This design comes from an exercise in tuning for small area and a short achievable clock period on the open sky130 flow, not from production work. RTL that was checked went through simulation tests only; none was proved equivalent to the original. Not every run is shown, and edits may drop behaviour that the tests do not exercise. Function not checked in runs 2 to 8: the RTL went through the layout flow alone. Power is estimated from default activity; no workload was simulated.

### flow/design.v
module mac (
  input logic clk, rst,
  input logic clear, en,
  input logic signed [7:0] row_input, col_input,
  output logic signed [31:0] accumulate
);
  logic signed [31:0] next_accumulate;
  logic signed [15:0] prod;
  always_comb begin
    prod = row_input * col_input;
    if (clear) next_accumulate = '0;
    else if (en) next_accumulate = accumulate + {{16{prod[15]}}, prod};
    else next_accumulate = accumulate;
  end
  always_ff @(posedge clk or posedge rst) begin
    if (rst) accumulate <= '0;
    else accumulate <= next_accumulate;
  end
endmodule
module systolic_array #(
  parameter int ROW_DIM = 4
) (
  input logic clk, rst,
  input logic en, clear,
  input logic signed [7:0] row0_in, row1_in, row2_in, row3_in,
  input logic signed [7:0] col0_in, col1_in, col2_in, col3_in,
  output logic signed [31:0] mac00, mac01, mac02, mac03,  
  output logic signed [31:0] mac10, mac11, mac12, mac13,
  output logic signed [31:0] mac20, mac21, mac22, mac23,
  output logic signed [31:0] mac30, mac31, mac32, mac33
);
  logic signed [7:0] col1_input1, col1_input2, col1_input3, col1_input4;
  logic signed [7:0] col2_input1, col2_input2, col2_input3, col2_input4;
  logic signed [7:0] col3_input1, col3_input2, col3_input3, col3_input4;
  logic signed [7:0] col4_input1, col4_input2, col4_input3, col4_input4;
  logic signed [7:0] next_col1_input2, next_col1_input3, next_col1_input4;
  logic signed [7:0] next_col2_input2, next_col2_input3, next_col2_input4;
  logic signed [7:0] next_col3_input2, next_col3_input3, next_col3_input4;
  logic signed [7:0] next_col4_input2, next_col4_input3, next_col4_input4;
  assign col1_input1 = (rst || clear) ? '0 : col0_in;
  assign col2_input1 = (rst || clear) ? '0 : col1_in;
  assign col3_input1 = (rst || clear) ? '0 : col2_in;
  assign col4_input1 = (rst || clear) ? '0 : col3_in;
  always_comb begin
    next_col1_input2 = col1_input2;
    next_col2_input2 = col2_input2;
    next_col3_input2 = col3_input2;
    next_col4_input2 = col4_input2;
    next_col1_input3 = col1_input3;
    next_col2_input3 = col2_input3;
    next_col3_input3 = col3_input3;
    next_col4_input3 = col4_input3;
    next_col1_input4 = col1_input4;
    next_col2_input4 = col2_input4;
    next_col3_input4 = col3_input4;
    next_col4_input4 = col4_input4;
    if (clear) begin
      next_col1_input2 = '0;
      next_col2_input2 = '0;
      next_col3_input2 = '0;
      next_col4_input2 = '0;
      next_col1_input3 = '0;
      next_col2_input3 = '0;
      next_col3_input3 = '0;
      next_col4_input3 = '0;
      next_col1_input4 = '0;
      next_col2_input4 = '0;
      next_col3_input4 = '0;
      next_col4_input4 = '0;
    end else if (en) begin
      next_col1_input2 = col1_input1;
      next_col2_input2 = col2_input1;
      next_col3_input2 = col3_input1;
      next_col4_input2 = col4_input1;
      next_col1_input3 = col1_input2;
      next_col2_input3 = col2_input2;
      next_col3_input3 = col3_input2;
      next_col4_input3 = col4_input2;
      next_col1_input4 = col1_input3;
      next_col2_input4 = col2_input3;
      next_col3_input4 = col3_input3;
      next_col4_input4 = col4_input3;
    end
  end
  always_ff @(posedge clk or posedge rst) begin
    if (rst) begin
      col1_input2 <= '0;
      col1_input3 <= '0;
      col1_input4 <= '0;
      col2_input2 <= '0;
      col2_input3 <= '0;
      col2_input4 <= '0;
      col3_input2 <= '0;
      col3_input3 <= '0;
      col3_input4 <= '0;
      col4_input2 <= '0;
      col4_input3 <= '0;
      col4_input4 <= '0;
    end else begin
      col1_input2 <= next_col1_input2;
      col1_input3 <= next_col1_input3;
      col1_input4 <= next_col1_input4;
      col2_input2 <= next_col2_input2;
      col2_input3 <= next_col2_input3;
      col2_input4 <= next_col2_input4;
      col3_input2 <= next_col3_input2;
      col3_input3 <= next_col3_input3;
      col3_input4 <= next_col3_input4;
      col4_input2 <= next_col4_input2;
      col4_input3 <= next_col4_input3;
      col4_input4 <= next_col4_input4;
    end
  end
  mac unit11(
    .clk(clk),
    .rst(rst),
    .clear(clear),
    .en(en),
    .row_input(row0_in),
    .col_input(col1_input1),
    .accumulate(mac00)  
  );
  mac unit12(
    .clk(clk),
    .rst(rst),
    .clear(clear),
    .en(en),
    .row_input(row1_in),
    .col_input(col1_input2),
    .accumulate(mac01)  
  );
  mac unit13(
    .clk(clk),
    .rst(rst),
    .clear(clear),
    .en(en),
    .row_input(row2_in),
    .col_input(col1_input3),
    .accumulate(mac02)  
  );
  mac unit14(
    .clk(clk),
    .rst(rst),
    .clear(clear),
    .en(en),
    .row_input(row3_in),
    .col_input(col1_input4),
    .accumulate(mac03)  
  );
  mac unit21(
    .clk(clk),
    .rst(rst),
    .clear(clear),
    .en(en),
    .row_input(row0_in),
    .col_input(col2_input1),
    .accumulate(mac10)  
  );
  mac unit22(
    .clk(clk),
    .rst(rst),
    .clear(clear),
    .en(en),
    .row_input(row1_in),
    .col_input(col2_input2),
    .accumulate(mac11)  
  );
  mac unit23(
    .clk(clk),
    .rst(rst),
    .clear(clear),
    .en(en),
    .row_input(row2_in),
    .col_input(col2_input3),
    .accumulate(mac12)  
  );
  mac unit24(
    .clk(clk),
    .rst(rst),
    .clear(clear),
    .en(en),
    .row_input(row3_in),
    .col_input(col2_input4),
    .accumulate(mac13)  
  );
  mac unit31(
    .clk(clk),
    .rst(rst),
    .clear(clear),
    .en(en),
    .row_input(row0_in),
    .col_input(col3_input1),
    .accumulate(mac20)  
  );
  mac unit32(
    .clk(clk),
    .rst(rst),
    .clear(clear),
    .en(en),
    .row_input(row1_in),
    .col_input(col3_input2),
    .accumulate(mac21)  
  );
  mac unit33(
    .clk(clk),
    .rst(rst),
    .clear(clear),
    .en(en),
    .row_input(row2_in),
    .col_input(col3_input3),
    .accumulate(mac22)  
  );
  mac unit34(
    .clk(clk),
    .rst(rst),
    .clear(clear),
    .en(en),
    .row_input(row3_in),
    .col_input(col3_input4),
    .accumulate(mac23)  
  );
  mac unit41(
    .clk(clk),
    .rst(rst),
    .clear(clear),
    .en(en),
    .row_input(row0_in),
    .col_input(col4_input1),
    .accumulate(mac30)  
  );
  mac unit42(
    .clk(clk),
    .rst(rst),
    .clear(clear),
    .en(en),
    .row_input(row1_in),
    .col_input(col4_input2),
    .accumulate(mac31)  
  );
  mac unit43(
    .clk(clk),
    .rst(rst),
    .clear(clear),
    .en(en),
    .row_input(row2_in),
    .col_input(col4_input3),
    .accumulate(mac32)  
  );
  mac unit44(
    .clk(clk),
    .rst(rst),
    .clear(clear),
    .en(en),
    .row_input(row3_in),
    .col_input(col4_input4),
    .accumulate(mac33)  
  );
endmodule
### flow/run.sh
#!/bin/bash
# synth_recipe.tcl (not shown) runs the flow's synth.tcl, then flattens the netlist and writes it again
# the make line also repeats each setting of config.mk as NAME=value (left out here)
make -C /OpenROAD-flow-scripts/flow DESIGN_CONFIG=/design/flow/config.mk WORK_HOME=/design/flow/orfs CLKGATE_MAP_FILE= SYNTH_SCRIPT=/design/flow/synth_recipe.tcl finish
### flow/config.mk
export PLATFORM = sky130hd
export DESIGN_NAME = systolic_array
export DESIGN_NICKNAME = systolic_array
export VERILOG_FILES = /design/flow/design.v
export SDC_FILE = /design/flow/constraint.sdc
export NUM_CORES = 4
export LEC_CHECK = 0
export CAP_MARGIN = 20
export CORE_MARGIN = 2
export CORE_UTILIZATION = 40
export SLEW_MARGIN = 20
### flow/constraint.sdc
create_clock -name core_clock -period 9.0 [get_ports {clk}]
set_input_delay 1.8000 -clock core_clock [delete_from_list [all_inputs] [get_ports {clk}]]
set_output_delay 1.8000 -clock core_clock [all_outputs]
set_load 0.01 [all_outputs]
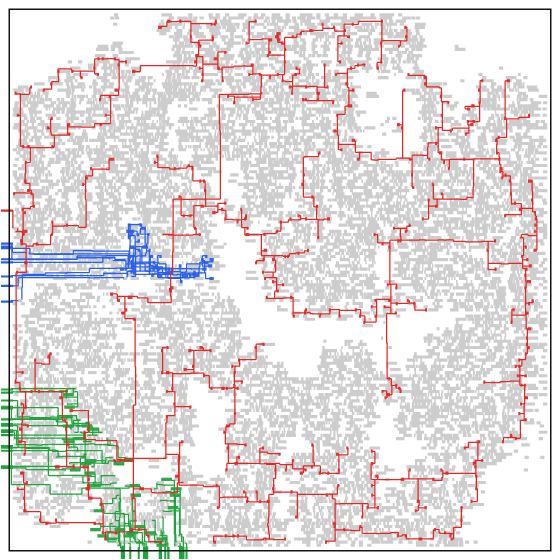
run_1/io_fan.png
legend:
  green:
    port: `mac20`
    direction: output
    edge: 16 left, 16 bottom
    end_cells: 32
    buffers: 32
    wire: 2670 um
  red:
    port: `clear`
    direction: input
    edge: left
    end_cells: 494
    buffers: 7
    wire: 7460 um
  blue:
    port: `col1_in`
    direction: input
    edge: left
    end_cells: 56
    buffers: 13
    wire: 1790 um

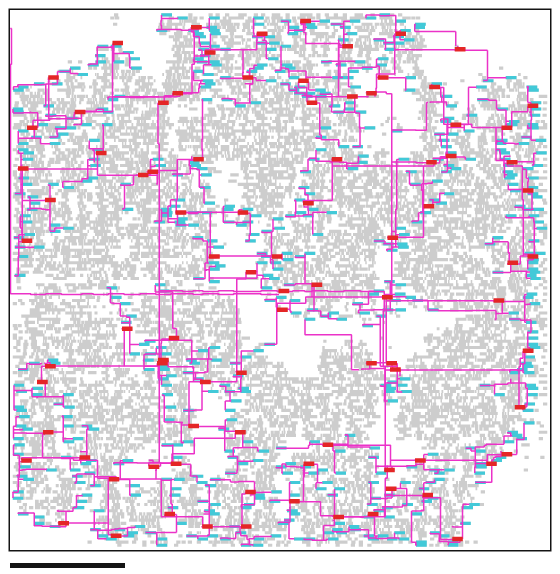
run_1/clk_routes.png
Bar = 100 um.
legend:
  red:
    item: clock drivers
    count: 89
  magenta:
    item: clock wires
    length: 13200 um
  cyan:
    item: flip-flops
    count: 608
flops lie: spread over the die
routed clock nets: 90

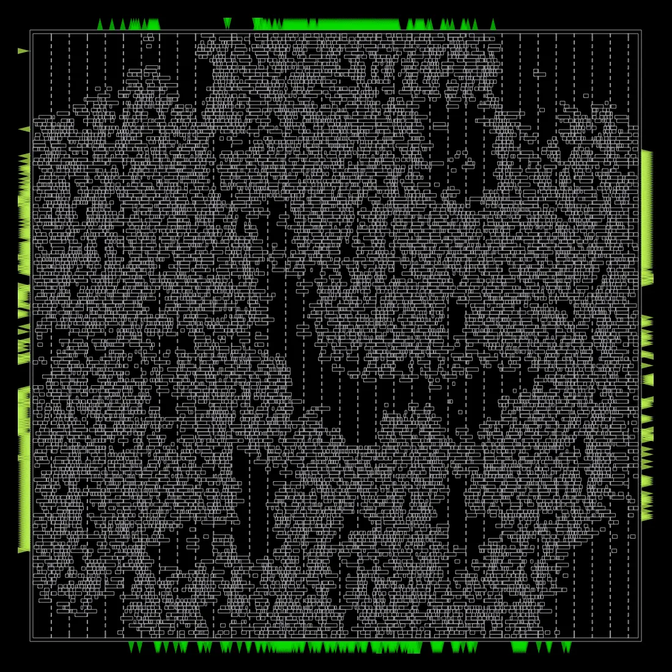
run_1/placement.png
Core Util, Final: 48.9%
Final Non-Filler Cells: 13900
fill cell count: 20200
Seq area share: 14.5%
TAP cells: 2838

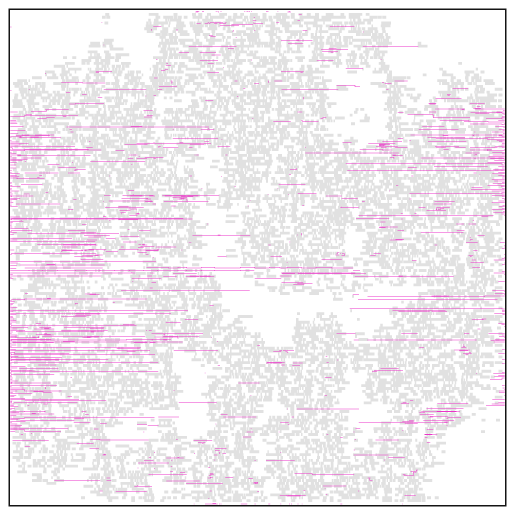
run_1/layer_met3.png
Cells faint in the background.
main direction: horizontal
wire length on this layer: 14400 um
share of all routed wire: 5.6%
longest straight run: 171 um
nets with wire on the layer: 703

[run 1: routing by layer]
layer	global-route usage [%]	vias up	wire length, um
met5	0	-	68
met4	7.83	12	8730
met3	4.25	326	14400
met2	40.2	1457	123000
met1	30.6	35800	112000
li1	-	34700	-
[run 1: worst max path at each step]
stage	slack, ns	depth (start not counted)	to	start
after floorplan	-1.10	1	col1_input2[0]	rst
after global placement	-0.42	30	unit21.accumulate[31]	rst
after detailed placement	-0.52	34	unit31.accumulate[31]	rst
after CTS	0.26	34	unit31.accumulate[31]	rst
after global routing	-0.03	34	unit21.accumulate[31]	rst
final	0.38	32	unit11.accumulate[31]	rst
[run 1: worst register-to-register path, stage by stage (launching register included)]
cell and delay [ns]:
dfrtp_1 0.72, nand2_1 0.18, fa_1 0.54, fa_1 0.55
inv_1 0.05, fa_1 0.50, fa_1 0.45, ha_1 0.32
inv_1 0.05, o21bai_1 0.15, a21oi_1 0.10, o21ai_0 0.27
a211oi_1 0.15, nor4_1 0.38, buf_4 0.19, nor2_1 0.06
buf_4 0.17, ha_1 0.34, o2111ai_1 0.16, a2111oi_0 0.40
a21oi_1 0.19, o311ai_1 0.40, o221ai_1 0.23, o21ai_1 0.21
mux2i_1 0.25, xnor2_1 0.15, nor2_1 0.05
[run 1: power groups by stage]
stage               Sequential (mW)  Clock (mW)  Combinational [mW]
floorplan                      3.55           0                4.20
global placement               3.55           0                7.13
detailed placement             3.56           0                7.25
CTS                            3.52        4.02                7.31
global route                   3.56        4.12                8.10
finish                         3.52        3.88                7.29
[run 1: cell usage after synthesis, types with 161 or more instances]
cell      count
and2_1      536
xor2_1      161
mux2i_1     309
nor2_1      798
a21oi_1     546
fa_1        896
o21ai_0     320
dfrtp_1     608
inv_1      1463
ha_1        968
clkbuf_1    272
nand2_1     549
a21o_1      254
xnor2_1     498
and3_1      211
[run 1: stage by stage]
| step | std cells | setup TNS [ns] | hold WS, ns | setup slack (ns) |
|---|---|---|---|---|
| after floorplan | 9756 | -665.84 | 0.535 | -1.10 |
| after global placement | 13700 | -5.25 | 0.501 | -0.420 |
| after detailed placement | 13700 | -9.87 | 0.505 | -0.518 |
| after CTS | 13900 | 0 | 0.520 | 0.262 |
| after global routing | 13900 | -0.0488 | 0.544 | -0.0346 |
| final | 13900 | 0 | 0.518 | 0.376 |
==> impl_metrics.csv, run 1 <==
group,metric,value,unit
synth,synth_top_family_by_area,"adder cells",
setup_path,r2r-end,"unit43.accumulate[31]",
synth,seq_area_frac_synth,17.7,%
run,cap_violations,0,
floorplanning,floorplan.initialDensity,40.2,%
sta,rsz0062_at_grt,"true",
layout,layout_commonest_cell,"inv_1",
sta,tightestPinTransition,1.06,ns
clock_network,clkTransAtPathRegs,0.06,ns
pwr,switching_power,5.76,mW
detailed_routing,wl_per_cell,18.5,um
clock_network,numClockSinks,608,
outcome,status,"complete, no violations",
synth,synth_fa_ha_area_share,34.9,%
clock_network,cts_tree,"built",
sta,finalSetupViolations,0,
synth,synth_seq_cells,608,
setup_path,arrival,9.25,ns
detailed_routing,vias,72400,
worst_hold_path,whs_path_depth,2,
pwr,p_clk_share,26.4,%
detailed_routing,drt_first_pass_iters,6,
synth,synth_warnings,2,
clock_network,clockRootBuffer,"clkbuf_16",
setup_path,crit_buf_inv,9,
layout,n_all_buffers,1476,
layout,multi_input_area,64200,um2
placement,io_buffers,579,
synth,synth_area_leaders,"fa_1 21%, dfrtp_1 18%, ha_1 14%",
floorplanning,die-area,219000,um2
clock_network,cts_resized,0,
clock_network,clock_path_buffers,3,
worst_hold_path,hp-start,"unit24.accumulate[28]",
setup_path,start_kind,"primary input",
sta,slew_headroom,29.1,%
sta,finalHoldViolCount,0,
synth,synth_simple_gate_area_share,15.7,%
worst_hold_path,holdPathEnd,"unit24.accumulate[28]",
synth,syn_nets,11700,
layout,inv_count,1464,
layout,n_antenna_cell,4,
clock_network,holdBufCountCts,0,
floorplanning,rows,170,
synth,synth_compound_area_share,13.5,%
floorplanning,io_pins,580,
pwr,internal_power,8.93,mW
setup_path,crit_type,"primary input to flop",
synth,syn_area_per_cell,8.82,um2
synth,synth_top_cell_by_area,"fa_1",
floorplanning,coreArea,214000,um2
clock_network,htree_levels,3,
detailed_routing,via_per_inst,5.20,
global_route,grt_antenna_before_repair,12,
layout,final_cell_mix,"1460 x inv_1, 968 x ha_1, 896 x fa_1, 861 x buf_4, 795 x nor2_1",
synth,async_flop_share,100,%
sta,slew_viol_final,0,
placement,dp_hpwl,203000,um
pwr,finalPower,14.7,mW
clock_network,cts_buffers,89,
setup_path,crit_slowest_cell,"clkdlybuf4s50_1",
setup_path,r2r-start,"col4_input3[2]",
sta,finalCritPeriodShare,95.8,%
pwr,p_sw_share,39.2,%
synth,synth-edff-count,0,
placement,gp_congestion,0.913,
synth,synth_ff_type,"dfrtp_1",
layout,final_nets,12900,
detailed_routing,routed_wl,258000,um
setup_path,slowest_delay,0.57,ns
placement,dpl_cell_area,101000,um2
clock_network,cts_setup_buffers,0,
global_route,overflow,0,
synth,synthXorXnorAreaFrac,6.73,%
setup_path,reg2reg_depth,26,
pwr,seqPwrFrac,23.9,%
layout,regArea,15200,um2
pwr,pwr-share-comb,49.6,%
setup_path,reg2reg_slack,1.63,ns
layout,dominant-cell-class,"multi-input gates",
layout,seq_cells,608,
layout,buffer_area_share,12.4,%
pwr,p_leak,54.7,nW
floorplanning,die_w,468,um
global_route,grt_max_degree,141,
sta,min_period,8.62,ns
pwr,peakVddDrop,0.175,mV
synth,netlist_area,86100,um2
detailed_routing,first_iter_violations,3687,
floorplanning,fp.dieH,468,um
pwr,powerDensity,140,nW/um2
setup_path,cp_max_fo,14,
layout,drive_gt1_share,10.5,%
layout,comb.multi_input.count,7355,
worst_hold_path,hold_path_class,"flop to flop",
layout,postLayoutCellArea,105000,um2
global_route,grt_pass1_wl,415000,um
detailed_routing,ant_nets,0,
sta,max_freq,0.116,GHz
synth,synth_cell_type_count,102,
setup_path,endpoint_kind,"flop",
layout,multi_input_area_share,61.4,%
layout,clkCellAreaFrac,3.02,%
global_route,grt_usage,23.8,%
layout,syn2layout_area_growth,21.6,%
setup_path,critPathTopFamily,"adder cells",
detailed_routing,drc,0,
global_route,grt_pass1_vias,75300,
layout,clkbuf_count,115,
synth,muxShareOfSynthArea,3.66,%
setup_path,crit_required,9.63,ns
clock_network,insertion_delay,0.76,ns
sta,clock_skew,0.0540,ns
synth,postSynthCellCount,9756,
synth,synth_top_area_share,20.8,%
--- run 2 (changed files replaced; the others as in run 1) ---
==> flow/design.v <==
module mac (
  input  logic clk, rst,
  input  logic en, clear,
  input  logic [7:0] a,    
  input  logic [7:0] b,    
  output logic [31:0] accumulate
);
  logic [15:0] lo_q, hi_q;
  logic up_q, dn_q;
  wire [15:0] al = lo_q;
  wire pp1 = a[0] & b[0];
  wire pp2 = a[0] & b[1];
  wire pp3 = a[0] & b[2];
  wire pp4 = a[0] & b[3];
  wire pp5 = a[0] & b[4];
  wire pp6 = a[0] & b[5];
  wire pp7 = a[0] & b[6];
  wire pp8 = ~(a[0] & b[7]);
  wire pp9 = a[1] & b[0];
  wire pp10 = a[1] & b[1];
  wire pp11 = a[1] & b[2];
  wire pp12 = a[1] & b[3];
  wire pp13 = a[1] & b[4];
  wire pp14 = a[1] & b[5];
  wire pp15 = a[1] & b[6];
  wire pp16 = ~(a[1] & b[7]);
  wire pp17 = a[2] & b[0];
  wire pp18 = a[2] & b[1];
  wire pp19 = a[2] & b[2];
  wire pp20 = a[2] & b[3];
  wire pp21 = a[2] & b[4];
  wire pp22 = a[2] & b[5];
  wire pp23 = a[2] & b[6];
  wire pp24 = ~(a[2] & b[7]);
  wire pp25 = a[3] & b[0];
  wire pp26 = a[3] & b[1];
  wire pp27 = a[3] & b[2];
  wire pp28 = a[3] & b[3];
  wire pp29 = a[3] & b[4];
  wire pp30 = a[3] & b[5];
  wire pp31 = a[3] & b[6];
  wire pp32 = ~(a[3] & b[7]);
  wire pp33 = a[4] & b[0];
  wire pp34 = a[4] & b[1];
  wire pp35 = a[4] & b[2];
  wire pp36 = a[4] & b[3];
  wire pp37 = a[4] & b[4];
  wire pp38 = a[4] & b[5];
  wire pp39 = a[4] & b[6];
  wire pp40 = ~(a[4] & b[7]);
  wire pp41 = a[5] & b[0];
  wire pp42 = a[5] & b[1];
  wire pp43 = a[5] & b[2];
  wire pp44 = a[5] & b[3];
  wire pp45 = a[5] & b[4];
  wire pp46 = a[5] & b[5];
  wire pp47 = a[5] & b[6];
  wire pp48 = ~(a[5] & b[7]);
  wire pp49 = a[6] & b[0];
  wire pp50 = a[6] & b[1];
  wire pp51 = a[6] & b[2];
  wire pp52 = a[6] & b[3];
  wire pp53 = a[6] & b[4];
  wire pp54 = a[6] & b[5];
  wire pp55 = a[6] & b[6];
  wire pp56 = ~(a[6] & b[7]);
  wire pp57 = ~(a[7] & b[0]);
  wire pp58 = ~(a[7] & b[1]);
  wire pp59 = ~(a[7] & b[2]);
  wire pp60 = ~(a[7] & b[3]);
  wire pp61 = ~(a[7] & b[4]);
  wire pp62 = ~(a[7] & b[5]);
  wire pp63 = ~(a[7] & b[6]);
  wire pp64 = a[7] & b[7];
  wire s65 = al[5] ^ pp6;
  wire c66 = al[5] & pp6;
  wire s67 = al[6] ^ pp7 ^ pp14;
  wire c68 = (al[6] & pp7) | (al[6] & pp14) | (pp7 & pp14);
  wire s69 = pp21 ^ pp28;
  wire c70 = pp21 & pp28;
  wire s71 = al[7] ^ pp8 ^ pp15;
  wire c72 = (al[7] & pp8) | (al[7] & pp15) | (pp8 & pp15);
  wire s73 = pp22 ^ pp29 ^ pp36;
  wire c74 = (pp22 & pp29) | (pp22 & pp36) | (pp29 & pp36);
  wire s75 = pp43 ^ pp50;
  wire c76 = pp43 & pp50;
  wire s77 = 1'b1 ^ al[8] ^ pp16;
  wire c78 = (1'b1 & al[8]) | (1'b1 & pp16) | (al[8] & pp16);
  wire s79 = pp23 ^ pp30 ^ pp37;
  wire c80 = (pp23 & pp30) | (pp23 & pp37) | (pp30 & pp37);
  wire s81 = pp44 ^ pp51 ^ pp58;
  wire c82 = (pp44 & pp51) | (pp44 & pp58) | (pp51 & pp58);
  wire s83 = al[9] ^ pp24 ^ pp31;
  wire c84 = (al[9] & pp24) | (al[9] & pp31) | (pp24 & pp31);
  wire s85 = pp38 ^ pp45 ^ pp52;
  wire c86 = (pp38 & pp45) | (pp38 & pp52) | (pp45 & pp52);
  wire s87 = al[10] ^ pp32 ^ pp39;
  wire c88 = (al[10] & pp32) | (al[10] & pp39) | (pp32 & pp39);
  wire s89 = al[3] ^ pp4;
  wire c90 = al[3] & pp4;
  wire s91 = al[4] ^ pp5 ^ pp12;
  wire c92 = (al[4] & pp5) | (al[4] & pp12) | (pp5 & pp12);
  wire s93 = pp19 ^ pp26;
  wire c94 = pp19 & pp26;
  wire s95 = pp13 ^ pp20 ^ pp27;
  wire c96 = (pp13 & pp20) | (pp13 & pp27) | (pp20 & pp27);
  wire s97 = pp34 ^ pp41 ^ s65;
  wire c98 = (pp34 & pp41) | (pp34 & s65) | (pp41 & s65);
  wire s99 = pp35 ^ pp42 ^ pp49;
  wire c100 = (pp35 & pp42) | (pp35 & pp49) | (pp42 & pp49);
  wire s101 = c66 ^ s69 ^ s67;
  wire c102 = (c66 & s69) | (c66 & s67) | (s69 & s67);
  wire s103 = pp57 ^ c70 ^ s75;
  wire c104 = (pp57 & c70) | (pp57 & s75) | (c70 & s75);
  wire s105 = c68 ^ s71 ^ s73;
  wire c106 = (c68 & s71) | (c68 & s73) | (s71 & s73);
  wire s107 = c76 ^ c72 ^ c74;
  wire c108 = (c76 & c72) | (c76 & c74) | (c72 & c74);
  wire s109 = s77 ^ s79 ^ s81;
  wire c110 = (s77 & s79) | (s77 & s81) | (s79 & s81);
  wire s111 = pp59 ^ c78 ^ c80;
  wire c112 = (pp59 & c78) | (pp59 & c80) | (c78 & c80);
  wire s113 = c82 ^ s83 ^ s85;
  wire c114 = (c82 & s83) | (c82 & s85) | (s83 & s85);
  wire s115 = pp46 ^ pp53 ^ pp60;
  wire c116 = (pp46 & pp53) | (pp46 & pp60) | (pp53 & pp60);
  wire s117 = c84 ^ c86 ^ s87;
  wire c118 = (c84 & c86) | (c84 & s87) | (c86 & s87);
  wire s119 = al[11] ^ pp40 ^ pp47;
  wire c120 = (al[11] & pp40) | (al[11] & pp47) | (pp40 & pp47);
  wire s121 = pp54 ^ pp61 ^ c88;
  wire c122 = (pp54 & pp61) | (pp54 & c88) | (pp61 & c88);
  wire s123 = al[12] ^ pp48 ^ pp55;
  wire c124 = (al[12] & pp48) | (al[12] & pp55) | (pp48 & pp55);
  wire s125 = al[2] ^ pp3;
  wire c126 = al[2] & pp3;
  wire s127 = pp11 ^ pp18 ^ pp25;
  wire c128 = (pp11 & pp18) | (pp11 & pp25) | (pp18 & pp25);
  wire s129 = pp33 ^ c90 ^ s93;
  wire c130 = (pp33 & c90) | (pp33 & s93) | (c90 & s93);
  wire s131 = c94 ^ c92 ^ s95;
  wire c132 = (c94 & c92) | (c94 & s95) | (c92 & s95);
  wire s133 = c96 ^ s99 ^ c98;
  wire c134 = (c96 & s99) | (c96 & c98) | (s99 & c98);
  wire s135 = c100 ^ s103 ^ c102;
  wire c136 = (c100 & s103) | (c100 & c102) | (s103 & c102);
  wire s137 = c104 ^ c106 ^ s107;
  wire c138 = (c104 & c106) | (c104 & s107) | (c106 & s107);
  wire s139 = c108 ^ c110 ^ s111;
  wire c140 = (c108 & c110) | (c108 & s111) | (c110 & s111);
  wire s141 = s115 ^ c112 ^ c114;
  wire c142 = (s115 & c112) | (s115 & c114) | (c112 & c114);
  wire s143 = c116 ^ s119 ^ c118;
  wire c144 = (c116 & s119) | (c116 & c118) | (s119 & c118);
  wire s145 = pp62 ^ c120 ^ s123;
  wire c146 = (pp62 & c120) | (pp62 & s123) | (c120 & s123);
  wire s147 = al[13] ^ pp56 ^ pp63;
  wire c148 = (al[13] & pp56) | (al[13] & pp63) | (pp56 & pp63);
  wire s149 = al[1] ^ pp2;
  wire c150 = al[1] & pp2;
  wire s151 = pp10 ^ pp17 ^ s125;
  wire c152 = (pp10 & pp17) | (pp10 & s125) | (pp17 & s125);
  wire s153 = c126 ^ s89 ^ s127;
  wire c154 = (c126 & s89) | (c126 & s127) | (s89 & s127);
  wire s155 = c128 ^ s91 ^ s129;
  wire c156 = (c128 & s91) | (c128 & s129) | (s91 & s129);
  wire s157 = c130 ^ s97 ^ s131;
  wire c158 = (c130 & s97) | (c130 & s131) | (s97 & s131);
  wire s159 = c132 ^ s101 ^ s133;
  wire c160 = (c132 & s101) | (c132 & s133) | (s101 & s133);
  wire s161 = s105 ^ c134 ^ s135;
  wire c162 = (s105 & c134) | (s105 & s135) | (c134 & s135);
  wire s163 = s109 ^ c136 ^ s137;
  wire c164 = (s109 & c136) | (s109 & s137) | (c136 & s137);
  wire s165 = s113 ^ c138 ^ s139;
  wire c166 = (s113 & c138) | (s113 & s139) | (c138 & s139);
  wire s167 = s117 ^ c140 ^ s141;
  wire c168 = (s117 & c140) | (s117 & s141) | (c140 & s141);
  wire s169 = s121 ^ c142 ^ s143;
  wire c170 = (s121 & c142) | (s121 & s143) | (c142 & s143);
  wire s171 = c122 ^ s145 ^ c144;
  wire c172 = (c122 & s145) | (c122 & c144) | (s145 & c144);
  wire s173 = c124 ^ s147 ^ c146;
  wire c174 = (c124 & s147) | (c124 & c146) | (s147 & c146);
  wire s175 = al[14] ^ pp64 ^ c148;
  wire c176 = (al[14] & pp64) | (al[14] & c148) | (pp64 & c148);
  wire s177 = 1'b1 ^ al[15];
  wire c178 = 1'b1 & al[15];
  wire [15:0] ra = {c176, c174, c172, c170, c168, c166, c164, c162, c160, c158, c156, c154, c152, c150, s149, al[0]};
  wire [15:0] rb = {s177, s175, s173, s171, s169, s167, s165, s163, s161, s159, s157, s155, s153, s151, pp9, pp1};
  wire [15:0] g0 = ra & rb;
  wire [15:0] p0 = ra ^ rb;
  wire G1_1 = g0[1] | (p0[1] & g0[0]);
  wire P1_1 = p0[1] & p0[0];
  wire G1_3 = g0[3] | (p0[3] & g0[2]);
  wire P1_3 = p0[3] & p0[2];
  wire G1_5 = g0[5] | (p0[5] & g0[4]);
  wire P1_5 = p0[5] & p0[4];
  wire G1_7 = g0[7] | (p0[7] & g0[6]);
  wire P1_7 = p0[7] & p0[6];
  wire G1_9 = g0[9] | (p0[9] & g0[8]);
  wire P1_9 = p0[9] & p0[8];
  wire G1_11 = g0[11] | (p0[11] & g0[10]);
  wire P1_11 = p0[11] & p0[10];
  wire G1_13 = g0[13] | (p0[13] & g0[12]);
  wire P1_13 = p0[13] & p0[12];
  wire G1_15 = g0[15] | (p0[15] & g0[14]);
  wire P1_15 = p0[15] & p0[14];
  wire G2_2 = g0[2] | (p0[2] & G1_1);
  wire P2_2 = p0[2] & P1_1;
  wire G2_3 = G1_3 | (P1_3 & G1_1);
  wire P2_3 = P1_3 & P1_1;
  wire G2_6 = g0[6] | (p0[6] & G1_5);
  wire P2_6 = p0[6] & P1_5;
  wire G2_7 = G1_7 | (P1_7 & G1_5);
  wire P2_7 = P1_7 & P1_5;
  wire G2_10 = g0[10] | (p0[10] & G1_9);
  wire P2_10 = p0[10] & P1_9;
  wire G2_11 = G1_11 | (P1_11 & G1_9);
  wire P2_11 = P1_11 & P1_9;
  wire G2_14 = g0[14] | (p0[14] & G1_13);
  wire P2_14 = p0[14] & P1_13;
  wire G2_15 = G1_15 | (P1_15 & G1_13);
  wire P2_15 = P1_15 & P1_13;
  wire G4_4 = g0[4] | (p0[4] & G2_3);
  wire P4_4 = p0[4] & P2_3;
  wire G4_5 = G1_5 | (P1_5 & G2_3);
  wire P4_5 = P1_5 & P2_3;
  wire G4_6 = G2_6 | (P2_6 & G2_3);
  wire P4_6 = P2_6 & P2_3;
  wire G4_7 = G2_7 | (P2_7 & G2_3);
  wire P4_7 = P2_7 & P2_3;
  wire G4_12 = g0[12] | (p0[12] & G2_11);
  wire P4_12 = p0[12] & P2_11;
  wire G4_13 = G1_13 | (P1_13 & G2_11);
  wire P4_13 = P1_13 & P2_11;
  wire G4_14 = G2_14 | (P2_14 & G2_11);
  wire P4_14 = P2_14 & P2_11;
  wire G4_15 = G2_15 | (P2_15 & G2_11);
  wire P4_15 = P2_15 & P2_11;
  wire G8_8 = g0[8] | (p0[8] & G4_7);
  wire P8_8 = p0[8] & P4_7;
  wire G8_9 = G1_9 | (P1_9 & G4_7);
  wire P8_9 = P1_9 & P4_7;
  wire G8_10 = G2_10 | (P2_10 & G4_7);
  wire P8_10 = P2_10 & P4_7;
  wire G8_11 = G2_11 | (P2_11 & G4_7);
  wire P8_11 = P2_11 & P4_7;
  wire G8_12 = G4_12 | (P4_12 & G4_7);
  wire P8_12 = P4_12 & P4_7;
  wire G8_13 = G4_13 | (P4_13 & G4_7);
  wire P8_13 = P4_13 & P4_7;
  wire G8_14 = G4_14 | (P4_14 & G4_7);
  wire P8_14 = P4_14 & P4_7;
  wire G8_15 = G4_15 | (P4_15 & G4_7);
  wire P8_15 = P4_15 & P4_7;
  wire [16:0] lo;
  assign lo[0] = p0[0];
  assign lo[1] = p0[1] ^ g0[0];
  assign lo[2] = p0[2] ^ G1_1;
  assign lo[3] = p0[3] ^ G2_2;
  assign lo[4] = p0[4] ^ G2_3;
  assign lo[5] = p0[5] ^ G4_4;
  assign lo[6] = p0[6] ^ G4_5;
  assign lo[7] = p0[7] ^ G4_6;
  assign lo[8] = p0[8] ^ G4_7;
  assign lo[9] = p0[9] ^ G8_8;
  assign lo[10] = p0[10] ^ G8_9;
  assign lo[11] = p0[11] ^ G8_10;
  assign lo[12] = p0[12] ^ G8_11;
  assign lo[13] = p0[13] ^ G8_12;
  assign lo[14] = p0[14] ^ G8_13;
  assign lo[15] = p0[15] ^ G8_14;
  assign lo[16] = G8_15;
  wire [1:0] cnt = 2'(c178) + 2'(lo[16]);
  logic [15:0] hi;
  always_comb begin
    for (int i = 0; i < 16; i++) begin
      hi[i] = hi_q[i] ^ ((up_q & (&(hi_q | (16'hffff << i)))) |
                         (dn_q & ~(|(hi_q & ~(16'hffff << i)))));
    end
  end
  assign accumulate = {hi, lo_q};
  always_ff @(posedge clk or posedge rst) begin
    if (rst) begin
      lo_q <= '0;
      hi_q <= '0;
      up_q <= 1'b0;
      dn_q <= 1'b0;
    end else begin
      lo_q <= clear ? 16'd0 : en ? lo[15:0] : lo_q;
      hi_q <= clear ? 16'd0 : hi;
      up_q <= ~clear & en & cnt[1];
      dn_q <= ~clear & en & ~cnt[1] & ~cnt[0];
    end
  end
endmodule
module systolic_array #(
  parameter int ROW_DIM = 4
) (
  input logic clk, rst,
  input logic en, clear,
  input logic signed [7:0] row0_in, row1_in, row2_in, row3_in,
  input logic signed [7:0] col0_in, col1_in, col2_in, col3_in,
  output logic signed [31:0] mac00, mac01, mac02, mac03,  
  output logic signed [31:0] mac10, mac11, mac12, mac13,
  output logic signed [31:0] mac20, mac21, mac22, mac23,
  output logic signed [31:0] mac30, mac31, mac32, mac33
);
  logic [7:0] x1 [4], x2 [4], x3 [4];
  logic [3:1] valid;
  logic [7:0] col_in [4];
  assign col_in[0] = col0_in;
  assign col_in[1] = col1_in;
  assign col_in[2] = col2_in;
  assign col_in[3] = col3_in;
  always_ff @(posedge clk or posedge rst) begin
    if (rst) valid <= '0;
    else if (clear) valid <= '0;
    else if (en) valid <= {valid[2:1], 1'b1};
  end
  always_ff @(posedge clk) begin
    if (en) begin
      for (int c = 0; c < 4; c++) begin
        x1[c] <= col_in[c];
        x2[c] <= x1[c];
        x3[c] <= x2[c];
      end
    end
  end
  logic [7:0] b1 [4], b2 [4], b3 [4];
  always_comb begin
    for (int c = 0; c < 4; c++) begin
      b1[c] = x1[c] & {8{valid[1]}};
      b2[c] = x2[c] & {8{valid[2]}};
      b3[c] = x3[c] & {8{valid[3]}};
    end
  end
  mac u00 (.clk, .rst, .en, .clear, .a(row0_in), .b(col0_in), .accumulate(mac00));
  mac u01 (.clk, .rst, .en, .clear, .a(row1_in), .b(b1[0]),   .accumulate(mac01));
  mac u02 (.clk, .rst, .en, .clear, .a(row2_in), .b(b2[0]),   .accumulate(mac02));
  mac u03 (.clk, .rst, .en, .clear, .a(row3_in), .b(b3[0]),   .accumulate(mac03));
  mac u10 (.clk, .rst, .en, .clear, .a(row0_in), .b(col1_in), .accumulate(mac10));
  mac u11 (.clk, .rst, .en, .clear, .a(row1_in), .b(b1[1]),   .accumulate(mac11));
  mac u12 (.clk, .rst, .en, .clear, .a(row2_in), .b(b2[1]),   .accumulate(mac12));
  mac u13 (.clk, .rst, .en, .clear, .a(row3_in), .b(b3[1]),   .accumulate(mac13));
  mac u20 (.clk, .rst, .en, .clear, .a(row0_in), .b(col2_in), .accumulate(mac20));
  mac u21 (.clk, .rst, .en, .clear, .a(row1_in), .b(b1[2]),   .accumulate(mac21));
  mac u22 (.clk, .rst, .en, .clear, .a(row2_in), .b(b2[2]),   .accumulate(mac22));
  mac u23 (.clk, .rst, .en, .clear, .a(row3_in), .b(b3[2]),   .accumulate(mac23));
  mac u30 (.clk, .rst, .en, .clear, .a(row0_in), .b(col3_in), .accumulate(mac30));
  mac u31 (.clk, .rst, .en, .clear, .a(row1_in), .b(b1[3]),   .accumulate(mac31));
  mac u32 (.clk, .rst, .en, .clear, .a(row2_in), .b(b2[3]),   .accumulate(mac32));
  mac u33 (.clk, .rst, .en, .clear, .a(row3_in), .b(b3[3]),   .accumulate(mac33));
endmodule
==> flow/config.mk <==
export PLATFORM = sky130hd
export DESIGN_NAME = systolic_array
export DESIGN_NICKNAME = systolic_array
export VERILOG_FILES = /design/flow/design.v
export SDC_FILE = /design/flow/constraint.sdc
export NUM_CORES = 4
export LEC_CHECK = 0
export CAP_MARGIN = 20
export CORE_MARGIN = 2
export CORE_UTILIZATION = 40
export SETUP_SLACK_MARGIN = 3
export SLEW_MARGIN = 20
export SYNTH_HIERARCHICAL = 1
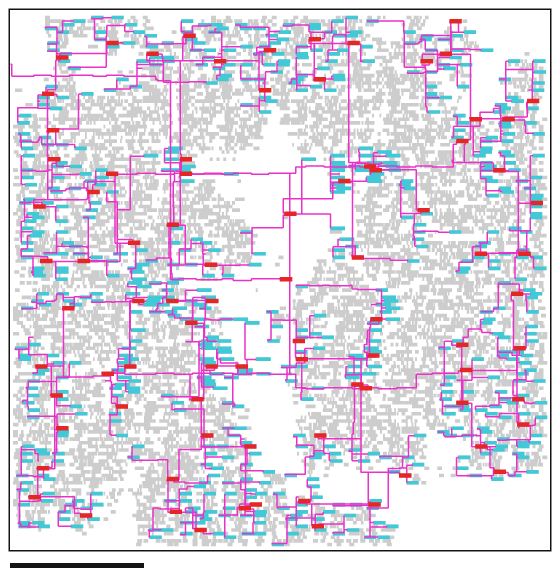
run_2/clk_routes.png
Bar = 100 um.
legend:
  magenta:
    item: clock wires
    length: 11600 um
  red:
    item: clock drivers
    count: 85
  cyan:
    item: flip-flops
    count: 643
routed clock nets: 86

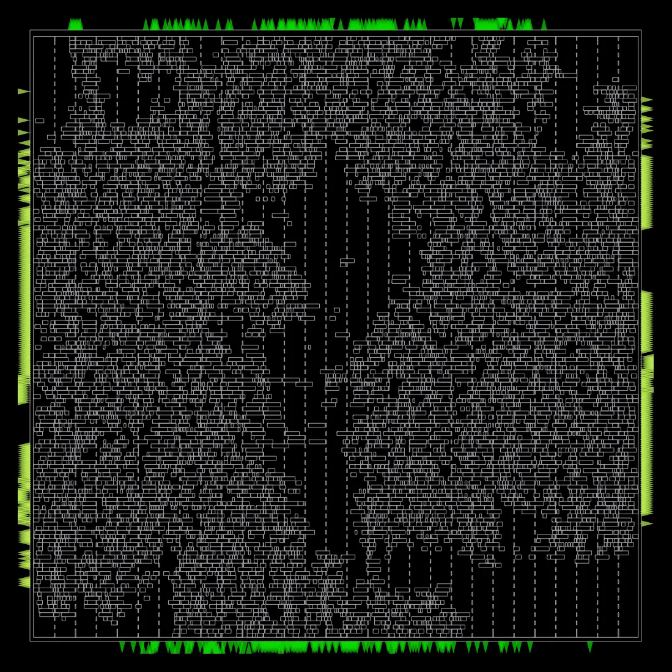
run_2/placement.png
Row Count: 146
Core Util, Final: 47.5%
sequential cell count: 643
Final Non-Filler Cells: 9244

==> run 2 against run 1 <==
Compared with the run above: sequential power rose by 36%; combinational power rose by 100%; core utilization fell by 1.3 points; largest power group unchanged; clock power fell by about 10%; cell count fell by 34%; count of clock-buffer cells in the layout rose by 4; wire length fell by 31%; synthesized cell count fell by 33%; largest cell class unchanged; global-route usage fell by 1.5 points; clock skew fell by 0.033 ns.
==> impl_metrics.csv, run 2 <==
group,metric,value,unit
layout,dominant-cell-class,"multi-input gates",
synth,async_flop_share,85.1,%
pwr,peakVddDrop,0.259,mV
sta,rsz0062_at_grt,"false",
setup_path,arrival,6.40,ns
clock_network,clkTransAtPathRegs,0.06,ns
floorplanning,floorplan.initialDensity,40.3,%
pwr,switching_power,10.0,mW
synth,synth_seq_cells,643,
layout,nFillCells,15000,
layout,comb.multi_input.count,4790,
global_route,grt_max_degree,148,
detailed_routing,drc,0,
detailed_routing,ant_nets,0,
layout,syn2layout_area_growth,17.8,%
pwr,powerDensity,306,nW/um2
synth,seq_area_frac_synth,25.9,%
clock_network,clock_path_buffers,3,
detailed_routing,first_iter_violations,2446,
placement,gp_congestion,0.870,
worst_hold_path,hold_path_class,"flop to flop",
pwr,p_sw_share,43.4,%
layout,n_antenna_cell,3,
detailed_routing,via_per_inst,5.08,
synth,postSynthCellCount,6499,
synth,muxShareOfSynthArea,2.53,%
outcome,status,"complete, no violations",
clock_network,insertion_delay,0.69,ns
clock_network,cts_setup_buffers,0,
sta,tightestPinTransition,0.916,ns
global_route,grt_pass1_wl,285000,um
synth,synth-edff-count,96,
synth,synth_top_family_by_area,"adder cells",
layout,regArea,16600,um2
sta,max_freq,0.172,GHz
synth,netlist_area,64000,um2
global_route,grt_pass1_vias,50100,
setup_path,crit_buf_inv,2,
clock_network,cts_buffers,85,
layout,clkCellAreaFrac,3.73,%
clock_network,numClockSinks,643,
setup_path,crit_required,9.57,ns
layout,clkbuf_count,119,
sta,slew_viol_final,0,
pwr,internal_power,13.0,mW
setup_path,start_kind,"primary input",
sta,min_period,5.83,ns
synth,synth.cells.most_frequent,"929 x inv_1, 832 x fa_1, 660 x and2_1, 624 x nand2_1, 547 x dfrtp_1",
global_route,grt_antenna_before_repair,20,
layout,inv_count,929,
clock_network,htree_levels,3,
synth,synthXorXnorAreaFrac,5.25,%
sta,finalHoldViolCount,0,
synth,synth_warnings,22,
pwr,finalPower,23.1,mW
detailed_routing,drt-met1-wl,76900,um
pwr,p_clk_share,15.1,%
synth,synth_top_cell_by_area,"fa_1",
synth,synth_area_leaders,"fa_1 26%, dfrtp_1 21%, ha_1 7.5%",
clock_network,holdBufCountCts,0,
synth,synth_cell_type_count,45,
layout,multi_input_area,43500,um2
setup_path,slowest_delay,0.62,ns
floorplanning,fp.dieH,404,um
pwr,p_leak,36.0,nW
setup_path,endpoint_kind,"flop",
clock_network,cts_resized,107,
detailed_routing,route.met3.wl,10800,um
sta,finalCritPeriodShare,64.8,%
setup_path,crit_type,"primary input to flop",
setup_path,cp_max_fo,16,
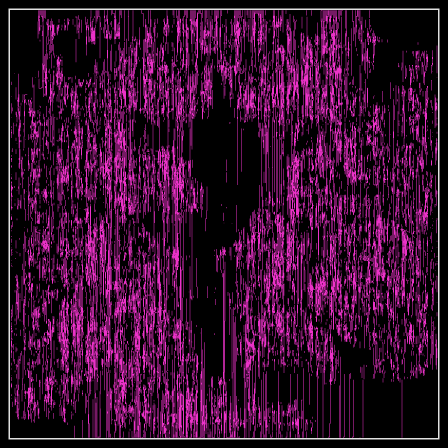
run_2/layer_met2.png
share of all routed wire: 48%
longest straight run: 154 um
nets with wire on the layer: 7218
vias: 47000
met2 Track Usage GR: 37.0%
final WL: 178000 um

==> run 2: changes by cell type in the layout (fill, tap and decap cells not counted), moves of 182 or more <==
cell / before / now
nor2b_1: 98 / 304
xnor2_1: 491 / 192
inv_1: 1460 / 927
nor2_1: 795 / 356
a21o_1: 254 / 16
buf_4: 861 / 49
a21oi_1: 546 / 176
o21ai_0: 319 / 137
ha_1: 968 / 384
==> run 2: metal layers <==
layer | vias up | GRT usage (%)
met2 | 1030 | 37.0
li1 | 21900 | -
met5 | - | 0
met1 | 23700 | 29.3
met4 | 14 | 6.22
met3 | 241 | 4.78
==> run 2: metrics by stage <==
stage | cells | worst slack (ns) | area (um2)
2_1_floorplan | 6499 | 3.12 | 64000
4_1_cts | 9237 | 2.96 | 75200
3_3_place_gp | 9078 | 1.59 | 72400
5_1_grt | 9244 | 2.97 | 75400
6_report | 9244 | 3.17 | 75400
3_5_place_dp | 9078 | 1.49 | 72400
==> run 2: kinds of logic (layout without fill, tap and decap cells) <==
kind of cell / count (synthesis) / count (layout)
AO/OA/AOI/OAI: 576 / 576
XOR/XNOR: 384 / 384
adder cells (fa/ha/maj): 1216 / 1216
buffers and inverters: 1066 / 1736
flip-flops: 643 / 643
multiplexers: 162 / 162
other: 0 / 3
AND/OR/NAND/NOR: 2452 / 2452
==> run 2: worst paths after layout <==
check                            from            to  slack (ns)  depth (start not counted)
max reg2reg                  valid[2]      u22.dn_q        3.52                         16
min reg2reg                  x2[0][6]      x3[0][6]        0.45                          0
min in group asynchronous         rst   u11.lo_q[8]        1.39                          3
max in group asynchronous         rst  u00.hi_q[14]        6.63                          4
min                          x2[0][6]      x3[0][6]        0.45                          0
max                        row1_in[7]  u01.lo_q[15]        3.17                         15
==> run 2: worst reg2reg max path, stage by stage (launching register included) <==
cell and delay (ns):
dfrtp_1 0.94, and2_1 0.48, nand2_1 0.15, fa_1 0.56, inv_1 0.05, fa_1 0.41, fa_1 0.54, fa_1 0.43
ha_1 0.34, a21oi_1 0.14, o21ai_1 0.10, o31ai_1 0.18, a21bo_2 0.29, a211oi_2 0.26, o21bai_1 0.10, ha_1 0.27
nor3_1 0.15
==> run 2: power groups by stage <==
stage	Combinational, mW	Clock (mW)	Sequential, mW
after floorplan	9.71	0	4.59
after global placement	14.4	0	4.80
after detailed placement	14.6	0	4.83
after CTS	14.8	3.62	4.79
after global routing	16.6	3.73	4.92
final	14.8	3.49	4.79
==> run 2 -> run 3 <==
--- a/flow/design.v
+++ b/flow/design.v
@@ -1,13 +1,11 @@
 module mac (
   input  logic clk, rst,
-  input  logic en, clear,
+  input  logic clear,
   input  logic [7:0] a,    
   input  logic [7:0] b,    
   output logic [31:0] accumulate
 );
-  logic [15:0] lo_q, hi_q;
-  logic up_q, dn_q;
-  wire [15:0] al = lo_q;
+  wire [15:0] al = accumulate[15:0] & {16{~clear}};
   wire pp1 = a[0] & b[0];
   wire pp2 = a[0] & b[1];
   wire pp3 = a[0] & b[2];
@@ -273,26 +271,21 @@
   assign lo[15] = p0[15] ^ G8_14;
   assign lo[16] = G8_15;
   wire [1:0] cnt = 2'(c178) + 2'(lo[16]);
-  logic [15:0] hi;
-  always_comb begin
-    for (int i = 0; i < 16; i++) begin
-      hi[i] = hi_q[i] ^ ((up_q & (&(hi_q | (16'hffff << i)))) |
-                         (dn_q & ~(|(hi_q & ~(16'hffff << i)))));
-    end
+  wire up = cnt[1];
+  wire dn = ~cnt[1] & ~cnt[0];
+  wire [15:0] hi = accumulate[31:16];
+  wire [15:0] ones, zeros;
+  assign ones[0] = 1'b1;
+  assign zeros[0] = 1'b1;
+  genvar i;
+  for (i = 1; i < 16; i++) begin : g_chain
+    assign ones[i] = ones[i-1] & hi[i-1];
+    assign zeros[i] = zeros[i-1] & ~hi[i-1];
   end
-  assign accumulate = {hi, lo_q};
+  wire [15:0] nhi = (hi ^ (({16{up}} & ones) | ({16{dn}} & zeros))) & {16{~clear}};
   always_ff @(posedge clk or posedge rst) begin
-    if (rst) begin
-      lo_q <= '0;
-      hi_q <= '0;
-      up_q <= 1'b0;
-      dn_q <= 1'b0;
-    end else begin
-      lo_q <= clear ? 16'd0 : en ? lo[15:0] : lo_q;
-      hi_q <= clear ? 16'd0 : hi;
-      up_q <= ~clear & en & cnt[1];
-      dn_q <= ~clear & en & ~cnt[1] & ~cnt[0];
-    end
+    if (rst) accumulate <= '0;
+    else accumulate <= {nhi, lo[15:0]};
   end
 endmodule
 module systolic_array #(
@@ -328,28 +321,27 @@
       end
     end
   end
-  logic [7:0] b1 [4], b2 [4], b3 [4];
-  always_comb begin
-    for (int c = 0; c < 4; c++) begin
-      b1[c] = x1[c] & {8{valid[1]}};
-      b2[c] = x2[c] & {8{valid[2]}};
-      b3[c] = x3[c] & {8{valid[3]}};
-    end
-  end
-  mac u00 (.clk, .rst, .en, .clear, .a(row0_in), .b(col0_in), .accumulate(mac00));
-  mac u01 (.clk, .rst, .en, .clear, .a(row1_in), .b(b1[0]),   .accumulate(mac01));
-  mac u02 (.clk, .rst, .en, .clear, .a(row2_in), .b(b2[0]),   .accumulate(mac02));
-  mac u03 (.clk, .rst, .en, .clear, .a(row3_in), .b(b3[0]),   .accumulate(mac03));
-  mac u10 (.clk, .rst, .en, .clear, .a(row0_in), .b(col1_in), .accumulate(mac10));
-  mac u11 (.clk, .rst, .en, .clear, .a(row1_in), .b(b1[1]),   .accumulate(mac11));
-  mac u12 (.clk, .rst, .en, .clear, .a(row2_in), .b(b2[1]),   .accumulate(mac12));
-  mac u13 (.clk, .rst, .en, .clear, .a(row3_in), .b(b3[1]),   .accumulate(mac13));
-  mac u20 (.clk, .rst, .en, .clear, .a(row0_in), .b(col2_in), .accumulate(mac20));
-  mac u21 (.clk, .rst, .en, .clear, .a(row1_in), .b(b1[2]),   .accumulate(mac21));
-  mac u22 (.clk, .rst, .en, .clear, .a(row2_in), .b(b2[2]),   .accumulate(mac22));
-  mac u23 (.clk, .rst, .en, .clear, .a(row3_in), .b(b3[2]),   .accumulate(mac23));
-  mac u30 (.clk, .rst, .en, .clear, .a(row0_in), .b(col3_in), .accumulate(mac30));
-  mac u31 (.clk, .rst, .en, .clear, .a(row1_in), .b(b1[3]),   .accumulate(mac31));
-  mac u32 (.clk, .rst, .en, .clear, .a(row2_in), .b(b2[3]),   .accumulate(mac32));
-  mac u33 (.clk, .rst, .en, .clear, .a(row3_in), .b(b3[3]),   .accumulate(mac33));
+  logic step;
+  assign step = en & ~clear;
+  logic signed [7:0] r0, r1, r2, r3;
+  assign r0 = row0_in & {8{step}};
+  assign r1 = row1_in & {8{step & valid[1]}};
+  assign r2 = row2_in & {8{step & valid[2]}};
+  assign r3 = row3_in & {8{step & valid[3]}};
+  mac u00 (.clk, .rst, .clear, .a(r0), .b(col0_in), .accumulate(mac00));
+  mac u01 (.clk, .rst, .clear, .a(r1), .b(x1[0]),   .accumulate(mac01));
+  mac u02 (.clk, .rst, .clear, .a(r2), .b(x2[0]),   .accumulate(mac02));
+  mac u03 (.clk, .rst, .clear, .a(r3), .b(x3[0]),   .accumulate(mac03));
+  mac u10 (.clk, .rst, .clear, .a(r0), .b(col1_in), .accumulate(mac10));
+  mac u11 (.clk, .rst, .clear, .a(r1), .b(x1[1]),   .accumulate(mac11));
+  mac u12 (.clk, .rst, .clear, .a(r2), .b(x2[1]),   .accumulate(mac12));
+  mac u13 (.clk, .rst, .clear, .a(r3), .b(x3[1]),   .accumulate(mac13));
+  mac u20 (.clk, .rst, .clear, .a(r0), .b(col2_in), .accumulate(mac20));
+  mac u21 (.clk, .rst, .clear, .a(r1), .b(x1[2]),   .accumulate(mac21));
+  mac u22 (.clk, .rst, .clear, .a(r2), .b(x2[2]),   .accumulate(mac22));
+  mac u23 (.clk, .rst, .clear, .a(r3), .b(x3[2]),   .accumulate(mac23));
+  mac u30 (.clk, .rst, .clear, .a(r0), .b(col3_in), .accumulate(mac30));
+  mac u31 (.clk, .rst, .clear, .a(r1), .b(x1[3]),   .accumulate(mac31));
+  mac u32 (.clk, .rst, .clear, .a(r2), .b(x2[3]),   .accumulate(mac32));
+  mac u33 (.clk, .rst, .clear, .a(r3), .b(x3[3]),   .accumulate(mac33));
 endmodule
--- a/flow/config.mk
+++ b/flow/config.mk
@@ -8,6 +8,5 @@
 export CAP_MARGIN = 20
 export CORE_MARGIN = 2
 export CORE_UTILIZATION = 40
-export SETUP_SLACK_MARGIN = 3
+export SETUP_SLACK_MARGIN = 4
 export SLEW_MARGIN = 20
-export SYNTH_HIERARCHICAL = 1
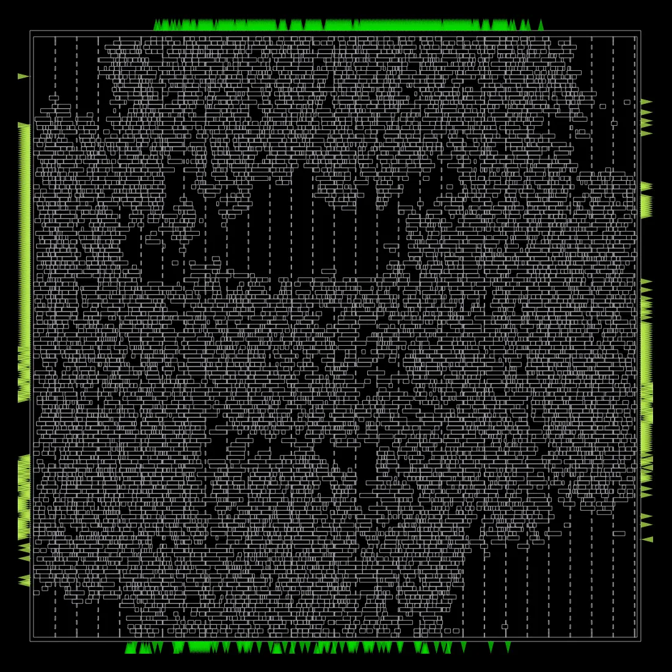
run_3/placement.png
Seq area share: 18.5%
fill cell count: 12600
sequential cell count: 611

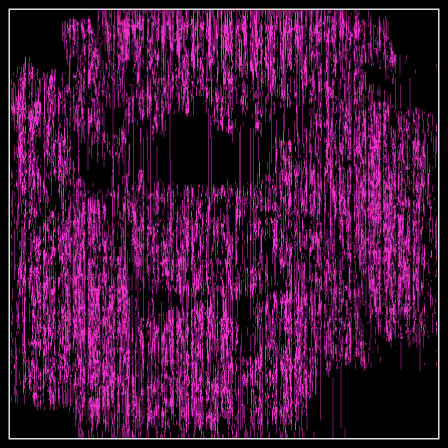
run_3/layer_met2.png
nets with wire on the layer: 7529
share of all routed wire: 48%
longest straight run: 175 um
wire length on this layer: 98.7 mm
main direction: vertical
vias: 48500
final WL: 205000 um
met2 Track Usage GR: 42.5%

==> run 3 against run 2 <==
Compared with the run above: still clean on timing, DRC and antenna; sequential share of layout area decreased by 3.5 points; count of clock-buffer cells in the layout fell by 11; worst hold slack improved by 0.095 ns; critical path depth grew 14; wire length up 15%; largest cell class unchanged.
==> impl_metrics.csv, run 3 <==
group,metric,value,unit
sta,finalHoldViolCount,0,
detailed_routing,drc,0,
floorplanning,floorplan.initialDensity,40.3,%
sta,slew_viol_final,0,
synth,syn_area_per_cell,10.0,um2
clock_network,numClockSinks,611,
sta,rsz0062_at_grt,"true",
global_route,grt_antenna_before_repair,3,
clock_network,cts_tree,"built",
synth,synth_compound_area_share,5.16,%
layout,multi_input_area,48100,um2
pwr,powerDensity,290,nW/um2
sta,tightestPinTransition,0.872,ns
global_route,grt_max_degree,143,
floorplanning,fp.dieH,393,um
layout,syn2layout_area_growth,41.0,%
global_route,grt_pass1_vias,50900,
detailed_routing,ant_nets,0,
detailed_routing,via_per_inst,5.23,
setup_path,endpoint_kind,"flop",
synth,syn_nets,7345,
placement,gp_congestion,0.890,
floorplanning,coreArea,150000,um2
clock_network,clock_path_buffers,3,
synth,muxShareOfSynthArea,0.831,%
floorplanning,io_pins,580,
clock_network,clkTransAtPathRegs,0.06,ns
synth,synth_top_cell_by_area,"fa_1",
sta,tns,0,ns
placement,dp_hpwl,136000,um
global_route,use_met1,32.1,%
sta,finalCritPeriodShare,82.0,%
setup_path,arrival,7.91,ns
floorplanning,die_w,393,um
outcome,status,"complete, no violations",
detailed_routing,first_iter_violations,2556,
setup_path,start_kind,"primary input",
synth,postSynthCellCount,6033,
synth,synth_top_area_share,27.5,%
global_route,grt_usage,25.6,%
sta,finalSetupViolations,0,
setup_path,slowest_delay,0.57,ns
placement,io_buffers,579,
synth,yosysMostFrequentCell,"fa_1",
synth,synth_cell_type_count,65,
synth,seq_area_frac_synth,26.1,%
sta,max_freq,0.136,GHz
layout,regArea,15800,um2
global_route,met3_usage,6.08,%
clock_network,holdBufCountCts,0,
sta,clock_skew,0.0236,ns
synth,synth_fa_ha_area_share,36.0,%
sta,whs,0.543,ns
pwr,peakVddDrop,0.296,mV
synth,synth_area_leaders,"fa_1 28%, dfrtp_1 21%, ha_1 8.5%",
sta,slew_headroom,41.8,%
layout,drive_gt1_share,28.2,%
synth,synth_ff_type,"dfrtp_1",
layout,layout_commonest_cell,"fa_1",
setup_path,crit_type,"primary input to flop",
setup_path,crit_required,9.53,ns
worst_hold_path,hold_path_class,"flop to flop",
setup_path,crit_path_frequent_cell,"buf_6",
synth,netlist_area,60500,um2
global_route,overflow,0,
floorplanning,die-area,154000,um2
synth,synthXorXnorAreaFrac,5.76,%
run,cap_violations,0,
global_route,grt_pass1_wl,303000,um
synth,async_flop_share,84.3,%
layout,final_cell_mix,"690 x fa_1, 665 x inv_1, 562 x clkdlybuf4s50_1, 515 x dfrtp_1, 460 x nand2_1",
layout,final_nets,8494,
clock_network,clockRootBuffer,"clkbuf_16",
synth,synth_top_family_by_area,"adder cells",
setup_path,cp_max_fo,8,
clock_network,cts_buffers,82,
floorplanning,rows,142,
setup_path,crit_slowest_cell,"fa_1",
sta,min_period,7.38,ns
synth,synth-edff-count,96,
synth,synth_warnings,10,
global_route,top_usage_layer,"met2",
synth,synth_simple_gate_area_share,20.1,%
synth,synth_seq_cells,611,
detailed_routing,wl_per_cell,22.1,um
detailed_routing,drt_first_pass_iters,6,
synth,synth.cells.most_frequent,"832 x fa_1, 755 x inv_1, 537 x nand2_1, 515 x dfrtp_1, 491 x and2_1",
pwr,p_leak,38.3,nW
clock_network,insertion_delay,0.69,ns
clock_network,htree_levels,3,
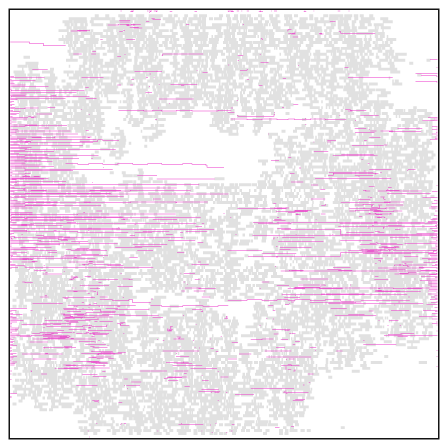
run_3/layer_met3.png
Cells faint in the background.
nets with wire on the layer: 652
wire length on this layer: 14500 um

run 3: worst paths after layout:
kind	from	endpoint	slack, ns	cells after the start
setup / recovery	clear	u30.accumulate[30]	1.62	29
hold / removal	u20.accumulate[31]	u20.accumulate[31]	0.54	2
setup reg to reg	valid[3]	u23.accumulate[9]	2.51	29
hold reg to reg	u20.accumulate[31]	u20.accumulate[31]	0.54	2
max in group asynchronous	rst	u31.accumulate[12]	5.72	4
min in group asynchronous	rst	u10.accumulate[4]	1.57	2
run 3: report_power, final:
part / internal, mW / switching (mW)
logic: 8.51 / 7.54
clock network: 2.18 / 1.46
registers: 3.74 / 1.29
total: 14.4 / 10.3
run 3: repair_timing:
| item | 4_1_cts | 5_1_grt |
|---|---|---|
| endpoints found under the setup margin | 407 | 399 |
| gates resized for setup | 942 | 714 |
| setup buffers | 340 | 232 |
| cloned | 35 | 7 |
| pin swaps | 318 | 556 |
run 3: stage by stage:
stage / power (mW) / instance area (um2) / setup WS (ns) / std cells / util [%]
5_1_grt: 26.4 / 85300 / 1.50 / 9269 / 56.9
6_report: 24.7 / 85300 / 1.62 / 9271 / 56.9
3_5_place_dp: 16.0 / 69800 / 0.159 / 8500 / 46.5
2_1_floorplan: 12.0 / 62000 / 0.206 / 6033 / -
4_1_cts: 22.5 / 80200 / 1.76 / 9029 / 53.5
3_3_place_gp: 15.9 / 69800 / 0.372 / 8500 / 46.5
run 3: cell families (layout without fill, tap and decap cells):
group	Yosys count	in the layout
AND/OR/NAND/NOR	2276	2289
adder cells (fa/ha/maj)	1244	1244
buffers and inverters	962	2168
flip-flops	611	611
AO/OA/AOI/OAI	492	492
XOR/XNOR	398	398
multiplexers	50	50
other	0	3
run 3: per-layer routing:
metal / vias to the layer above / wire [um]
met5: - / 0
li1: 21700 / -
met2: 1420 / 98700
met4: 0 / 10800
met1: 24900 / 80600
met3: 468 / 14500
run 3: worst max-delay path: cells and delay by family:
family | cells | cell delay (ns)
and+or+nand+nor | 10 | 1.95
adders and majority gates | 6 | 2.39
AOI/OAI and AO/OA | 4 | 0.68
buffers and inverters | 9 | 1.07
run 3: final cells by class:
cell class | count | area share [%]
tap | 2016 | 2.96
multi-input combinational | 4473 | 56.4
timing repair buffer | 1259 | 15.3
antenna | 3 | 0.00880
sequential | 611 | 18.5
clock inverter | 46 | 0.766
inverter | 755 | 3.33
clock buffer | 108 | 2.72
==> run 3 -> run 4 <==
--- a/flow/config.mk
+++ b/flow/config.mk
@@ -8,5 +8,5 @@
 export CAP_MARGIN = 20
 export CORE_MARGIN = 2
 export CORE_UTILIZATION = 40
-export SETUP_SLACK_MARGIN = 4
+export SETUP_SLACK_MARGIN = 3
 export SLEW_MARGIN = 20
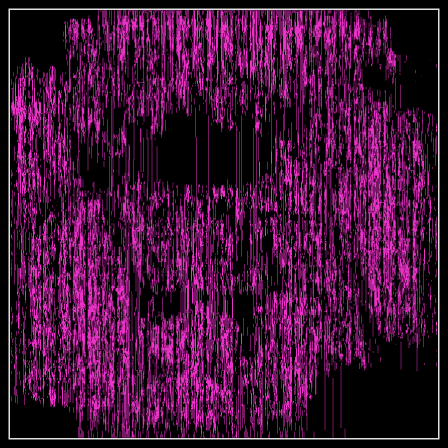
run_4/layer_met2.png
wire length on this layer: 95.8 mm
longest straight run: 175 um
main direction: vertical
nets with wire on the layer: 7368
share of all routed wire: 48%
met2 Track Usage GR: 41.8%
final WL: 198000 um
vias: 47500

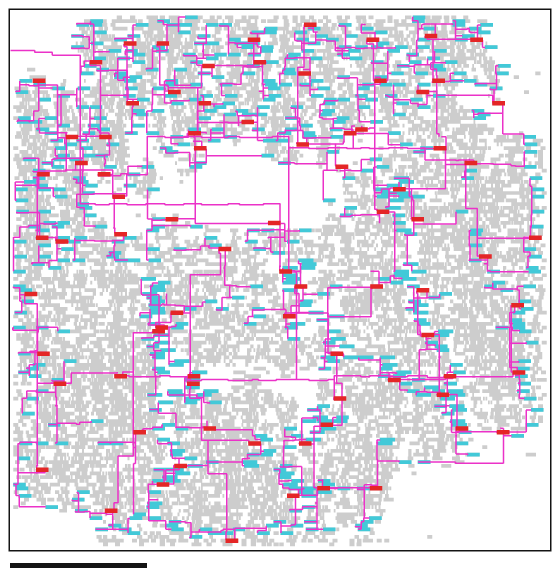
run_4/clk_routes.png
Bar = 100 um.
legend:
  cyan:
    item: flip-flops
    count: 611
  red:
    item: clock drivers
    count: 82
  magenta:
    item: clock wires
    length: 11300 um
flops lie: spread over the die

==> run 4 against run 3 <==
Compared with the run above: sequential share of layout area increased by 0.68 points; register-to-register slack about the same; count of clock-buffer cells in the layout unchanged; clock skew grew 0.0031 ns; sequential power about the same; wire length decreased by 3.4%; critical endpoint is now u13.accumulate[31]; worst setup slack improved by 0.031 ns; die area stayed put; largest cell class unchanged; still clean on timing, DRC and antenna; non-clock buffer count shrank 110; total power fell by 6.2%; fmax grew 0.42%; largest power group unchanged.
==> impl_metrics.csv, run 4 <==
group,metric,value,unit
outcome,status,"complete, no violations",
sta,fin_ws,1.65,ns
sta,max_freq,0.136,GHz
synth,synth_warnings,10,
sta,tns,0,ns
setup_path,crit_type,"primary input to flop",
sta,whs,0.538,ns
synth,synth_seq_cells,611,
floorplanning,die_w,393,um
layout,regArea,15800,um2
setup_path,reg2reg_slack,2.51,ns
global_route,grt_pass1_vias,50300,
synth,postSynthCellCount,6033,
worst_hold_path,holdPathEnd,"u20.accumulate[31]",
placement,io_buffers,579,
setup_path,r2r-start,"valid[3]",
synth,syn_nets,7345,
layout,drive_gt1_share,23.0,%
clock_network,holdBufCountCts,0,
layout,buffer_area_share,14.4,%
detailed_routing,ant_nets,0,
synth,seq_area_frac_synth,26.1,%
global_route,overflow,0,
setup_path,endpoint_kind,"flop",
detailed_routing,drt_first_pass_iters,5,
synth,netlist_area,60500,um2
sta,finalHoldViolCount,0,
floorplanning,coreArea,150000,um2
worst_hold_path,hp-start,"u20.accumulate[31]",
clock_network,numClockSinks,611,
layout,sh_seq_area,19.2,%
detailed_routing,first_iter_violations,2490,
run,cap_violations,0,
layout,clkbuf_count,108,
clock_network,clock_path_buffers,3,
layout,clkCellAreaFrac,3.61,%
sta,finalCritPeriodShare,81.6,%
floorplanning,floorplan.initialDensity,40.3,%
setup_path,reg2reg_depth,22,
floorplanning,die-area,154000,um2
global_route,grt_pass1_wl,299000,um
setup_path,r2r-end,"u13.accumulate[31]",
layout,inv_count,755,
layout,final_nets,8385,
global_route,grt_antenna_before_repair,4,
sta,min_period,7.35,ns
layout,multi_input_area,46300,um2
global_route,grt_usage,25.3,%
layout,nFillCells,12900,
layout,seq_cells,611,
floorplanning,fp.dieH,393,um
setup_path,arrival,7.87,ns
floorplanning,io_pins,580,
clock_network,cts_buffers,82,
detailed_routing,drc,0,
clock_network,htree_levels,3,
clock_network,cts_tree,"built",
sta,slew_viol_final,0,
sta,rsz0062_at_grt,"true",
layout,n_antenna_cell,3,
layout,layout_commonest_cell,"fa_1",
worst_hold_path,whs_path_depth,2,
layout,multi_input_area_share,56.3,%
sta,clock_skew,0.0267,ns
pwr,p_leak,37.4,nW
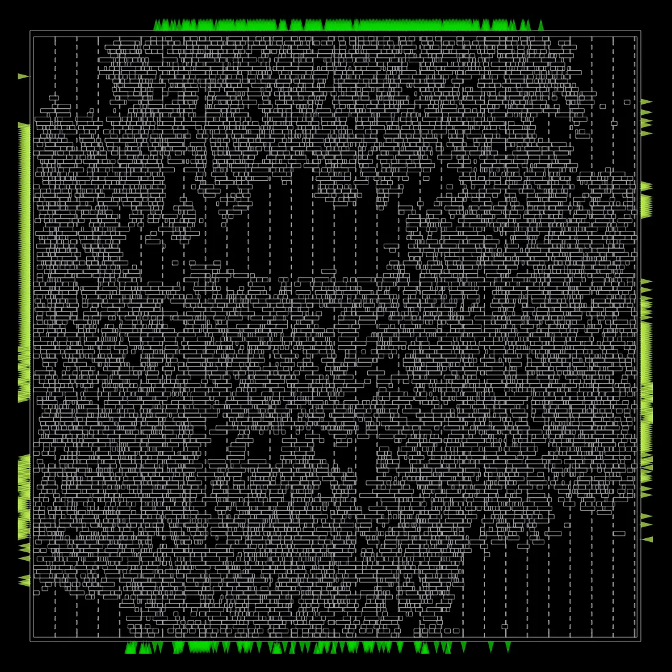
run_4/placement.png
Core Util, Final: 54.9%
Row Count: 142

run 4: cell families (layout without fill, tap and decap cells):
group           count (synthesis)  in the layout  synth area share [%]
compound gates                492            492                  5.16
flops                         611            611                  26.1
mux                            50             50                 0.831
xor+xnor                      398            398                  5.76
buf+inv                       962           2058                  6.01
fa+ha+maj                    1244           1244                  36.0
simple gates                 2276           2290                  20.1
other cells                     0              3                     0
run 4: metal layers:
metal / vias up / global-route usage [%] / share of wire, %
li1: 21400 / - / -
met1: 24400 / 31.9 / 40
met2: 1283 / 41.8 / 48
met3: 387 / 5.98 / 7.1
met4: 0 / 9.95 / 4.6
met5: - / 0 / 0
run 4: metrics by stage:
| stage | area, um2 | total power [mW] | utilization [%] | cells |
|---|---|---|---|---|
| after floorplan | 62000 | 12.0 | - | 6033 |
| after global placement | 69800 | 15.9 | 46.5 | 8500 |
| after detailed placement | 69800 | 16.0 | 46.5 | 8500 |
| after CTS | 79100 | 21.9 | 52.7 | 8995 |
| after global routing | 82300 | 24.9 | 54.9 | 9160 |
| final | 82300 | 23.2 | 54.9 | 9162 |
run 4: critical path: stages:
cell	delay (ns)
buf_16	0.13
nor2b_4	0.25
buf_12	0.18
buf_6	0.10
and3_4	0.25
buf_12	0.16
buf_6	0.11
nand2_4	0.05
fa_1	0.57
inv_2	0.05
fa_2	0.36
fa_1	0.48
fa_1	0.54
ha_4	0.22
and3_4	0.16
and3_4	0.18
a32oi_4	0.25
a21oi_4	0.13
a21oi_2	0.17
ha_2	0.21
nor4b_4	0.22
and4_4	0.29
or4b_4	0.52
o32ai_2	0.25
xnor2_1	0.15
nor2_1	0.06
run 4: how the worst max path moves through the flow:
stage | startpoint | end | slack, ns
after floorplan | rst | u00.accumulate[0] | 0.21
after global placement | en | u20.accumulate[30] | 0.37
after detailed placement | en | u30.accumulate[30] | 0.16
after CTS | en | u20.accumulate[30] | 1.76
after global routing | clear | u01.accumulate[29] | 1.51
final | clear | u13.accumulate[31] | 1.65
run 4: timing repair:
| action | CTS | global route |
|---|---|---|
| endpoints found under the setup margin | 283 | 269 |
| pin swaps | 237 | 376 |
| buffers inserted | 308 | 157 |
| cloned | 33 | 7 |
| resized for setup | 761 | 406 |
run 4: where the power goes:
part	leakage (nW)	total (mW)	switching, mW	internal, mW
registers	7.65	5.02	1.28	3.74
clock network	1.43	3.64	1.45	2.18
logic	28.3	14.5	6.89	7.64
==> run 4 -> run 5 <==
--- a/flow/design.v
+++ b/flow/design.v
@@ -5,7 +5,9 @@
   input  logic [7:0] b,    
   output logic [31:0] accumulate
 );
-  wire [15:0] al = accumulate[15:0] & {16{~clear}};
+  logic [15:0] lo_q, hi_q;
+  logic up_q, dn_q;
+  wire [15:0] al = lo_q & {16{~clear}};
   wire pp1 = a[0] & b[0];
   wire pp2 = a[0] & b[1];
   wire pp3 = a[0] & b[2];
@@ -271,21 +273,26 @@
   assign lo[15] = p0[15] ^ G8_14;
   assign lo[16] = G8_15;
   wire [1:0] cnt = 2'(c178) + 2'(lo[16]);
-  wire up = cnt[1];
-  wire dn = ~cnt[1] & ~cnt[0];
-  wire [15:0] hi = accumulate[31:16];
-  wire [15:0] ones, zeros;
-  assign ones[0] = 1'b1;
-  assign zeros[0] = 1'b1;
-  genvar i;
-  for (i = 1; i < 16; i++) begin : g_chain
-    assign ones[i] = ones[i-1] & hi[i-1];
-    assign zeros[i] = zeros[i-1] & ~hi[i-1];
+  logic [15:0] hi;
+  always_comb begin
+    for (int i = 0; i < 16; i++) begin
+      hi[i] = hi_q[i] ^ ((up_q & (&(hi_q | (16'hffff << i)))) |
+                         (dn_q & ~(|(hi_q & ~(16'hffff << i)))));
+    end
   end
-  wire [15:0] nhi = (hi ^ (({16{up}} & ones) | ({16{dn}} & zeros))) & {16{~clear}};
+  assign accumulate = {hi, lo_q};
   always_ff @(posedge clk or posedge rst) begin
-    if (rst) accumulate <= '0;
-    else accumulate <= {nhi, lo[15:0]};
+    if (rst) begin
+      lo_q <= '0;
+      hi_q <= '0;
+      up_q <= 1'b0;
+      dn_q <= 1'b0;
+    end else begin
+      lo_q <= lo[15:0];
+      hi_q <= hi & {16{~clear}};
+      up_q <= cnt[1];
+      dn_q <= ~cnt[1] & ~cnt[0];
+    end
   end
 endmodule
 module systolic_array #(
--- a/flow/config.mk
+++ b/flow/config.mk
@@ -10,3 +10,4 @@
 export CORE_UTILIZATION = 40
 export SETUP_SLACK_MARGIN = 3
 export SLEW_MARGIN = 20
+export SYNTH_HIERARCHICAL = 1
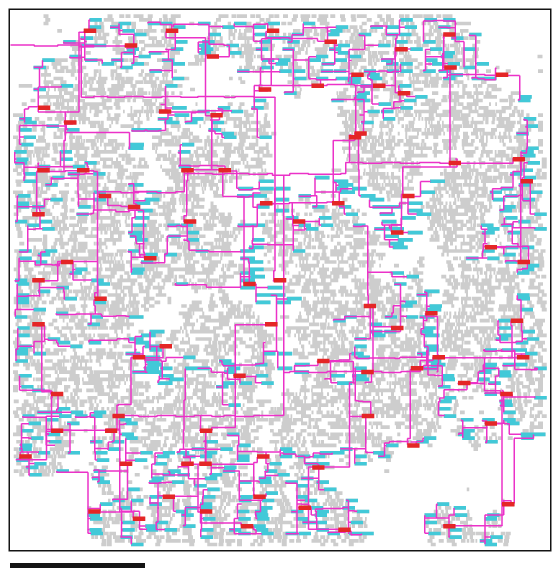
run_5/clk_routes.png
Bar = 100 um.
legend:
  magenta:
    item: clock wires
    length: 11800 um
  cyan:
    item: flip-flops
    count: 643
  red:
    item: clock drivers
    count: 85
flops lie: spread over the die
routed clock nets: 86
clock share of power: 17.4%
final clock skew: 0.0389 ns

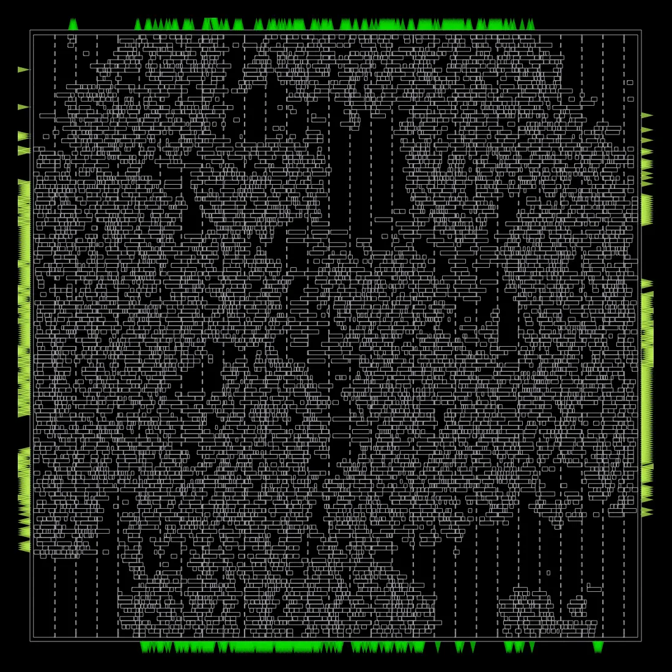
run_5/placement.png
TAP cells: 2058
Seq area share: 22.1%
fill cell count: 14500
Final Non-Filler Cells: 8920
Core Area: 156000 um2

==> run 5 against run 4 <==
Compared with the run above: synthesized area increased by 3.8%; critical path depth fell by 11; count of clock-buffer cells in the layout increased by 9; synthesized cell count grew 1.3%; wire length decreased by 3.9%; fmax grew 24%; combinational power is 14% lower; worst setup slack better by 1.4 ns; core utilization is 6.9 points lower; non-clock buffer count decreased by 488; first-iteration DRC count up 0.92%.
==> impl_metrics.csv, run 5 <==
group,metric,value,unit
outcome,status,"complete, no violations",
setup_path,crit_path_start,"row3_in[3]",
layout,syn2layout_area_growth,19.3,%
setup_path,r2r-start,"valid[1]",
pwr,p_sw_share,41.3,%
synth,synth_top_area_share,26.5,%
clock_network,cts_buffers,85,
run,cap_violations,0,
setup_path,cp_max_fo,8,
pwr,powerDensity,280,nW/um2
detailed_routing,drc,0,
detailed_routing,ant_nets,0,
synth,synth_ff_type,"dfrtp_1",
layout,drive_gt1_share,6.28,%
detailed_routing,drt_first_pass_iters,5,
detailed_routing,wl_per_cell,21.3,um
sta,whs,0.571,ns
synth,syn_nets,7378,
setup_path,start_kind,"primary input",
floorplanning,rows,145,
setup_path,crit_path_frequent_cell,"fa_1",
clock_network,holdBufCountCts,0,
clock_network,insertion_delay,0.72,ns
detailed_routing,vias,46600,
sta,slew_viol_final,0,
clock_network,numClockSinks,643,
setup_path,crit_end,"u33.lo_q[14]",
sta,tns,0,ns
detailed_routing,via_per_inst,5.22,
setup_path,crit_slowest_cell,"clkdlybuf4s50_1",
layout,reg_top3,"x1 (32), x2 (32), x3 (32)",
floorplanning,io_pins,580,
synth,synth.cells.most_frequent,"920 x and2_1, 832 x fa_1, 801 x inv_1, 576 x nand2_1, 547 x dfrtp_1",
sta,min_period,5.91,ns
global_route,grt_usage,22.4,%
clock_network,clock_path_buffers,3,
clock_network,clkTransAtPathRegs,0.06,ns
setup_path,crit_path_cell_trace,"clkdlybuf4s50_1, and3_2, and2_1, fa_1, inv_1, fa_1, inv_1, fa_1, fa_1, ha_1, nand4_1, nor2_1, a211o_1, and4_1, or3_1",
global_route,overflow,0,
setup_path,critPathTopFamily,"adder cells",
sta,finalHoldViolCount,0,
synth,postSynthCellCount,6110,
setup_path,arrival,6.48,ns
synth,async_flop_share,85.1,%
pwr,pwr-share-comb,59.2,%
setup_path,crit_required,9.56,ns
sta,slew_headroom,42.8,%
placement,dp_hpwl,132000,um
floorplanning,die-area,160000,um2
synth,synth_top_cell_by_area,"fa_1",
setup_path,endpoint_kind,"flop",
pwr,p_leak,34.6,nW
synth,synth_warnings,16,
synth,syn_area_per_cell,10.3,um2
setup_path,r2r-end,"u21.lo_q[14]",
layout,final_cell_mix,"912 x and2_1, 832 x fa_1, 785 x inv_1, 576 x nand2_1, 570 x clkdlybuf4s50_1",
global_route,grt_pass1_wl,283000,um
sta,tightestPinTransition,0.858,ns
layout,final_util,48.0,%
sta,finalCritPeriodShare,65.7,%
layout,final_nets,8057,
pwr,seqPwrFrac,23.4,%
detailed_routing,routed_wl,190000,um
floorplanning,die_w,400,um
placement,gp_congestion,0.884,
setup_path,crit_cells,15,
clock_network,clockRootBuffer,"clkbuf_16",
pwr,internal_power,12.3,mW
clock_network,cts_tree,"built",
setup_path,slowest_delay,0.61,ns
placement,dp.cells,8641,
global_route,grt_max_degree,100,
sta,finalSetupViolations,0,
setup_path,crit_buf_inv,3,
synth,synth-edff-count,96,
synth,synth_seq_cells,643,
synth,synth_cell_type_count,48,
setup_path,crit_type,"primary input to flop",
layout,layout_commonest_cell,"and2_1",
detailed_routing,first_iter_violations,2513,
pwr,switching_power,8.66,mW
worst_hold_path,hold_path_class,"flop to flop",
floorplanning,floorplan.initialDensity,40.3,%
floorplanning,fp.dieH,400,um
setup_path,reg2reg_slack,3.85,ns
synth,seq_area_frac_synth,26.4,%
synth,netlist_area,62800,um2
synth,yosysMostFrequentCell,"and2_1",
pwr,peakVddDrop,0.255,mV
global_route,grt_pass1_vias,49000,
synth,synth_area_leaders,"fa_1 27%, dfrtp_1 22%, and2_1 9.2%",
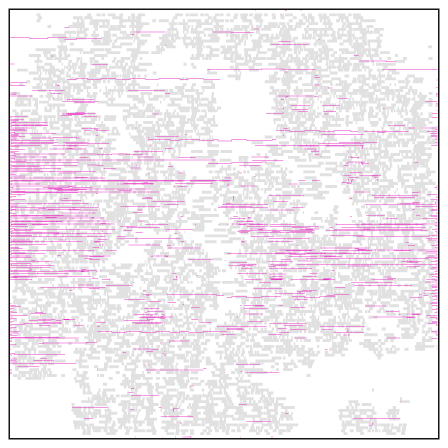
run_5/layer_met3.png
Cells faint in the background.
nets with wire on the layer: 581
longest straight run: 207 um
share of all routed wire: 6.7%
main direction: horizontal

## run 5: how the worst min path moves through the flow
stage	start	endpoint	cells past startpoint
detailed placement	u23.lo_q[15]	u23.up_q	2
floorplan	x1[0][5]	x2[0][5]	0
global route	u11.lo_q[15]	u11.up_q	2
global placement	u23.lo_q[15]	u23.up_q	2
CTS	u23.lo_q[15]	u23.up_q	2
finish	u23.lo_q[15]	u23.up_q	2
## run 5: cell type report
type,count,area [um2],share of cell area (%)
antenna,4,10.0,0.0134
timing repair inverter,15,75.1,0.100
sequential,643,16600,22.1
multi-input combinational,4582,43100,57.5
tap,2058,2570,3.44
inverter,801,3060,4.09
timing repair buffer,661,6590,8.80
clock inverter,39,569,0.760
clock buffer,117,2400,3.20
## run 5: timing repair
action	4_1_cts	5_1_grt
pin swaps	0	28
setup buffers	11	44
setup endpoints to repair	160	53
gates resized for setup	42	34
gates cloned	12	52
## run 5: logic make-up after synthesis
family                     share of synthesized area, %
xor gates and xnor gates                           5.99
muxes                                             0.797
DFF                                                26.4
adders and majority gates                          33.8
and+or+nand+nor                                    21.0
AOI/OAI and AO/OA                                  6.02
buffers and inverters                              5.99
## run 5: Yosys stat by module, one instance, submodules excluded
module / copies in the design / flops+latches / cells
mac: 16 / 34 / 373
systolic_array: 1 / 99 / 142
## run 5: stage by stage
step,setup WS [ns],power (mW),area [um2]
after global routing,2.97,22.6,74900
after CTS,2.93,21.1,74000
after floorplan,2.99,12.5,62900
final,3.09,21.0,74900
after global placement,1.73,17.1,70700
after detailed placement,1.62,17.2,70700
## run 5: worst min-delay path: cells and delay by family, from the launching register on
kind / cells / cell delay (ns)
AOI/OAI and AO/OA: 1 / 0.06
and+or+nand+nor: 1 / 0.09
DFF: 1 / 0.39
## run 5: power groups by stage
stage | clock, mW | combinational, mW | sequential (mW)
final | 3.66 | 12.4 | 4.91
after global routing | 3.87 | 13.7 | 5.03
after detailed placement | 0 | 12.3 | 4.91
after CTS | 3.78 | 12.4 | 4.89
after global placement | 0 | 12.2 | 4.90
after floorplan | 0 | 7.82 | 4.70
## run 5: per-layer routing
metal | vias to the layer above | GRT usage, % | wire length (um)
met3 | 278 | 5.30 | 12800
met5 | - | 0 | 87
li1 | 21200 | - | -
met4 | 16 | 6.01 | 5740
met2 | 1208 | 37.7 | 91900
met1 | 23900 | 28.8 | 79500
==> run 5 -> run 6 <==
--- a/flow/config.mk
+++ b/flow/config.mk
@@ -10,4 +10,3 @@
 export CORE_UTILIZATION = 40
 export SETUP_SLACK_MARGIN = 3
 export SLEW_MARGIN = 20
-export SYNTH_HIERARCHICAL = 1
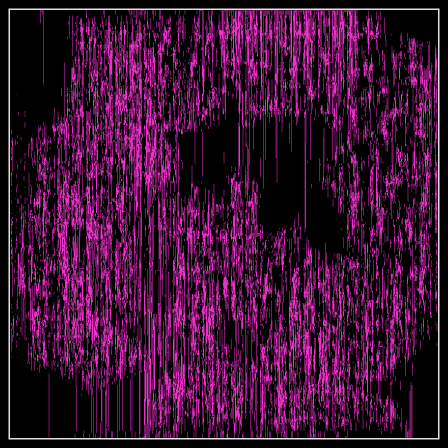
run_6/layer_met2.png
wire length on this layer: 90.2 mm
nets with wire on the layer: 7056
share of all routed wire: 46%

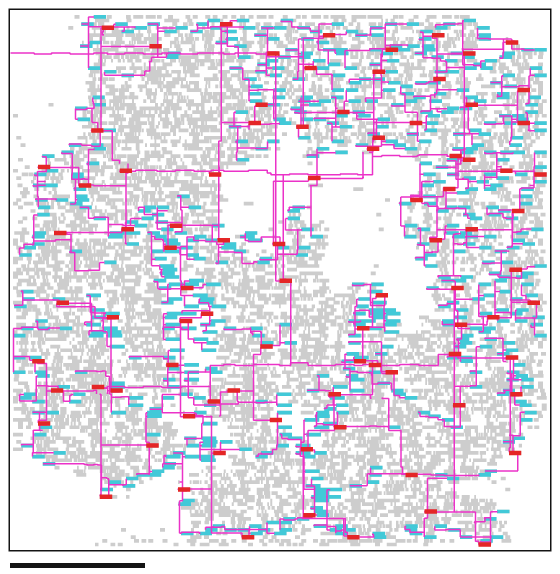
run_6/clk_routes.png
Bar = 100 um.
legend:
  cyan:
    item: flip-flops
    count: 643
  red:
    item: clock drivers
    count: 88
  magenta:
    item: clock wires
    length: 11700 um
flops lie: spread over the die
routed clock nets: 89
Clock Latency Late Sink: 0.72 ns
final clock skew: 0.0494 ns
Power Clock: 3.56 mW

==> run 6 against run 5 <==
Compared with the run above: synthesized area increased by 0.26%; clock power shrank 3%; sequential power grew 8.6%; wire length grew 2.4%; non-clock buffer count is 3 higher; core utilization grew 0.33 points; flip-flop and latch count did not move; die area up 0.26%; synthesized cell count increased by 3.8%; critical path type unchanged; largest cell class unchanged; largest power group unchanged.
==> impl_metrics.csv, run 6 <==
group,metric,value,unit
outcome,status,"complete, no violations",
synth,synth_cell_type_count,65,
synth,async_flop_share,85.1,%
sta,finalSetupViolations,0,
synth,yosysMostFrequentCell,"fa_1",
setup_path,endpoint_kind,"flop",
synth,synth_ff_type,"dfrtp_1",
placement,dpl_cell_area,71800,um2
sta,slew_headroom,33.8,%
setup_path,arrival,6.51,ns
synth,synth-edff-count,96,
detailed_routing,first_iter_violations,3038,
sta,tns,0,ns
detailed_routing,vias,47200,
layout,postLayoutCellArea,75500,um2
setup_path,crit_slowest_cell,"fa_1",
floorplanning,io_pins,580,
layout,final_cell_mix,"797 x fa_1, 767 x inv_1, 575 x clkdlybuf4s50_1, 547 x dfrtp_1, 530 x nand2_1",
setup_path,crit_type,"primary input to flop",
worst_hold_path,hp-start,"u21.lo_q[15]",
pwr,p_sw_share,43.3,%
placement,gp_congestion,0.891,
pwr,powerDensity,297,nW/um2
floorplanning,die_w,401,um
setup_path,r2r-start,"valid[1]",
synth,synth_area_leaders,"fa_1 26%, dfrtp_1 22%, ha_1 7.3%",
layout,syn2layout_area_growth,19.9,%
synth,syn_area_per_cell,9.93,um2
synth,synth_warnings,10,
setup_path,crit_cells,16,
clock_network,clockRootBuffer,"clkbuf_16",
setup_path,crit_required,9.59,ns
detailed_routing,via_per_inst,5.26,
sta,min_period,5.92,ns
floorplanning,floorplan.initialDensity,40.3,%
worst_hold_path,whs_path_depth,2,
global_route,grt_max_degree,151,
worst_hold_path,hold_path_class,"flop to flop",
setup_path,slowest_delay,0.54,ns
sta,max_freq,0.169,GHz
global_route,grt_pass1_vias,48900,
setup_path,crit_end,"u23.lo_q[14]",
setup_path,reg2reg_slack,3.82,ns
setup_path,crit_path_start,"en",
pwr,pwr-share-comb,60.3,%
synth,synth_top_area_share,26.4,%
synth,synth_seq_cells,643,
setup_path,r2r-end,"u31.dn_q",
layout,layout_commonest_cell,"fa_1",
synth,seq_area_frac_synth,26.3,%
sta,tightestPinTransition,0.992,ns
setup_path,cp_max_fo,20,
setup_path,reg2reg_depth,15,
setup_path,crit_buf_inv,3,
detailed_routing,wl_per_cell,21.7,um
clock_network,htree_levels,3,
sta,finalCritPeriodShare,65.8,%
detailed_routing,ant_nets,0,
global_route,grt_usage,24.2,%
synth,synth.cells.most_frequent,"832 x fa_1, 779 x inv_1, 547 x dfrtp_1, 530 x nand2_1, 489 x and2_1",
placement,dp_hpwl,147000,um
clock_network,cts_buffers,88,
synth,postSynthCellCount,6341,
sta,rsz0062_at_grt,"true",
global_route,grt_antenna_before_repair,11,
run,cap_violations,0,
layout,drive_gt1_share,7.64,%
pwr,seqPwrFrac,23.8,%
sta,finalHoldViolCount,0,
clock_network,holdBufCountCts,0,
sta,slew_viol_final,0,
layout,reg_top3,"x1 (32), x2 (32), x3 (32)",
detailed_routing,drt_first_pass_iters,6,
detailed_routing,drc,0,
setup_path,critPathTopFamily,"adder cells",
global_route,overflow,0,
pwr,switching_power,9.72,mW
placement,io_buffers,579,
synth,synth_top_cell_by_area,"fa_1",
clock_network,clkTransAtPathRegs,0.05,ns
synth,syn_nets,7609,
floorplanning,fp.dieH,401,um
pwr,p_clk_share,15.9,%
pwr,internal_power,12.7,mW
worst_hold_path,holdPathEnd,"u21.up_q",
detailed_routing,routed_wl,195000,um
pwr,p_leak,35.0,nW
layout,final_nets,8118,
global_route,grt_pass1_wl,300000,um
clock_network,cts_tree,"built",
floorplanning,die-area,161000,um2
synth,netlist_area,63000,um2
setup_path,crit_path_cell_trace,"buf_4, nor2b_4, buf_12, and3_2, buf_6, and2_1, fa_1, fa_2, fa_1, fa_1, ha_4, a21o_1, a21oi_1, o21ai_1, or2_2, o311ai_0",
clock_network,numClockSinks,643,
setup_path,start_kind,"primary input",
setup_path,crit_path_frequent_cell,"fa_1",
clock_network,clock_path_buffers,3,
pwr,peakVddDrop,0.182,mV
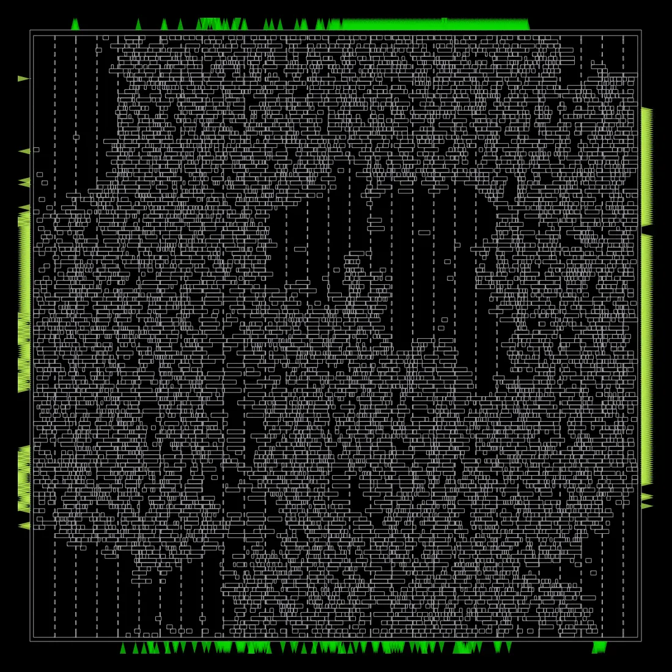
run_6/placement.png
Core Area: 156000 um2
fill cell count: 14400
sequential cell count: 643
Row Count: 145
Core Util, Final: 48.3%

## run 6: cell count changes in the layout (fill, tap and decap cells not counted), sizes merged, moves of 39 or more
cell / before / now
nor2: 148 / 244
xnor2: 304 / 240
and2: 928 / 490
nand2: 576 / 530
nand2b: 16 / 149
nor2b: 194 / 413
mux2: 0 / 39
and3: 94 / 217
o21ai: 64 / 109
## run 6: what timing repair did
item / 4_1_cts / 5_1_grt
setup endpoints to repair: 166 / 101
buffers inserted: 10 / 23
gates resized for setup: 39 / 59
cloned: 5 / 8
pin swaps: 3 / 14
## run 6: per-stage QoR
| stage | total power, mW | worst slack [ns] | cells | hold WS [ns] |
|---|---|---|---|---|
| 6_report | 22.4 | 3.08 | 8983 | 0.544 |
| 3_3_place_gp | 18.6 | 1.38 | 8772 | 0.546 |
| 4_1_cts | 22.5 | 2.94 | 8948 | 0.528 |
| 3_5_place_dp | 18.7 | 1.28 | 8772 | 0.550 |
| 5_1_grt | 24.1 | 2.93 | 8980 | 0.576 |
| 2_1_floorplan | 13.1 | -0.242 | 6341 | 0.530 |
## run 6: cell families after synthesis
kind of cell	after synthesis	synth area share, %
and+or+nand+nor	2418	21.1
DFF	643	26.3
muxes	74	1.27
xor gates and xnor gates	359	4.99
AOI/OAI and AO/OA	611	6.41
adders and majority gates	1200	33.8
buffers and inverters	1036	6.18
## run 6: layout make-up
class	instances	area (um2)
Fill cell	14400	80700
Multi-Input combinational cell	4674	43800
Sequential cell	643	16600
Timing Repair Buffer	664	6700
Inverter	779	2930
Tap cell	2058	2570
Clock buffer	129	2550
Clock inverter	32	390
Antenna cell	4	10.0
## run 6: layer usage
metal / vias to the layer above / GRT usage, % / wire, um
li1: 21500 / - / -
met1: 24100 / 33.0 / 85500
met2: 1379 / 39.1 / 90200
met3: 256 / 4.49 / 12500
met4: 8 / 7.34 / 6400
met5: - / 0 / 51
## run 6: power by group through the flow
stage / registers, mW / clock network (mW) / logic [mW]
after global placement: 5.34 / 0 / 13.2
after detailed placement: 5.36 / 0 / 13.4
after floorplan: 4.84 / 0 / 8.24
after CTS: 5.33 / 3.67 / 13.5
final: 5.33 / 3.56 / 13.5
after global routing: 5.48 / 3.77 / 14.8
==> run 6 -> run 7 <==
--- a/flow/design.v
+++ b/flow/design.v
@@ -7,7 +7,7 @@
 );
   logic [15:0] lo_q, hi_q;
   logic up_q, dn_q;
-  wire [15:0] al = lo_q & {16{~clear}};
+  wire [15:0] al = lo_q;
   wire pp1 = a[0] & b[0];
   wire pp2 = a[0] & b[1];
   wire pp3 = a[0] & b[2];
@@ -288,7 +288,7 @@
       up_q <= 1'b0;
       dn_q <= 1'b0;
     end else begin
-      lo_q <= lo[15:0];
+      lo_q <= lo[15:0] & {16{~clear}};
       hi_q <= hi & {16{~clear}};
       up_q <= cnt[1];
       dn_q <= ~cnt[1] & ~cnt[0];
--- a/flow/config.mk
+++ b/flow/config.mk
@@ -10,3 +10,4 @@
 export CORE_UTILIZATION = 40
 export SETUP_SLACK_MARGIN = 3
 export SLEW_MARGIN = 20
+export SYNTH_HIERARCHICAL = 1
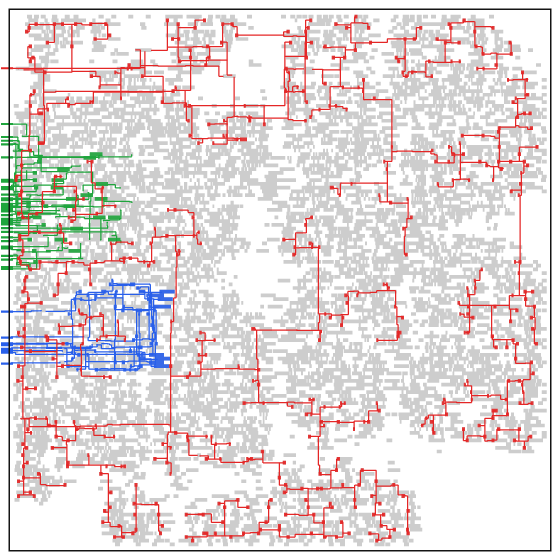
run_7/io_fan.png
legend:
  green:
    port: `mac20`
    direction: output
    edge: left
    end_cells: 32
    buffers: 32
    wire: 1830 um
  blue:
    port: `col1_in`
    direction: input
    edge: left
    end_cells: 72
    buffers: 8
    wire: 1660 um
  red:
    port: `clear`
    direction: input
    edge: left
    end_cells: 549
    buffers: 7
    wire: 7380 um
# port buffers: 579
io pins: 580

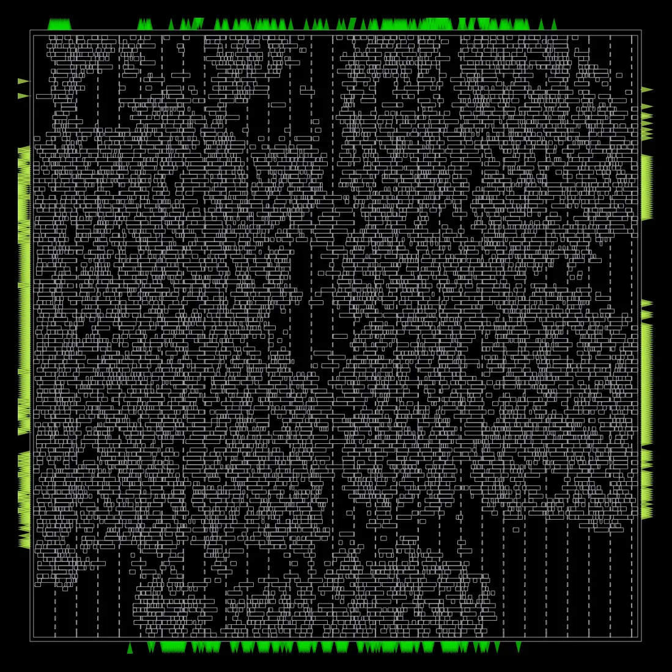
run_7/placement.png
fill cell count: 14000
Final Non-Filler Cells: 8922

==> run 7 against run 6 <==
Compared with the run above: still clean; non-clock buffer count grew 42; register-to-register slack got worse by 0.20 ns; worst hold slack lost 0.043 ns; combinational power rose by 5%; flip-flop and latch count is the same; sequential share of layout area is 0.25 points higher; largest cell class unchanged; highest routed layer unchanged.
==> impl_metrics.csv, run 7 <==
group,metric,value,unit
synth,seq_area_frac_synth,27.1,%
worst_hold_path,hp-start,"u00.lo_q[15]",
synth,yosysMostFrequentCell,"inv_1",
sta,whs,0.500,ns
setup_path,arrival,6.62,ns
detailed_routing,routed_wl,185000,um
synth,synth_top_cell_by_area,"fa_1",
layout,drive_gt1_share,8.59,%
synth,netlist_area,61200,um2
clock_network,cts_setup_buffers,18,
synth,synth_compound_area_share,5.89,%
setup_path,endpoint_kind,"flop",
pwr,p_leak,35.4,nW
synth,syn_area_per_cell,10.0,um2
detailed_routing,drc,0,
clock_network,insertion_delay,0.72,ns
layout,layout_commonest_cell,"inv_1",
synth,synth-edff-count,96,
sta,fin_ws,2.96,ns
global_route,grt_usage,22.7,%
placement,dp_hpwl,125000,um
sta,tns,0,ns
synth,muxShareOfSynthArea,0.850,%
floorplanning,die_w,395,um
global_route,grt_antenna_before_repair,14,
global_route,grt_max_degree,170,
detailed_routing,vias,45800,
setup_path,crit_path_start,"en",
pwr,p_sw_share,42.1,%
pwr,pwr-share-comb,62.6,%
detailed_routing,via_per_inst,5.13,
placement,gp_congestion,0.860,
global_route,grt_pass1_vias,47600,
setup_path,critPathTopFamily,"adder cells",
synth,synth_top_family_by_area,"adder cells",
global_route,met3_usage,5.82,%
setup_path,crit_required,9.58,ns
global_route,grt_pass1_wl,276000,um
sta,finalCritPeriodShare,67.1,%
clock_network,numClockSinks,643,
synth,synth.cells.most_frequent,"865 x inv_1, 832 x fa_1, 624 x nand2_1, 584 x and2_1, 547 x dfrtp_1",
synth,synth_ff_type,"dfrtp_1",
synth,synth_simple_gate_area_share,20.3,%
sta,slew_viol_final,0,
setup_path,crit_buf_inv,6,
setup_path,crit_slowest_cell,"fa_1",
clock_network,clock_path_buffers,3,
floorplanning,fp.dieH,395,um
outcome,status,"complete, no violations",
detailed_routing,drt_first_pass_iters,7,
synth,synth_area_leaders,"fa_1 27%, dfrtp_1 22%, ha_1 7.5%",
pwr,finalPower,22.7,mW
clock_network,cts_tree,"built",
setup_path,cp_max_fo,16,
pwr,switching_power,9.58,mW
setup_path,crit_type,"primary input to flop",
pwr,peakVddDrop,0.246,mV
sta,slew_headroom,30.1,%
detailed_routing,first_iter_violations,2473,
clock_network,clockRootBuffer,"clkbuf_16",
synth,synth_warnings,16,
sta,tightestPinTransition,1.05,ns
sta,clock_skew,0.0452,ns
synth,syn_nets,7362,
floorplanning,coreArea,152000,um2
clock_network,htree_levels,3,
pwr,powerDensity,304,nW/um2
layout,final_util,49.2,%
layout,postLayoutCellArea,74700,um2
setup_path,start_kind,"primary input",
layout,final_nets,8086,
sta,rsz0062_at_grt,"true",
floorplanning,die-area,156000,um2
placement,dp.cells,8611,
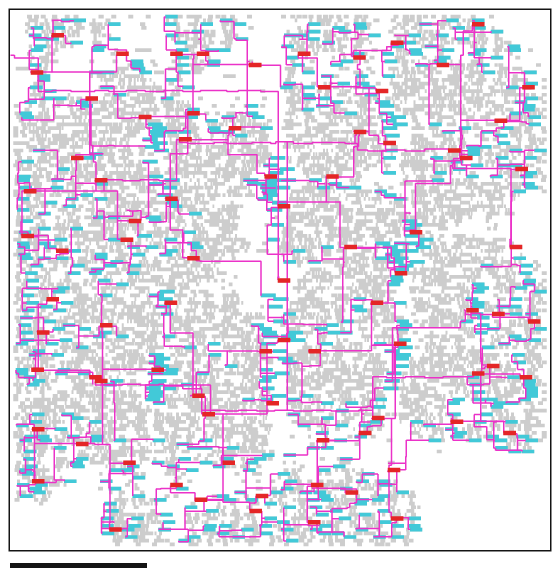
run_7/clk_routes.png
Bar = 100 um.
legend:
  cyan:
    item: flip-flops
    count: 643
  magenta:
    item: clock wires
    length: 11800 um
  red:
    item: clock drivers
    count: 84
routed clock nets: 85

[run 7: changes by cell type after synthesis, sizes merged, moves of 48 or more]
cell / change
nor2b: -59
clkbuf: -148
o21ai: +67
xnor2: -80
inv: +86
nor4: -48
nand2: +94
and3: -167
nand2b: -101
nor2: -48
xor2: +73
and2: +95
[run 7: cells by family (layout without fill, tap and decap cells)]
| logic type | after synthesis | count (layout) |
|---|---|---|
| xor+xnor | 352 | 352 |
| simple gates | 2293 | 2340 |
| other cells | 0 | 3 |
| flops | 643 | 643 |
| compound gates | 576 | 576 |
| mux | 50 | 50 |
| buf+inv | 980 | 1728 |
| fa+ha+maj | 1200 | 1200 |
[run 7: per-module statistics from Yosys, one instance, submodules excluded]
module	flip-flops and latches	cells inside	copies in the design
mac	34	372	16
systolic_array	99	142	1
[run 7: power by group through the flow]
stage               logic, mW  clock network [mW]  registers [mW]
floorplan                9.05                   0            4.61
global placement         13.6                   0            4.86
detailed placement       13.7                   0            4.88
CTS                      13.9                3.77            4.85
global route             15.8                3.87            4.98
finish                   14.2                3.66            4.85
[run 7: layout make-up]
cell class / instances / area, um2
fillers: 14000 / 77200
multi-input cells: 4518 / 42200
flip-flops and latches: 643 / 16600
repair buffers: 706 / 7100
inverters: 865 / 3250
well taps: 2030 / 2540
clock buffers: 116 / 2430
clock inverters: 41 / 528
diodes: 3 / 7.51
[run 7: worst reg2reg max path, delay by kind of cell, from the launching register on]
family                   cells  cell delay (ns)
adder cells (fa/ha/maj)      5             2.19
AO/OA/AOI/OAI                3             0.53
buffers and inverters        1             0.05
flip-flops                   1             0.97
AND/OR/NAND/NOR              4             1.20
multiplexers                 1             0.33
[run 7: worst paths after layout]
path / to / slack [ns] / depth (start not counted)
min: u00.dn_q / 0.50 / 1
max reg2reg: u01.lo_q[15] / 3.62 / 14
max in group asynchronous: u02.hi_q[14] / 6.71 / 3
max: u01.lo_q[15] / 2.96 / 18
min in group asynchronous: valid[1] / 1.36 / 3
min reg2reg: u00.dn_q / 0.50 / 1
[run 7: routing by layer]
layer | part of all wire [%] | routed length, um | vias up
met3 | 7.1 | 13100 | 294
met2 | 49 | 91400 | 1155
met1 | 41 | 75000 | 23300
li1 | - | - | 21000
met5 | 0.058 | 107 | -
met4 | 3.0 | 5570 | 18
==> run 7 -> run 8 <==
--- a/flow/config.mk
+++ b/flow/config.mk
@@ -8,6 +8,6 @@
 export CAP_MARGIN = 20
 export CORE_MARGIN = 2
 export CORE_UTILIZATION = 40
-export SETUP_SLACK_MARGIN = 3
+export SETUP_SLACK_MARGIN = 4
 export SLEW_MARGIN = 20
 export SYNTH_HIERARCHICAL = 1
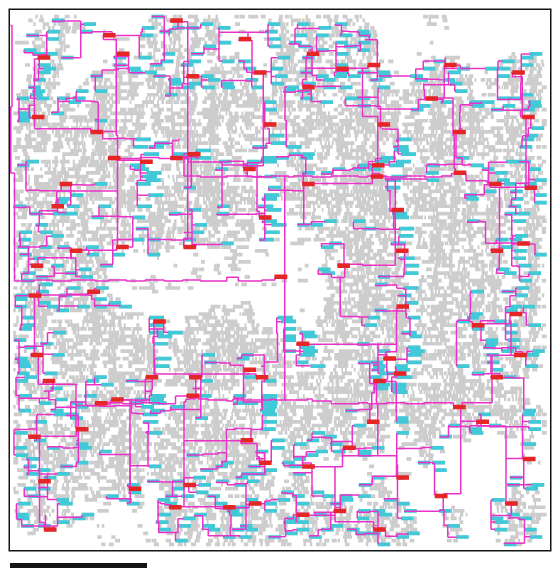
run_8/clk_routes.png
Bar = 100 um.
legend:
  red:
    item: clock drivers
    count: 88
  magenta:
    item: clock wires
    length: 12000 um
  cyan:
    item: flip-flops
    count: 643
routed clock nets: 89

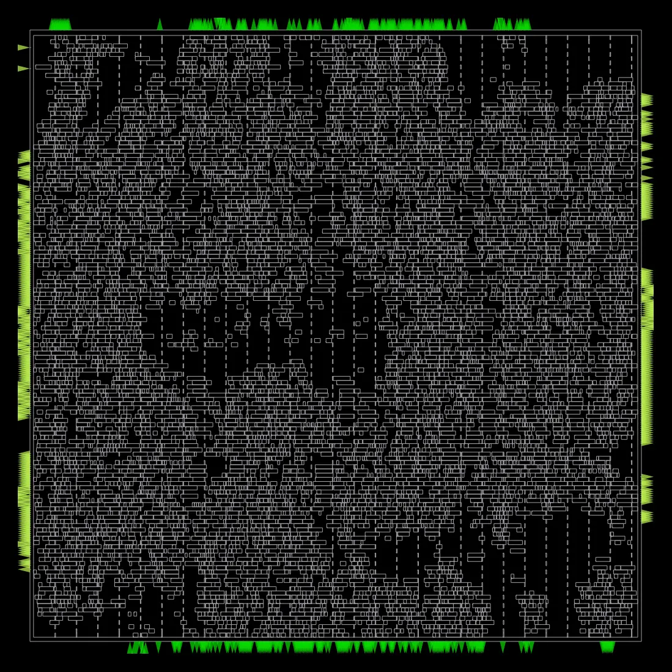
run_8/placement.png
Final Non-Filler Cells: 9328
Row Count: 143
Core Util, Final: 53.6%

==> run 8 against run 7 <==
Compared with the run above: fmax grew 4.6%; core utilization grew 4.4 points; worst setup slack gained 0.26 ns; critical path depth increased by 2; critical path type unchanged; largest power group unchanged.
==> impl_metrics.csv, run 8 <==
group,metric,value,unit
synth,synth_cell_type_count,43,
outcome,status,"complete, no violations",
floorplanning,die-area,156000,um2
sta,max_freq,0.173,GHz
pwr,peakVddDrop,0.298,mV
setup_path,cp_max_fo,8,
setup_path,reg2reg_depth,14,
worst_hold_path,holdPathEnd,"u02.dn_q",
layout,layout_commonest_cell,"inv_1",
setup_path,crit_slowest_cell,"fa_1",
global_route,grt_pass1_wl,295000,um
synth,netlist_area,61200,um2
setup_path,arrival,6.33,ns
synth,synth_warnings,16,
sta,finalCritPeriodShare,64.2,%
placement,gp_congestion,0.855,
placement,dp.cells,8613,
pwr,p_sw_share,42.3,%
synth,synth_seq_cells,643,
sta,clock_skew,0.0289,ns
detailed_routing,ant_nets,0,
placement,io_buffers,579,
worst_hold_path,whs_path_depth,1,
clock_network,htree_levels,3,
global_route,overflow,0,
detailed_routing,via_per_inst,5.13,
synth,synth.cells.most_frequent,"865 x inv_1, 832 x fa_1, 624 x nand2_1, 584 x and2_1, 547 x dfrtp_1",
pwr,p_clk_share,14.9,%
synth,async_flop_share,85.1,%
setup_path,r2r-end,"u12.lo_q[15]",
setup_path,crit_path_frequent_cell,"fa_1",
synth,synth_fa_ha_area_share,34.7,%
pwr,pwr-share-comb,65.9,%
pwr,switching_power,10.6,mW
pwr,internal_power,14.4,mW
sta,slew_viol_final,0,
floorplanning,fp.dieH,395,um
clock_network,cts_tree,"built",
synth,synth-edff-count,96,
floorplanning,die_w,395,um
sta,slew_headroom,30.2,%
sta,rsz0062_at_grt,"true",
synth,synth_top_family_by_area,"adder cells",
clock_network,numClockSinks,643,
global_route,grt_usage,24.5,%
clock_network,cts_buffers,88,
sta,min_period,5.78,ns
setup_path,crit_path_cell_trace,"buf_12, nor2b_4, buf_12, buf_16, and3_4, buf_6, and2_4, fa_1, inv_2, fa_2, inv_2, fa_1, fa_1, ha_4, a21oi_2, o21ai_2, or3_4, o21ai_4, o21a_1, mux2_2",
global_route,grt_pass1_vias,50100,
setup_path,crit_type,"primary input to flop",
detailed_routing,drt_first_pass_iters,5,
synth,synth_top_cell_by_area,"fa_1",
sta,finalSetupViolations,0,
clock_network,cts_resized,581,
clock_network,clock_path_buffers,3,
synth,seq_area_frac_synth,27.1,%
setup_path,slowest_delay,0.55,ns
synth,synth_area_leaders,"fa_1 27%, dfrtp_1 22%, ha_1 7.5%",
synth,synthXorXnorAreaFrac,5.04,%
layout,final_cell_mix,"809 x inv_1, 719 x fa_1, 542 x dfrtp_1, 541 x nand2_1, 535 x and2_1",
synth,postSynthCellCount,6094,
synth,yosysMostFrequentCell,"inv_1",
sta,whs,0.499,ns
setup_path,reg2reg_slack,3.88,ns
worst_hold_path,hp-start,"u02.lo_q[15]",
detailed_routing,drc,0,
sta,tns,0,ns
clock_network,holdBufCountCts,0,
clock_network,clockRootBuffer,"clkbuf_16",
setup_path,crit_required,9.55,ns
setup_path,endpoint_kind,"flop",
floorplanning,coreArea,152000,um2
setup_path,critPathTopFamily,"adder cells",
clock_network,insertion_delay,0.70,ns
setup_path,crit_path_start,"en",
layout,regArea,16600,um2
run,cap_violations,0,
placement,dp_hpwl,125000,um
synth,synth_ff_type,"dfrtp_1",
layout,reg_top3,"x1 (32), x2 (32), x3 (32)",
setup_path,start_kind,"primary input",
global_route,grt_antenna_before_repair,18,
setup_path,crit_buf_inv,6,
pwr,powerDensity,307,nW/um2
layout,final_nets,8487,
clock_network,clkTransAtPathRegs,0.06,ns
synth,muxShareOfSynthArea,0.850,%
detailed_routing,first_iter_violations,2347,
setup_path,r2r-start,"valid[2]",
synth,syn_area_per_cell,10.0,um2
layout,multi_input_area,45700,um2
floorplanning,floorplan.initialDensity,40.3,%
detailed_routing,wl_per_cell,21.0,um
synth,synth_simple_gate_area_share,20.3,%
pwr,seqPwrFrac,19.2,%
synth,synth_top_area_share,27.2,%
floorplanning,io_pins,580,
sta,tightestPinTransition,1.05,ns
synth,synth_compound_area_share,5.89,%
global_route,grt_max_degree,120,
clock_network,cts_setup_buffers,320,
layout,drive_gt1_share,22.4,%
worst_hold_path,hold_path_class,"flop to flop",
sta,finalHoldViolCount,0,
synth,syn_nets,7362,
layout,nFillCells,13400,
pwr,finalPower,25.0,mW
pwr,p_leak,38.3,nW
layout,syn2layout_area_growth,32.9,%
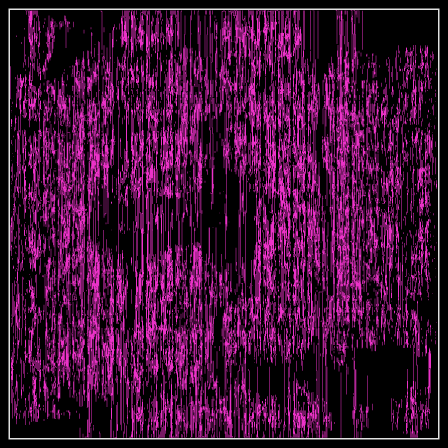
run_8/layer_met2.png
share of all routed wire: 49%
main direction: vertical
longest straight run: 121 um
final WL: 196000 um
vias: 47800
met2 Track Usage GR: 41.3%

-- run 8: cell types whose count changed in the layout (fill, tap and decap cells not counted), moves of 48 or more --
cell and delta:
fa_2 +83, inv_2 +55, and2_4 +52, buf_6 +90, a21oi_1 -89, a21oi_2 +48, clkdlybuf4s50_1 -132, buf_4 +267
fa_1 -83, dlygate4sd2_1 +48, nand2_1 -51, inv_1 -52
-- run 8: power groups by stage --
| stage | Sequential (mW) | Combinational (mW) | Clock (mW) |
|---|---|---|---|
| floorplan | 4.61 | 9.28 | 0 |
| global placement | 4.84 | 13.8 | 0 |
| detailed placement | 4.87 | 13.9 | 0 |
| CTS | 4.79 | 15.0 | 3.83 |
| global route | 4.93 | 18.1 | 3.94 |
| finish | 4.81 | 16.5 | 3.72 |
-- run 8: through the flow --
| step | area, um2 | worst slack (ns) | utilization (%) |
|---|---|---|---|
| 2_1_floorplan | 62800 | 2.96 | - |
| 3_3_place_gp | 70800 | 1.39 | 46.6 |
| 6_report | 81400 | 3.22 | 53.6 |
| 3_5_place_dp | 70800 | 1.26 | 46.6 |
| 4_1_cts | 78300 | 3.26 | 51.5 |
| 5_1_grt | 81400 | 3.15 | 53.6 |
-- run 8: worst max path at each step --
stage,end,cells past startpoint
after global routing,u33.lo_q[15],20
after global placement,u22.lo_q[15],15
after CTS,u01.lo_q[15],19
after floorplan,u01.lo_q[15],17
after detailed placement,u22.lo_q[15],15
final,u33.lo_q[15],20
-- run 8: area by class of cell --
cell class,instances,share of cell area (%)
antenna,9,0.0277
clock buffer,127,3.27
tap,2030,3.12
multi-input combinational,4531,56.2
timing repair buffer,1090,12.6
sequential,643,20.4
clock inverter,33,0.460
inverter,865,3.99
-- run 8: cells by family (layout without fill, tap and decap cells) --
group / count (synthesis) / in the layout
multiplexers: 50 / 50
buffers and inverters: 980 / 2115
flip-flops: 643 / 643
AND/OR/NAND/NOR: 2293 / 2353
other: 0 / 9
adder cells (fa/ha/maj): 1200 / 1200
AO/OA/AOI/OAI: 576 / 576
XOR/XNOR: 352 / 352
-- run 8: modules after synthesis, one instance, submodules excluded --
module | cells | area, um2
mac | 372 | 3620
systolic_array | 142 | 3250
-- run 8: per-layer routing --
metal | GRT usage, % | routed length, um
met1 | 30.3 | 78500
met3 | 6.35 | 13900
met4 | 8.74 | 7760
met5 | 0 | 133
met2 | 41.3 | 95900
--- run 9: outline of the changes from run 8 ---
flow/design.v: 354 -> 264 lines; modules unchanged: 1
  mac: edited, 297 -> 207 lines
--- a/flow/config.mk
+++ b/flow/config.mk
@@ -9,5 +9,3 @@
 export CORE_MARGIN = 2
 export CORE_UTILIZATION = 40
-export SETUP_SLACK_MARGIN = 4
 export SLEW_MARGIN = 20
-export SYNTH_HIERARCHICAL = 1
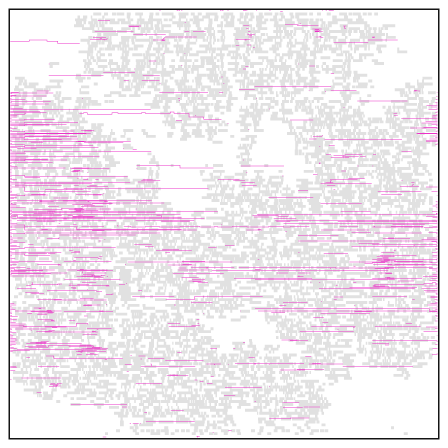
run_9/layer_met3.png
Cells faint in the background.
wire length on this layer: 14500 um
nets with wire on the layer: 608
longest straight run: 193 um
vias: 48400
met3 GRT Util: 6.27%

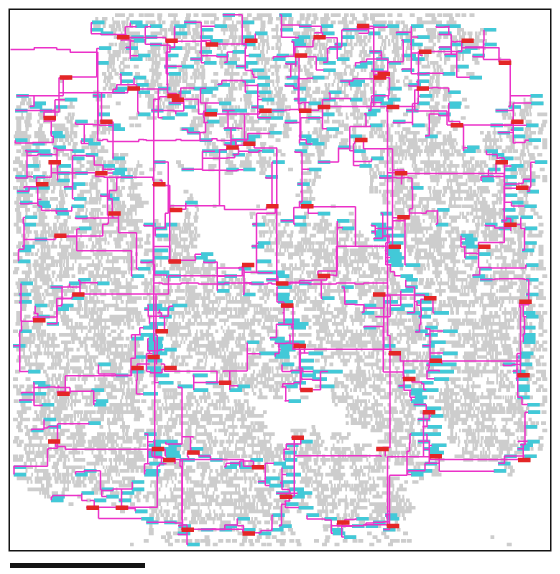
run_9/clk_routes.png
Bar = 100 um.
legend:
  red:
    item: clock drivers
    count: 84
  cyan:
    item: flip-flops
    count: 611
  magenta:
    item: clock wires
    length: 11700 um
routed clock nets: 85
flops lie: spread over the die

==> run 9 against run 8 <==
Compared with the run above: global-route usage shrank 0.54 points; non-clock buffer count fell by 167; wire length shrank 3.8%; synthesized area grew 2.2%; first-iteration DRC count up 12%; critical endpoint is now u23.accumulate[30]; largest cell class unchanged; largest power group unchanged.
==> impl_metrics.csv, run 9 <==
group,metric,value,unit
pwr,pwr-share-comb,60.1,%
global_route,grt_max_degree,139,
clock_network,cts_buffers,84,
setup_path,crit_slowest_cell,"or4b_1",
layout,nFillCells,14700,
synth,synthXorXnorAreaFrac,4.72,%
clock_network,clockRootBuffer,"clkbuf_16",
layout,syn2layout_area_growth,21.1,%
detailed_routing,wl_per_cell,19.8,um
setup_path,crit_path_start,"en",
synth,synth_simple_gate_area_share,22.6,%
floorplanning,coreArea,156000,um2
sta,finalSetupViolations,0,
layout,final_nets,8551,
sta,min_period,8.53,ns
sta,clock_skew,0.0349,ns
clock_network,htree_levels,3,
synth,synth_seq_cells,611,
pwr,p_clk_share,16.1,%
sta,finalHoldViolCount,0,
worst_hold_path,holdPathEnd,"u32.accumulate[31]",
setup_path,cp_max_fo,9,
worst_hold_path,hold_path_class,"flop to flop",
detailed_routing,drt_first_pass_iters,5,
floorplanning,rows,145,
synth,synth_top_cell_by_area,"fa_1",
setup_path,crit_cells,30,
synth,netlist_area,62600,um2
placement,gp_congestion,0.910,
clock_network,clkTransAtPathRegs,0.06,ns
setup_path,crit_type,"primary input to flop",
layout,layout_commonest_cell,"inv_1",
setup_path,crit_path_frequent_cell,"fa_1",
setup_path,slowest_delay,0.56,ns
pwr,internal_power,11.9,mW
setup_path,reg2reg_depth,27,
detailed_routing,first_iter_violations,2637,
synth,synth.cells.most_frequent,"1199 x inv_1, 880 x fa_1, 565 x nand2_1, 515 x dfrtp_1, 479 x and2_1",
floorplanning,die_w,400,um
synth,synth_compound_area_share,4.91,%
floorplanning,fp.dieH,400,um
sta,slew_viol_final,0,
synth,synth_warnings,10,
synth,muxShareOfSynthArea,1.58,%
pwr,seqPwrFrac,23.8,%
synth,synth-edff-count,96,
run,cap_violations,0,
layout,drive_gt1_share,7.73,%
synth,async_flop_share,84.3,%
setup_path,r2r-start,"valid[2]",
synth,syn_area_per_cell,9.50,um2
clock_network,numClockSinks,611,
outcome,status,"complete, no violations",
synth,synth_area_leaders,"fa_1 28%, dfrtp_1 21%, inv_1 7.2%",
synth,synth_top_family_by_area,"adder cells",
setup_path,endpoint_kind,"flop",
synth,yosysMostFrequentCell,"inv_1",
worst_hold_path,hp-start,"u32.accumulate[31]",
clock_network,insertion_delay,0.71,ns
floorplanning,io_pins,580,
setup_path,crit_required,9.62,ns
global_route,grt_antenna_before_repair,3,
floorplanning,die-area,160000,um2
pwr,p_sw_share,44.1,%
setup_path,start_kind,"primary input",
layout,regArea,15800,um2
setup_path,reg2reg_slack,1.60,ns
layout,final_cell_mix,"1198 x inv_1, 880 x fa_1, 577 x clkdlybuf4s50_1, 565 x nand2_1, 515 x dfrtp_1",
worst_hold_path,whs_path_depth,2,
synth,postSynthCellCount,6585,
global_route,overflow,0,
clock_network,clock_path_buffers,3,
sta,finalCritPeriodShare,94.8,%
detailed_routing,via_per_inst,5.09,
pwr,peakVddDrop,0.183,mV
clock_network,cts_tree,"built",
setup_path,crit_buf_inv,8,
detailed_routing,ant_nets,0,
setup_path,arrival,9.15,ns
layout,stdcell_count,9513,
synth,synth_fa_ha_area_share,32.6,%
placement,dp.cells,9352,
placement,io_buffers,579,
layout,multi_input_area,41500,um2
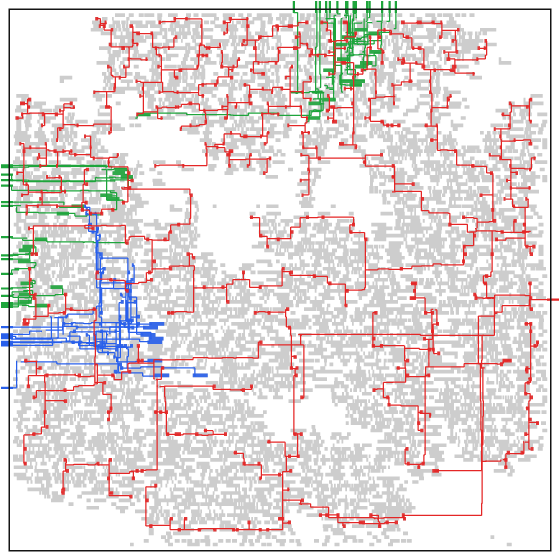
run_9/io_fan.png
legend:
  red:
    port: `clear`
    direction: input
    edge: right
    end_cells: 552
    buffers: 21
    wire: 7890 um
  blue:
    port: `col1_in`
    direction: input
    edge: left
    end_cells: 72
    buffers: 14
    wire: 1830 um
  green:
    port: `mac20`
    direction: output
    edge: 16 left, 16 top
    end_cells: 32
    buffers: 32
    wire: 2350 um

run 9: cell types whose count changed after synthesis, moves of 59 or more:
cell      previous run  this run
nor2b_1            352       165
o22ai_1             64         3
o21ai_0            160        75
and3_1              38       238
nand2b_1            48       141
clkbuf_1            96       198
nand2_1            624       565
nor3_1              96       169
ha_1               368       220
nor2_1             196       368
and2_1             584       479
inv_1              865      1199
run 9: logic make-up after synthesis:
| family | after synthesis |
|---|---|
| multiplexers | 94 |
| flip-flops | 611 |
| XOR/XNOR | 337 |
| adder cells (fa/ha/maj) | 1100 |
| buffers and inverters | 1410 |
| AO/OA/AOI/OAI | 456 |
| AND/OR/NAND/NOR | 2577 |
run 9: timing repair:
action,4_1_cts,5_1_grt
buffers inserted,0,3
setup endpoints to repair,0,34
hold endpoints to repair,0,0
hold buffers,0,0
run 9: power groups by stage:
stage                     registers (mW)  clock network (mW)  logic, mW
final                               5.06                3.41       12.8
after global routing                5.21                3.63       14.3
after CTS                           5.05                3.53       12.9
after detailed placement            5.07                   0       12.7
after global placement              5.06                   0       12.6
after floorplan                     4.99                   0       7.65
run 9: per-stage QoR:
stage	utilization, %	power [mW]	setup WS (ns)	area (um2)	hold slack (ns)
6_report	48.6	21.2	0.471	75700	0.578
5_1_grt	48.6	23.1	0.00693	75700	0.618
4_1_cts	48.6	21.4	0.230	75700	0.584
3_5_place_dp	46.8	17.8	-0.555	72900	0.575
3_3_place_gp	46.8	17.6	-0.414	72900	0.560
2_1_floorplan	-	12.6	0.206	62600	0.524
run 9: final cells by class:
type	count	share of cell area, %
antenna	2	0.00661
multi-input combinational	4564	54.8
tap	2058	3.40
clock inverter	52	0.694
sequential	611	20.8
timing repair buffer	923	11.4
clock buffer	104	2.96
inverter	1199	5.95
run 9: layer usage:
metal  vias to the layer above  GRT usage, %  wire (um)
li1                      22400             -          -
met1                     24600          31.1      79400
met2                      1223          39.2      89100
met3                       231          6.27      14500
met4                         2          7.36       5670
met5                         -             0         14
run 9: worst min-delay path, stage by stage, from the launching register on:
cell and delay, ns:
dfrtp_1 0.37, o21a_1 0.14, nor3_2 0.04

## Gallery

Wires at chosen ports, followed through buffers.
shot_01.png
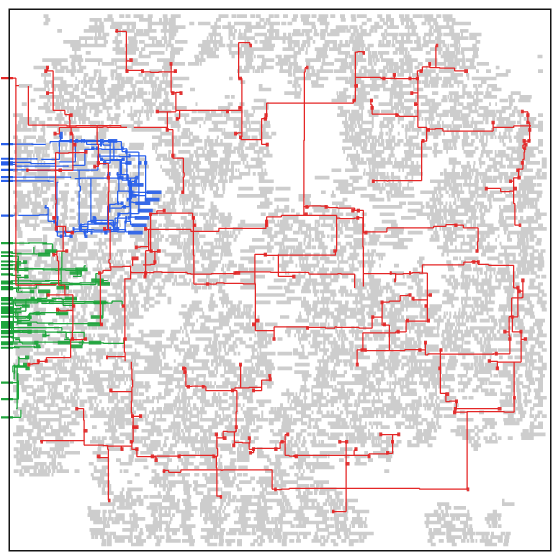
shot_02.png
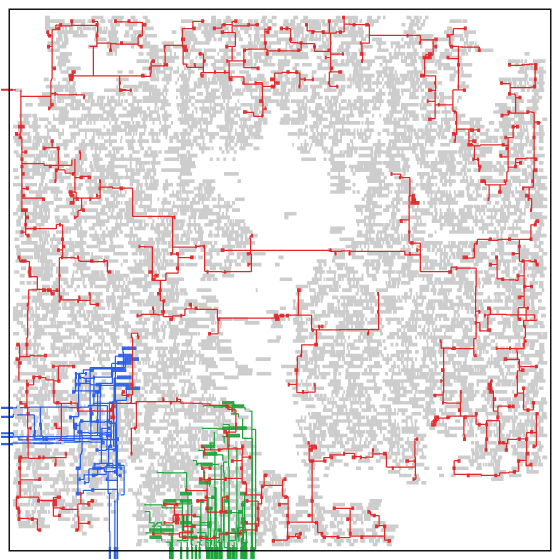
shot_03.png
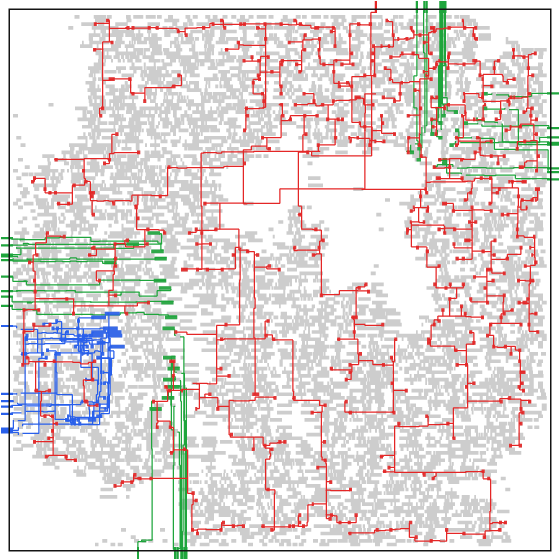
shot_04.png
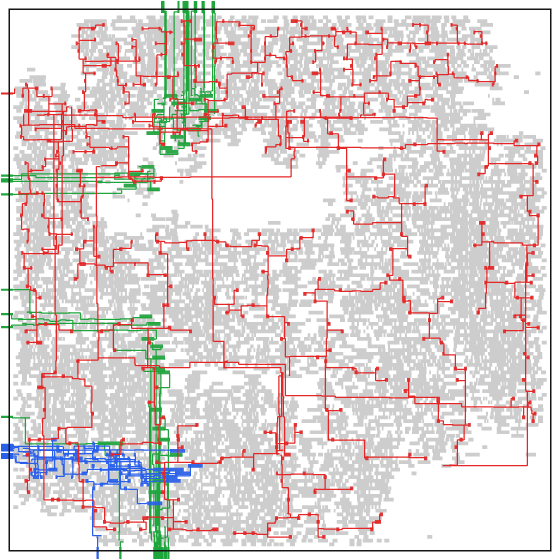
shot_05.png
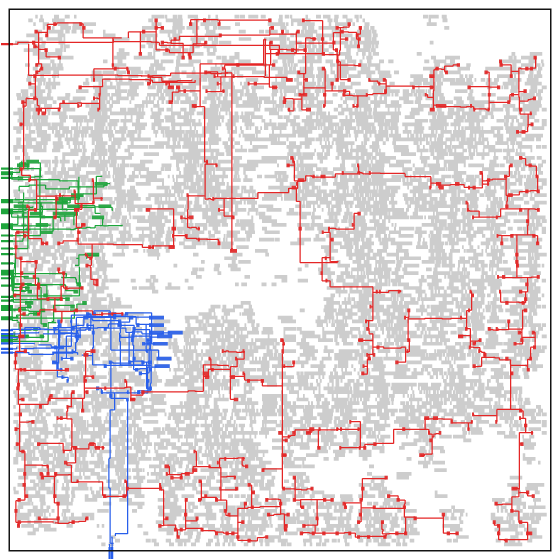
| picture | from |
|---|---|
| shot_05.png | run 8 |
| shot_04.png | run 3 |
| shot_02.png | run 2 |
| shot_01.png | run 5 |
| shot_03.png | run 6 |

Key to shot_04.png:
legend:
  green:
    port: `mac20`
    direction: output
    edge: 13 top, 11 bottom, 8 left
    end_cells: 32
    buffers: 32
    wire: 3640 um
  red:
    port: `clear`
    direction: input
    edge: left
    end_cells: 520
    buffers: 18
    wire: 9110 um
  blue:
    port: `col1_in`
    direction: input
    edge: 7 left, 1 bottom
    end_cells: 72
    buffers: 8
    wire: 1410 um


==> layout pictures side by side <==
Metal 3.
Cells faint in the background.
panel A
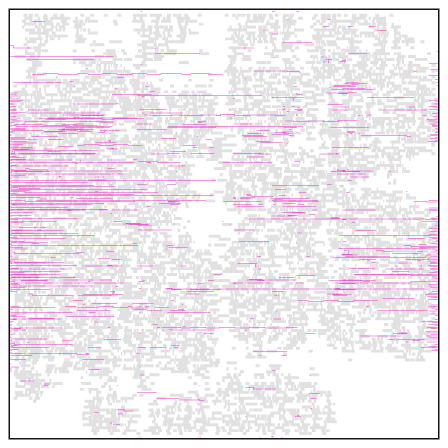
panel B
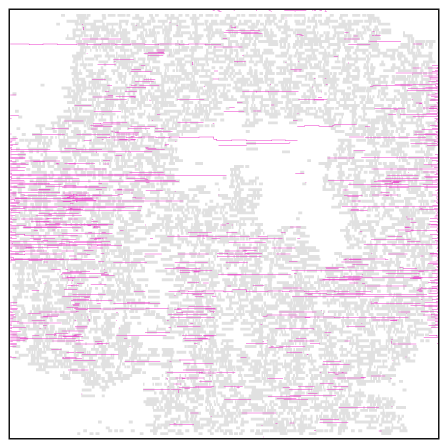
panel C
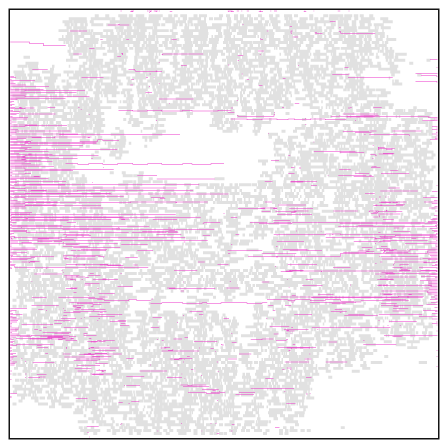
| from | picture |
|---|---|
| run 6 | panel B |
| run 4 | panel C |
| run 7 | panel A |

Key to panel C:
wire length on this layer: 14000 um
longest straight run: 187 um
nets with wire on the layer: 623
main direction: horizontal

static timing again, ports no longer ideal:
Ports are ideal in the flow. The routed layouts listed here were re-timed in OpenROAD.
Step 1, drivers: a clkbuf_16 drives clk and a buf_2 each remaining input, both assumed.
Step 2 adds t to the input delays and takes it off the output delays; t is the mean of the earliest and latest rising clock arrival at the registers after step 1. Input paths then give back, and output paths get back, about the clock's delay inside the block.
a / b / c = ideal / step 1 / step 2; a / b = the first two.
| run | t, ns | setup slack, ns | hold slack, ns | worst setup path at the end |
|---|---|---|---|---|
| run 1 | 0.828 | 0.376 / 0.439 / -0.389 | 0.518 / 0.518 / 0.518 | input to register |
| run 2 | 0.759 | 3.171 / 3.209 / 2.450 | 0.448 / 0.448 / 0.448 | input to register |
| run 3 | 0.760 | 1.623 / 1.639 / 0.879 | 0.543 / 0.543 / 0.543 | input to register |
| run 4 | 0.756 | 1.654 / 1.670 / 0.914 | 0.538 / 0.538 / 0.538 | input to register |
| run 5 | 0.776 | 3.087 / 2.962 / 2.187 | 0.571 / 0.571 / 0.571 | input to register |
| run 6 | 0.778 | 3.079 / 3.008 / 2.230 | 0.544 / 0.544 / 0.544 | input to register |
| run 7 | 0.772 | 2.957 / 2.853 / 2.081 | 0.500 / 0.500 / 0.500 | input to register |
| run 8 | 0.764 | 3.220 / 3.112 / 2.349 | 0.499 / 0.499 / 0.499 | input to register |
| run 9 | 0.772 | 0.471 / 0.518 / -0.254 | 0.578 / 0.578 / 0.578 | input to register |
With both steps, setup timing fails in run 1 and run 9, where it was met with ideal ports. The setup slack of run 5, which loses most, moves by -0.125 ns with the drivers and by -0.900 ns with both steps.
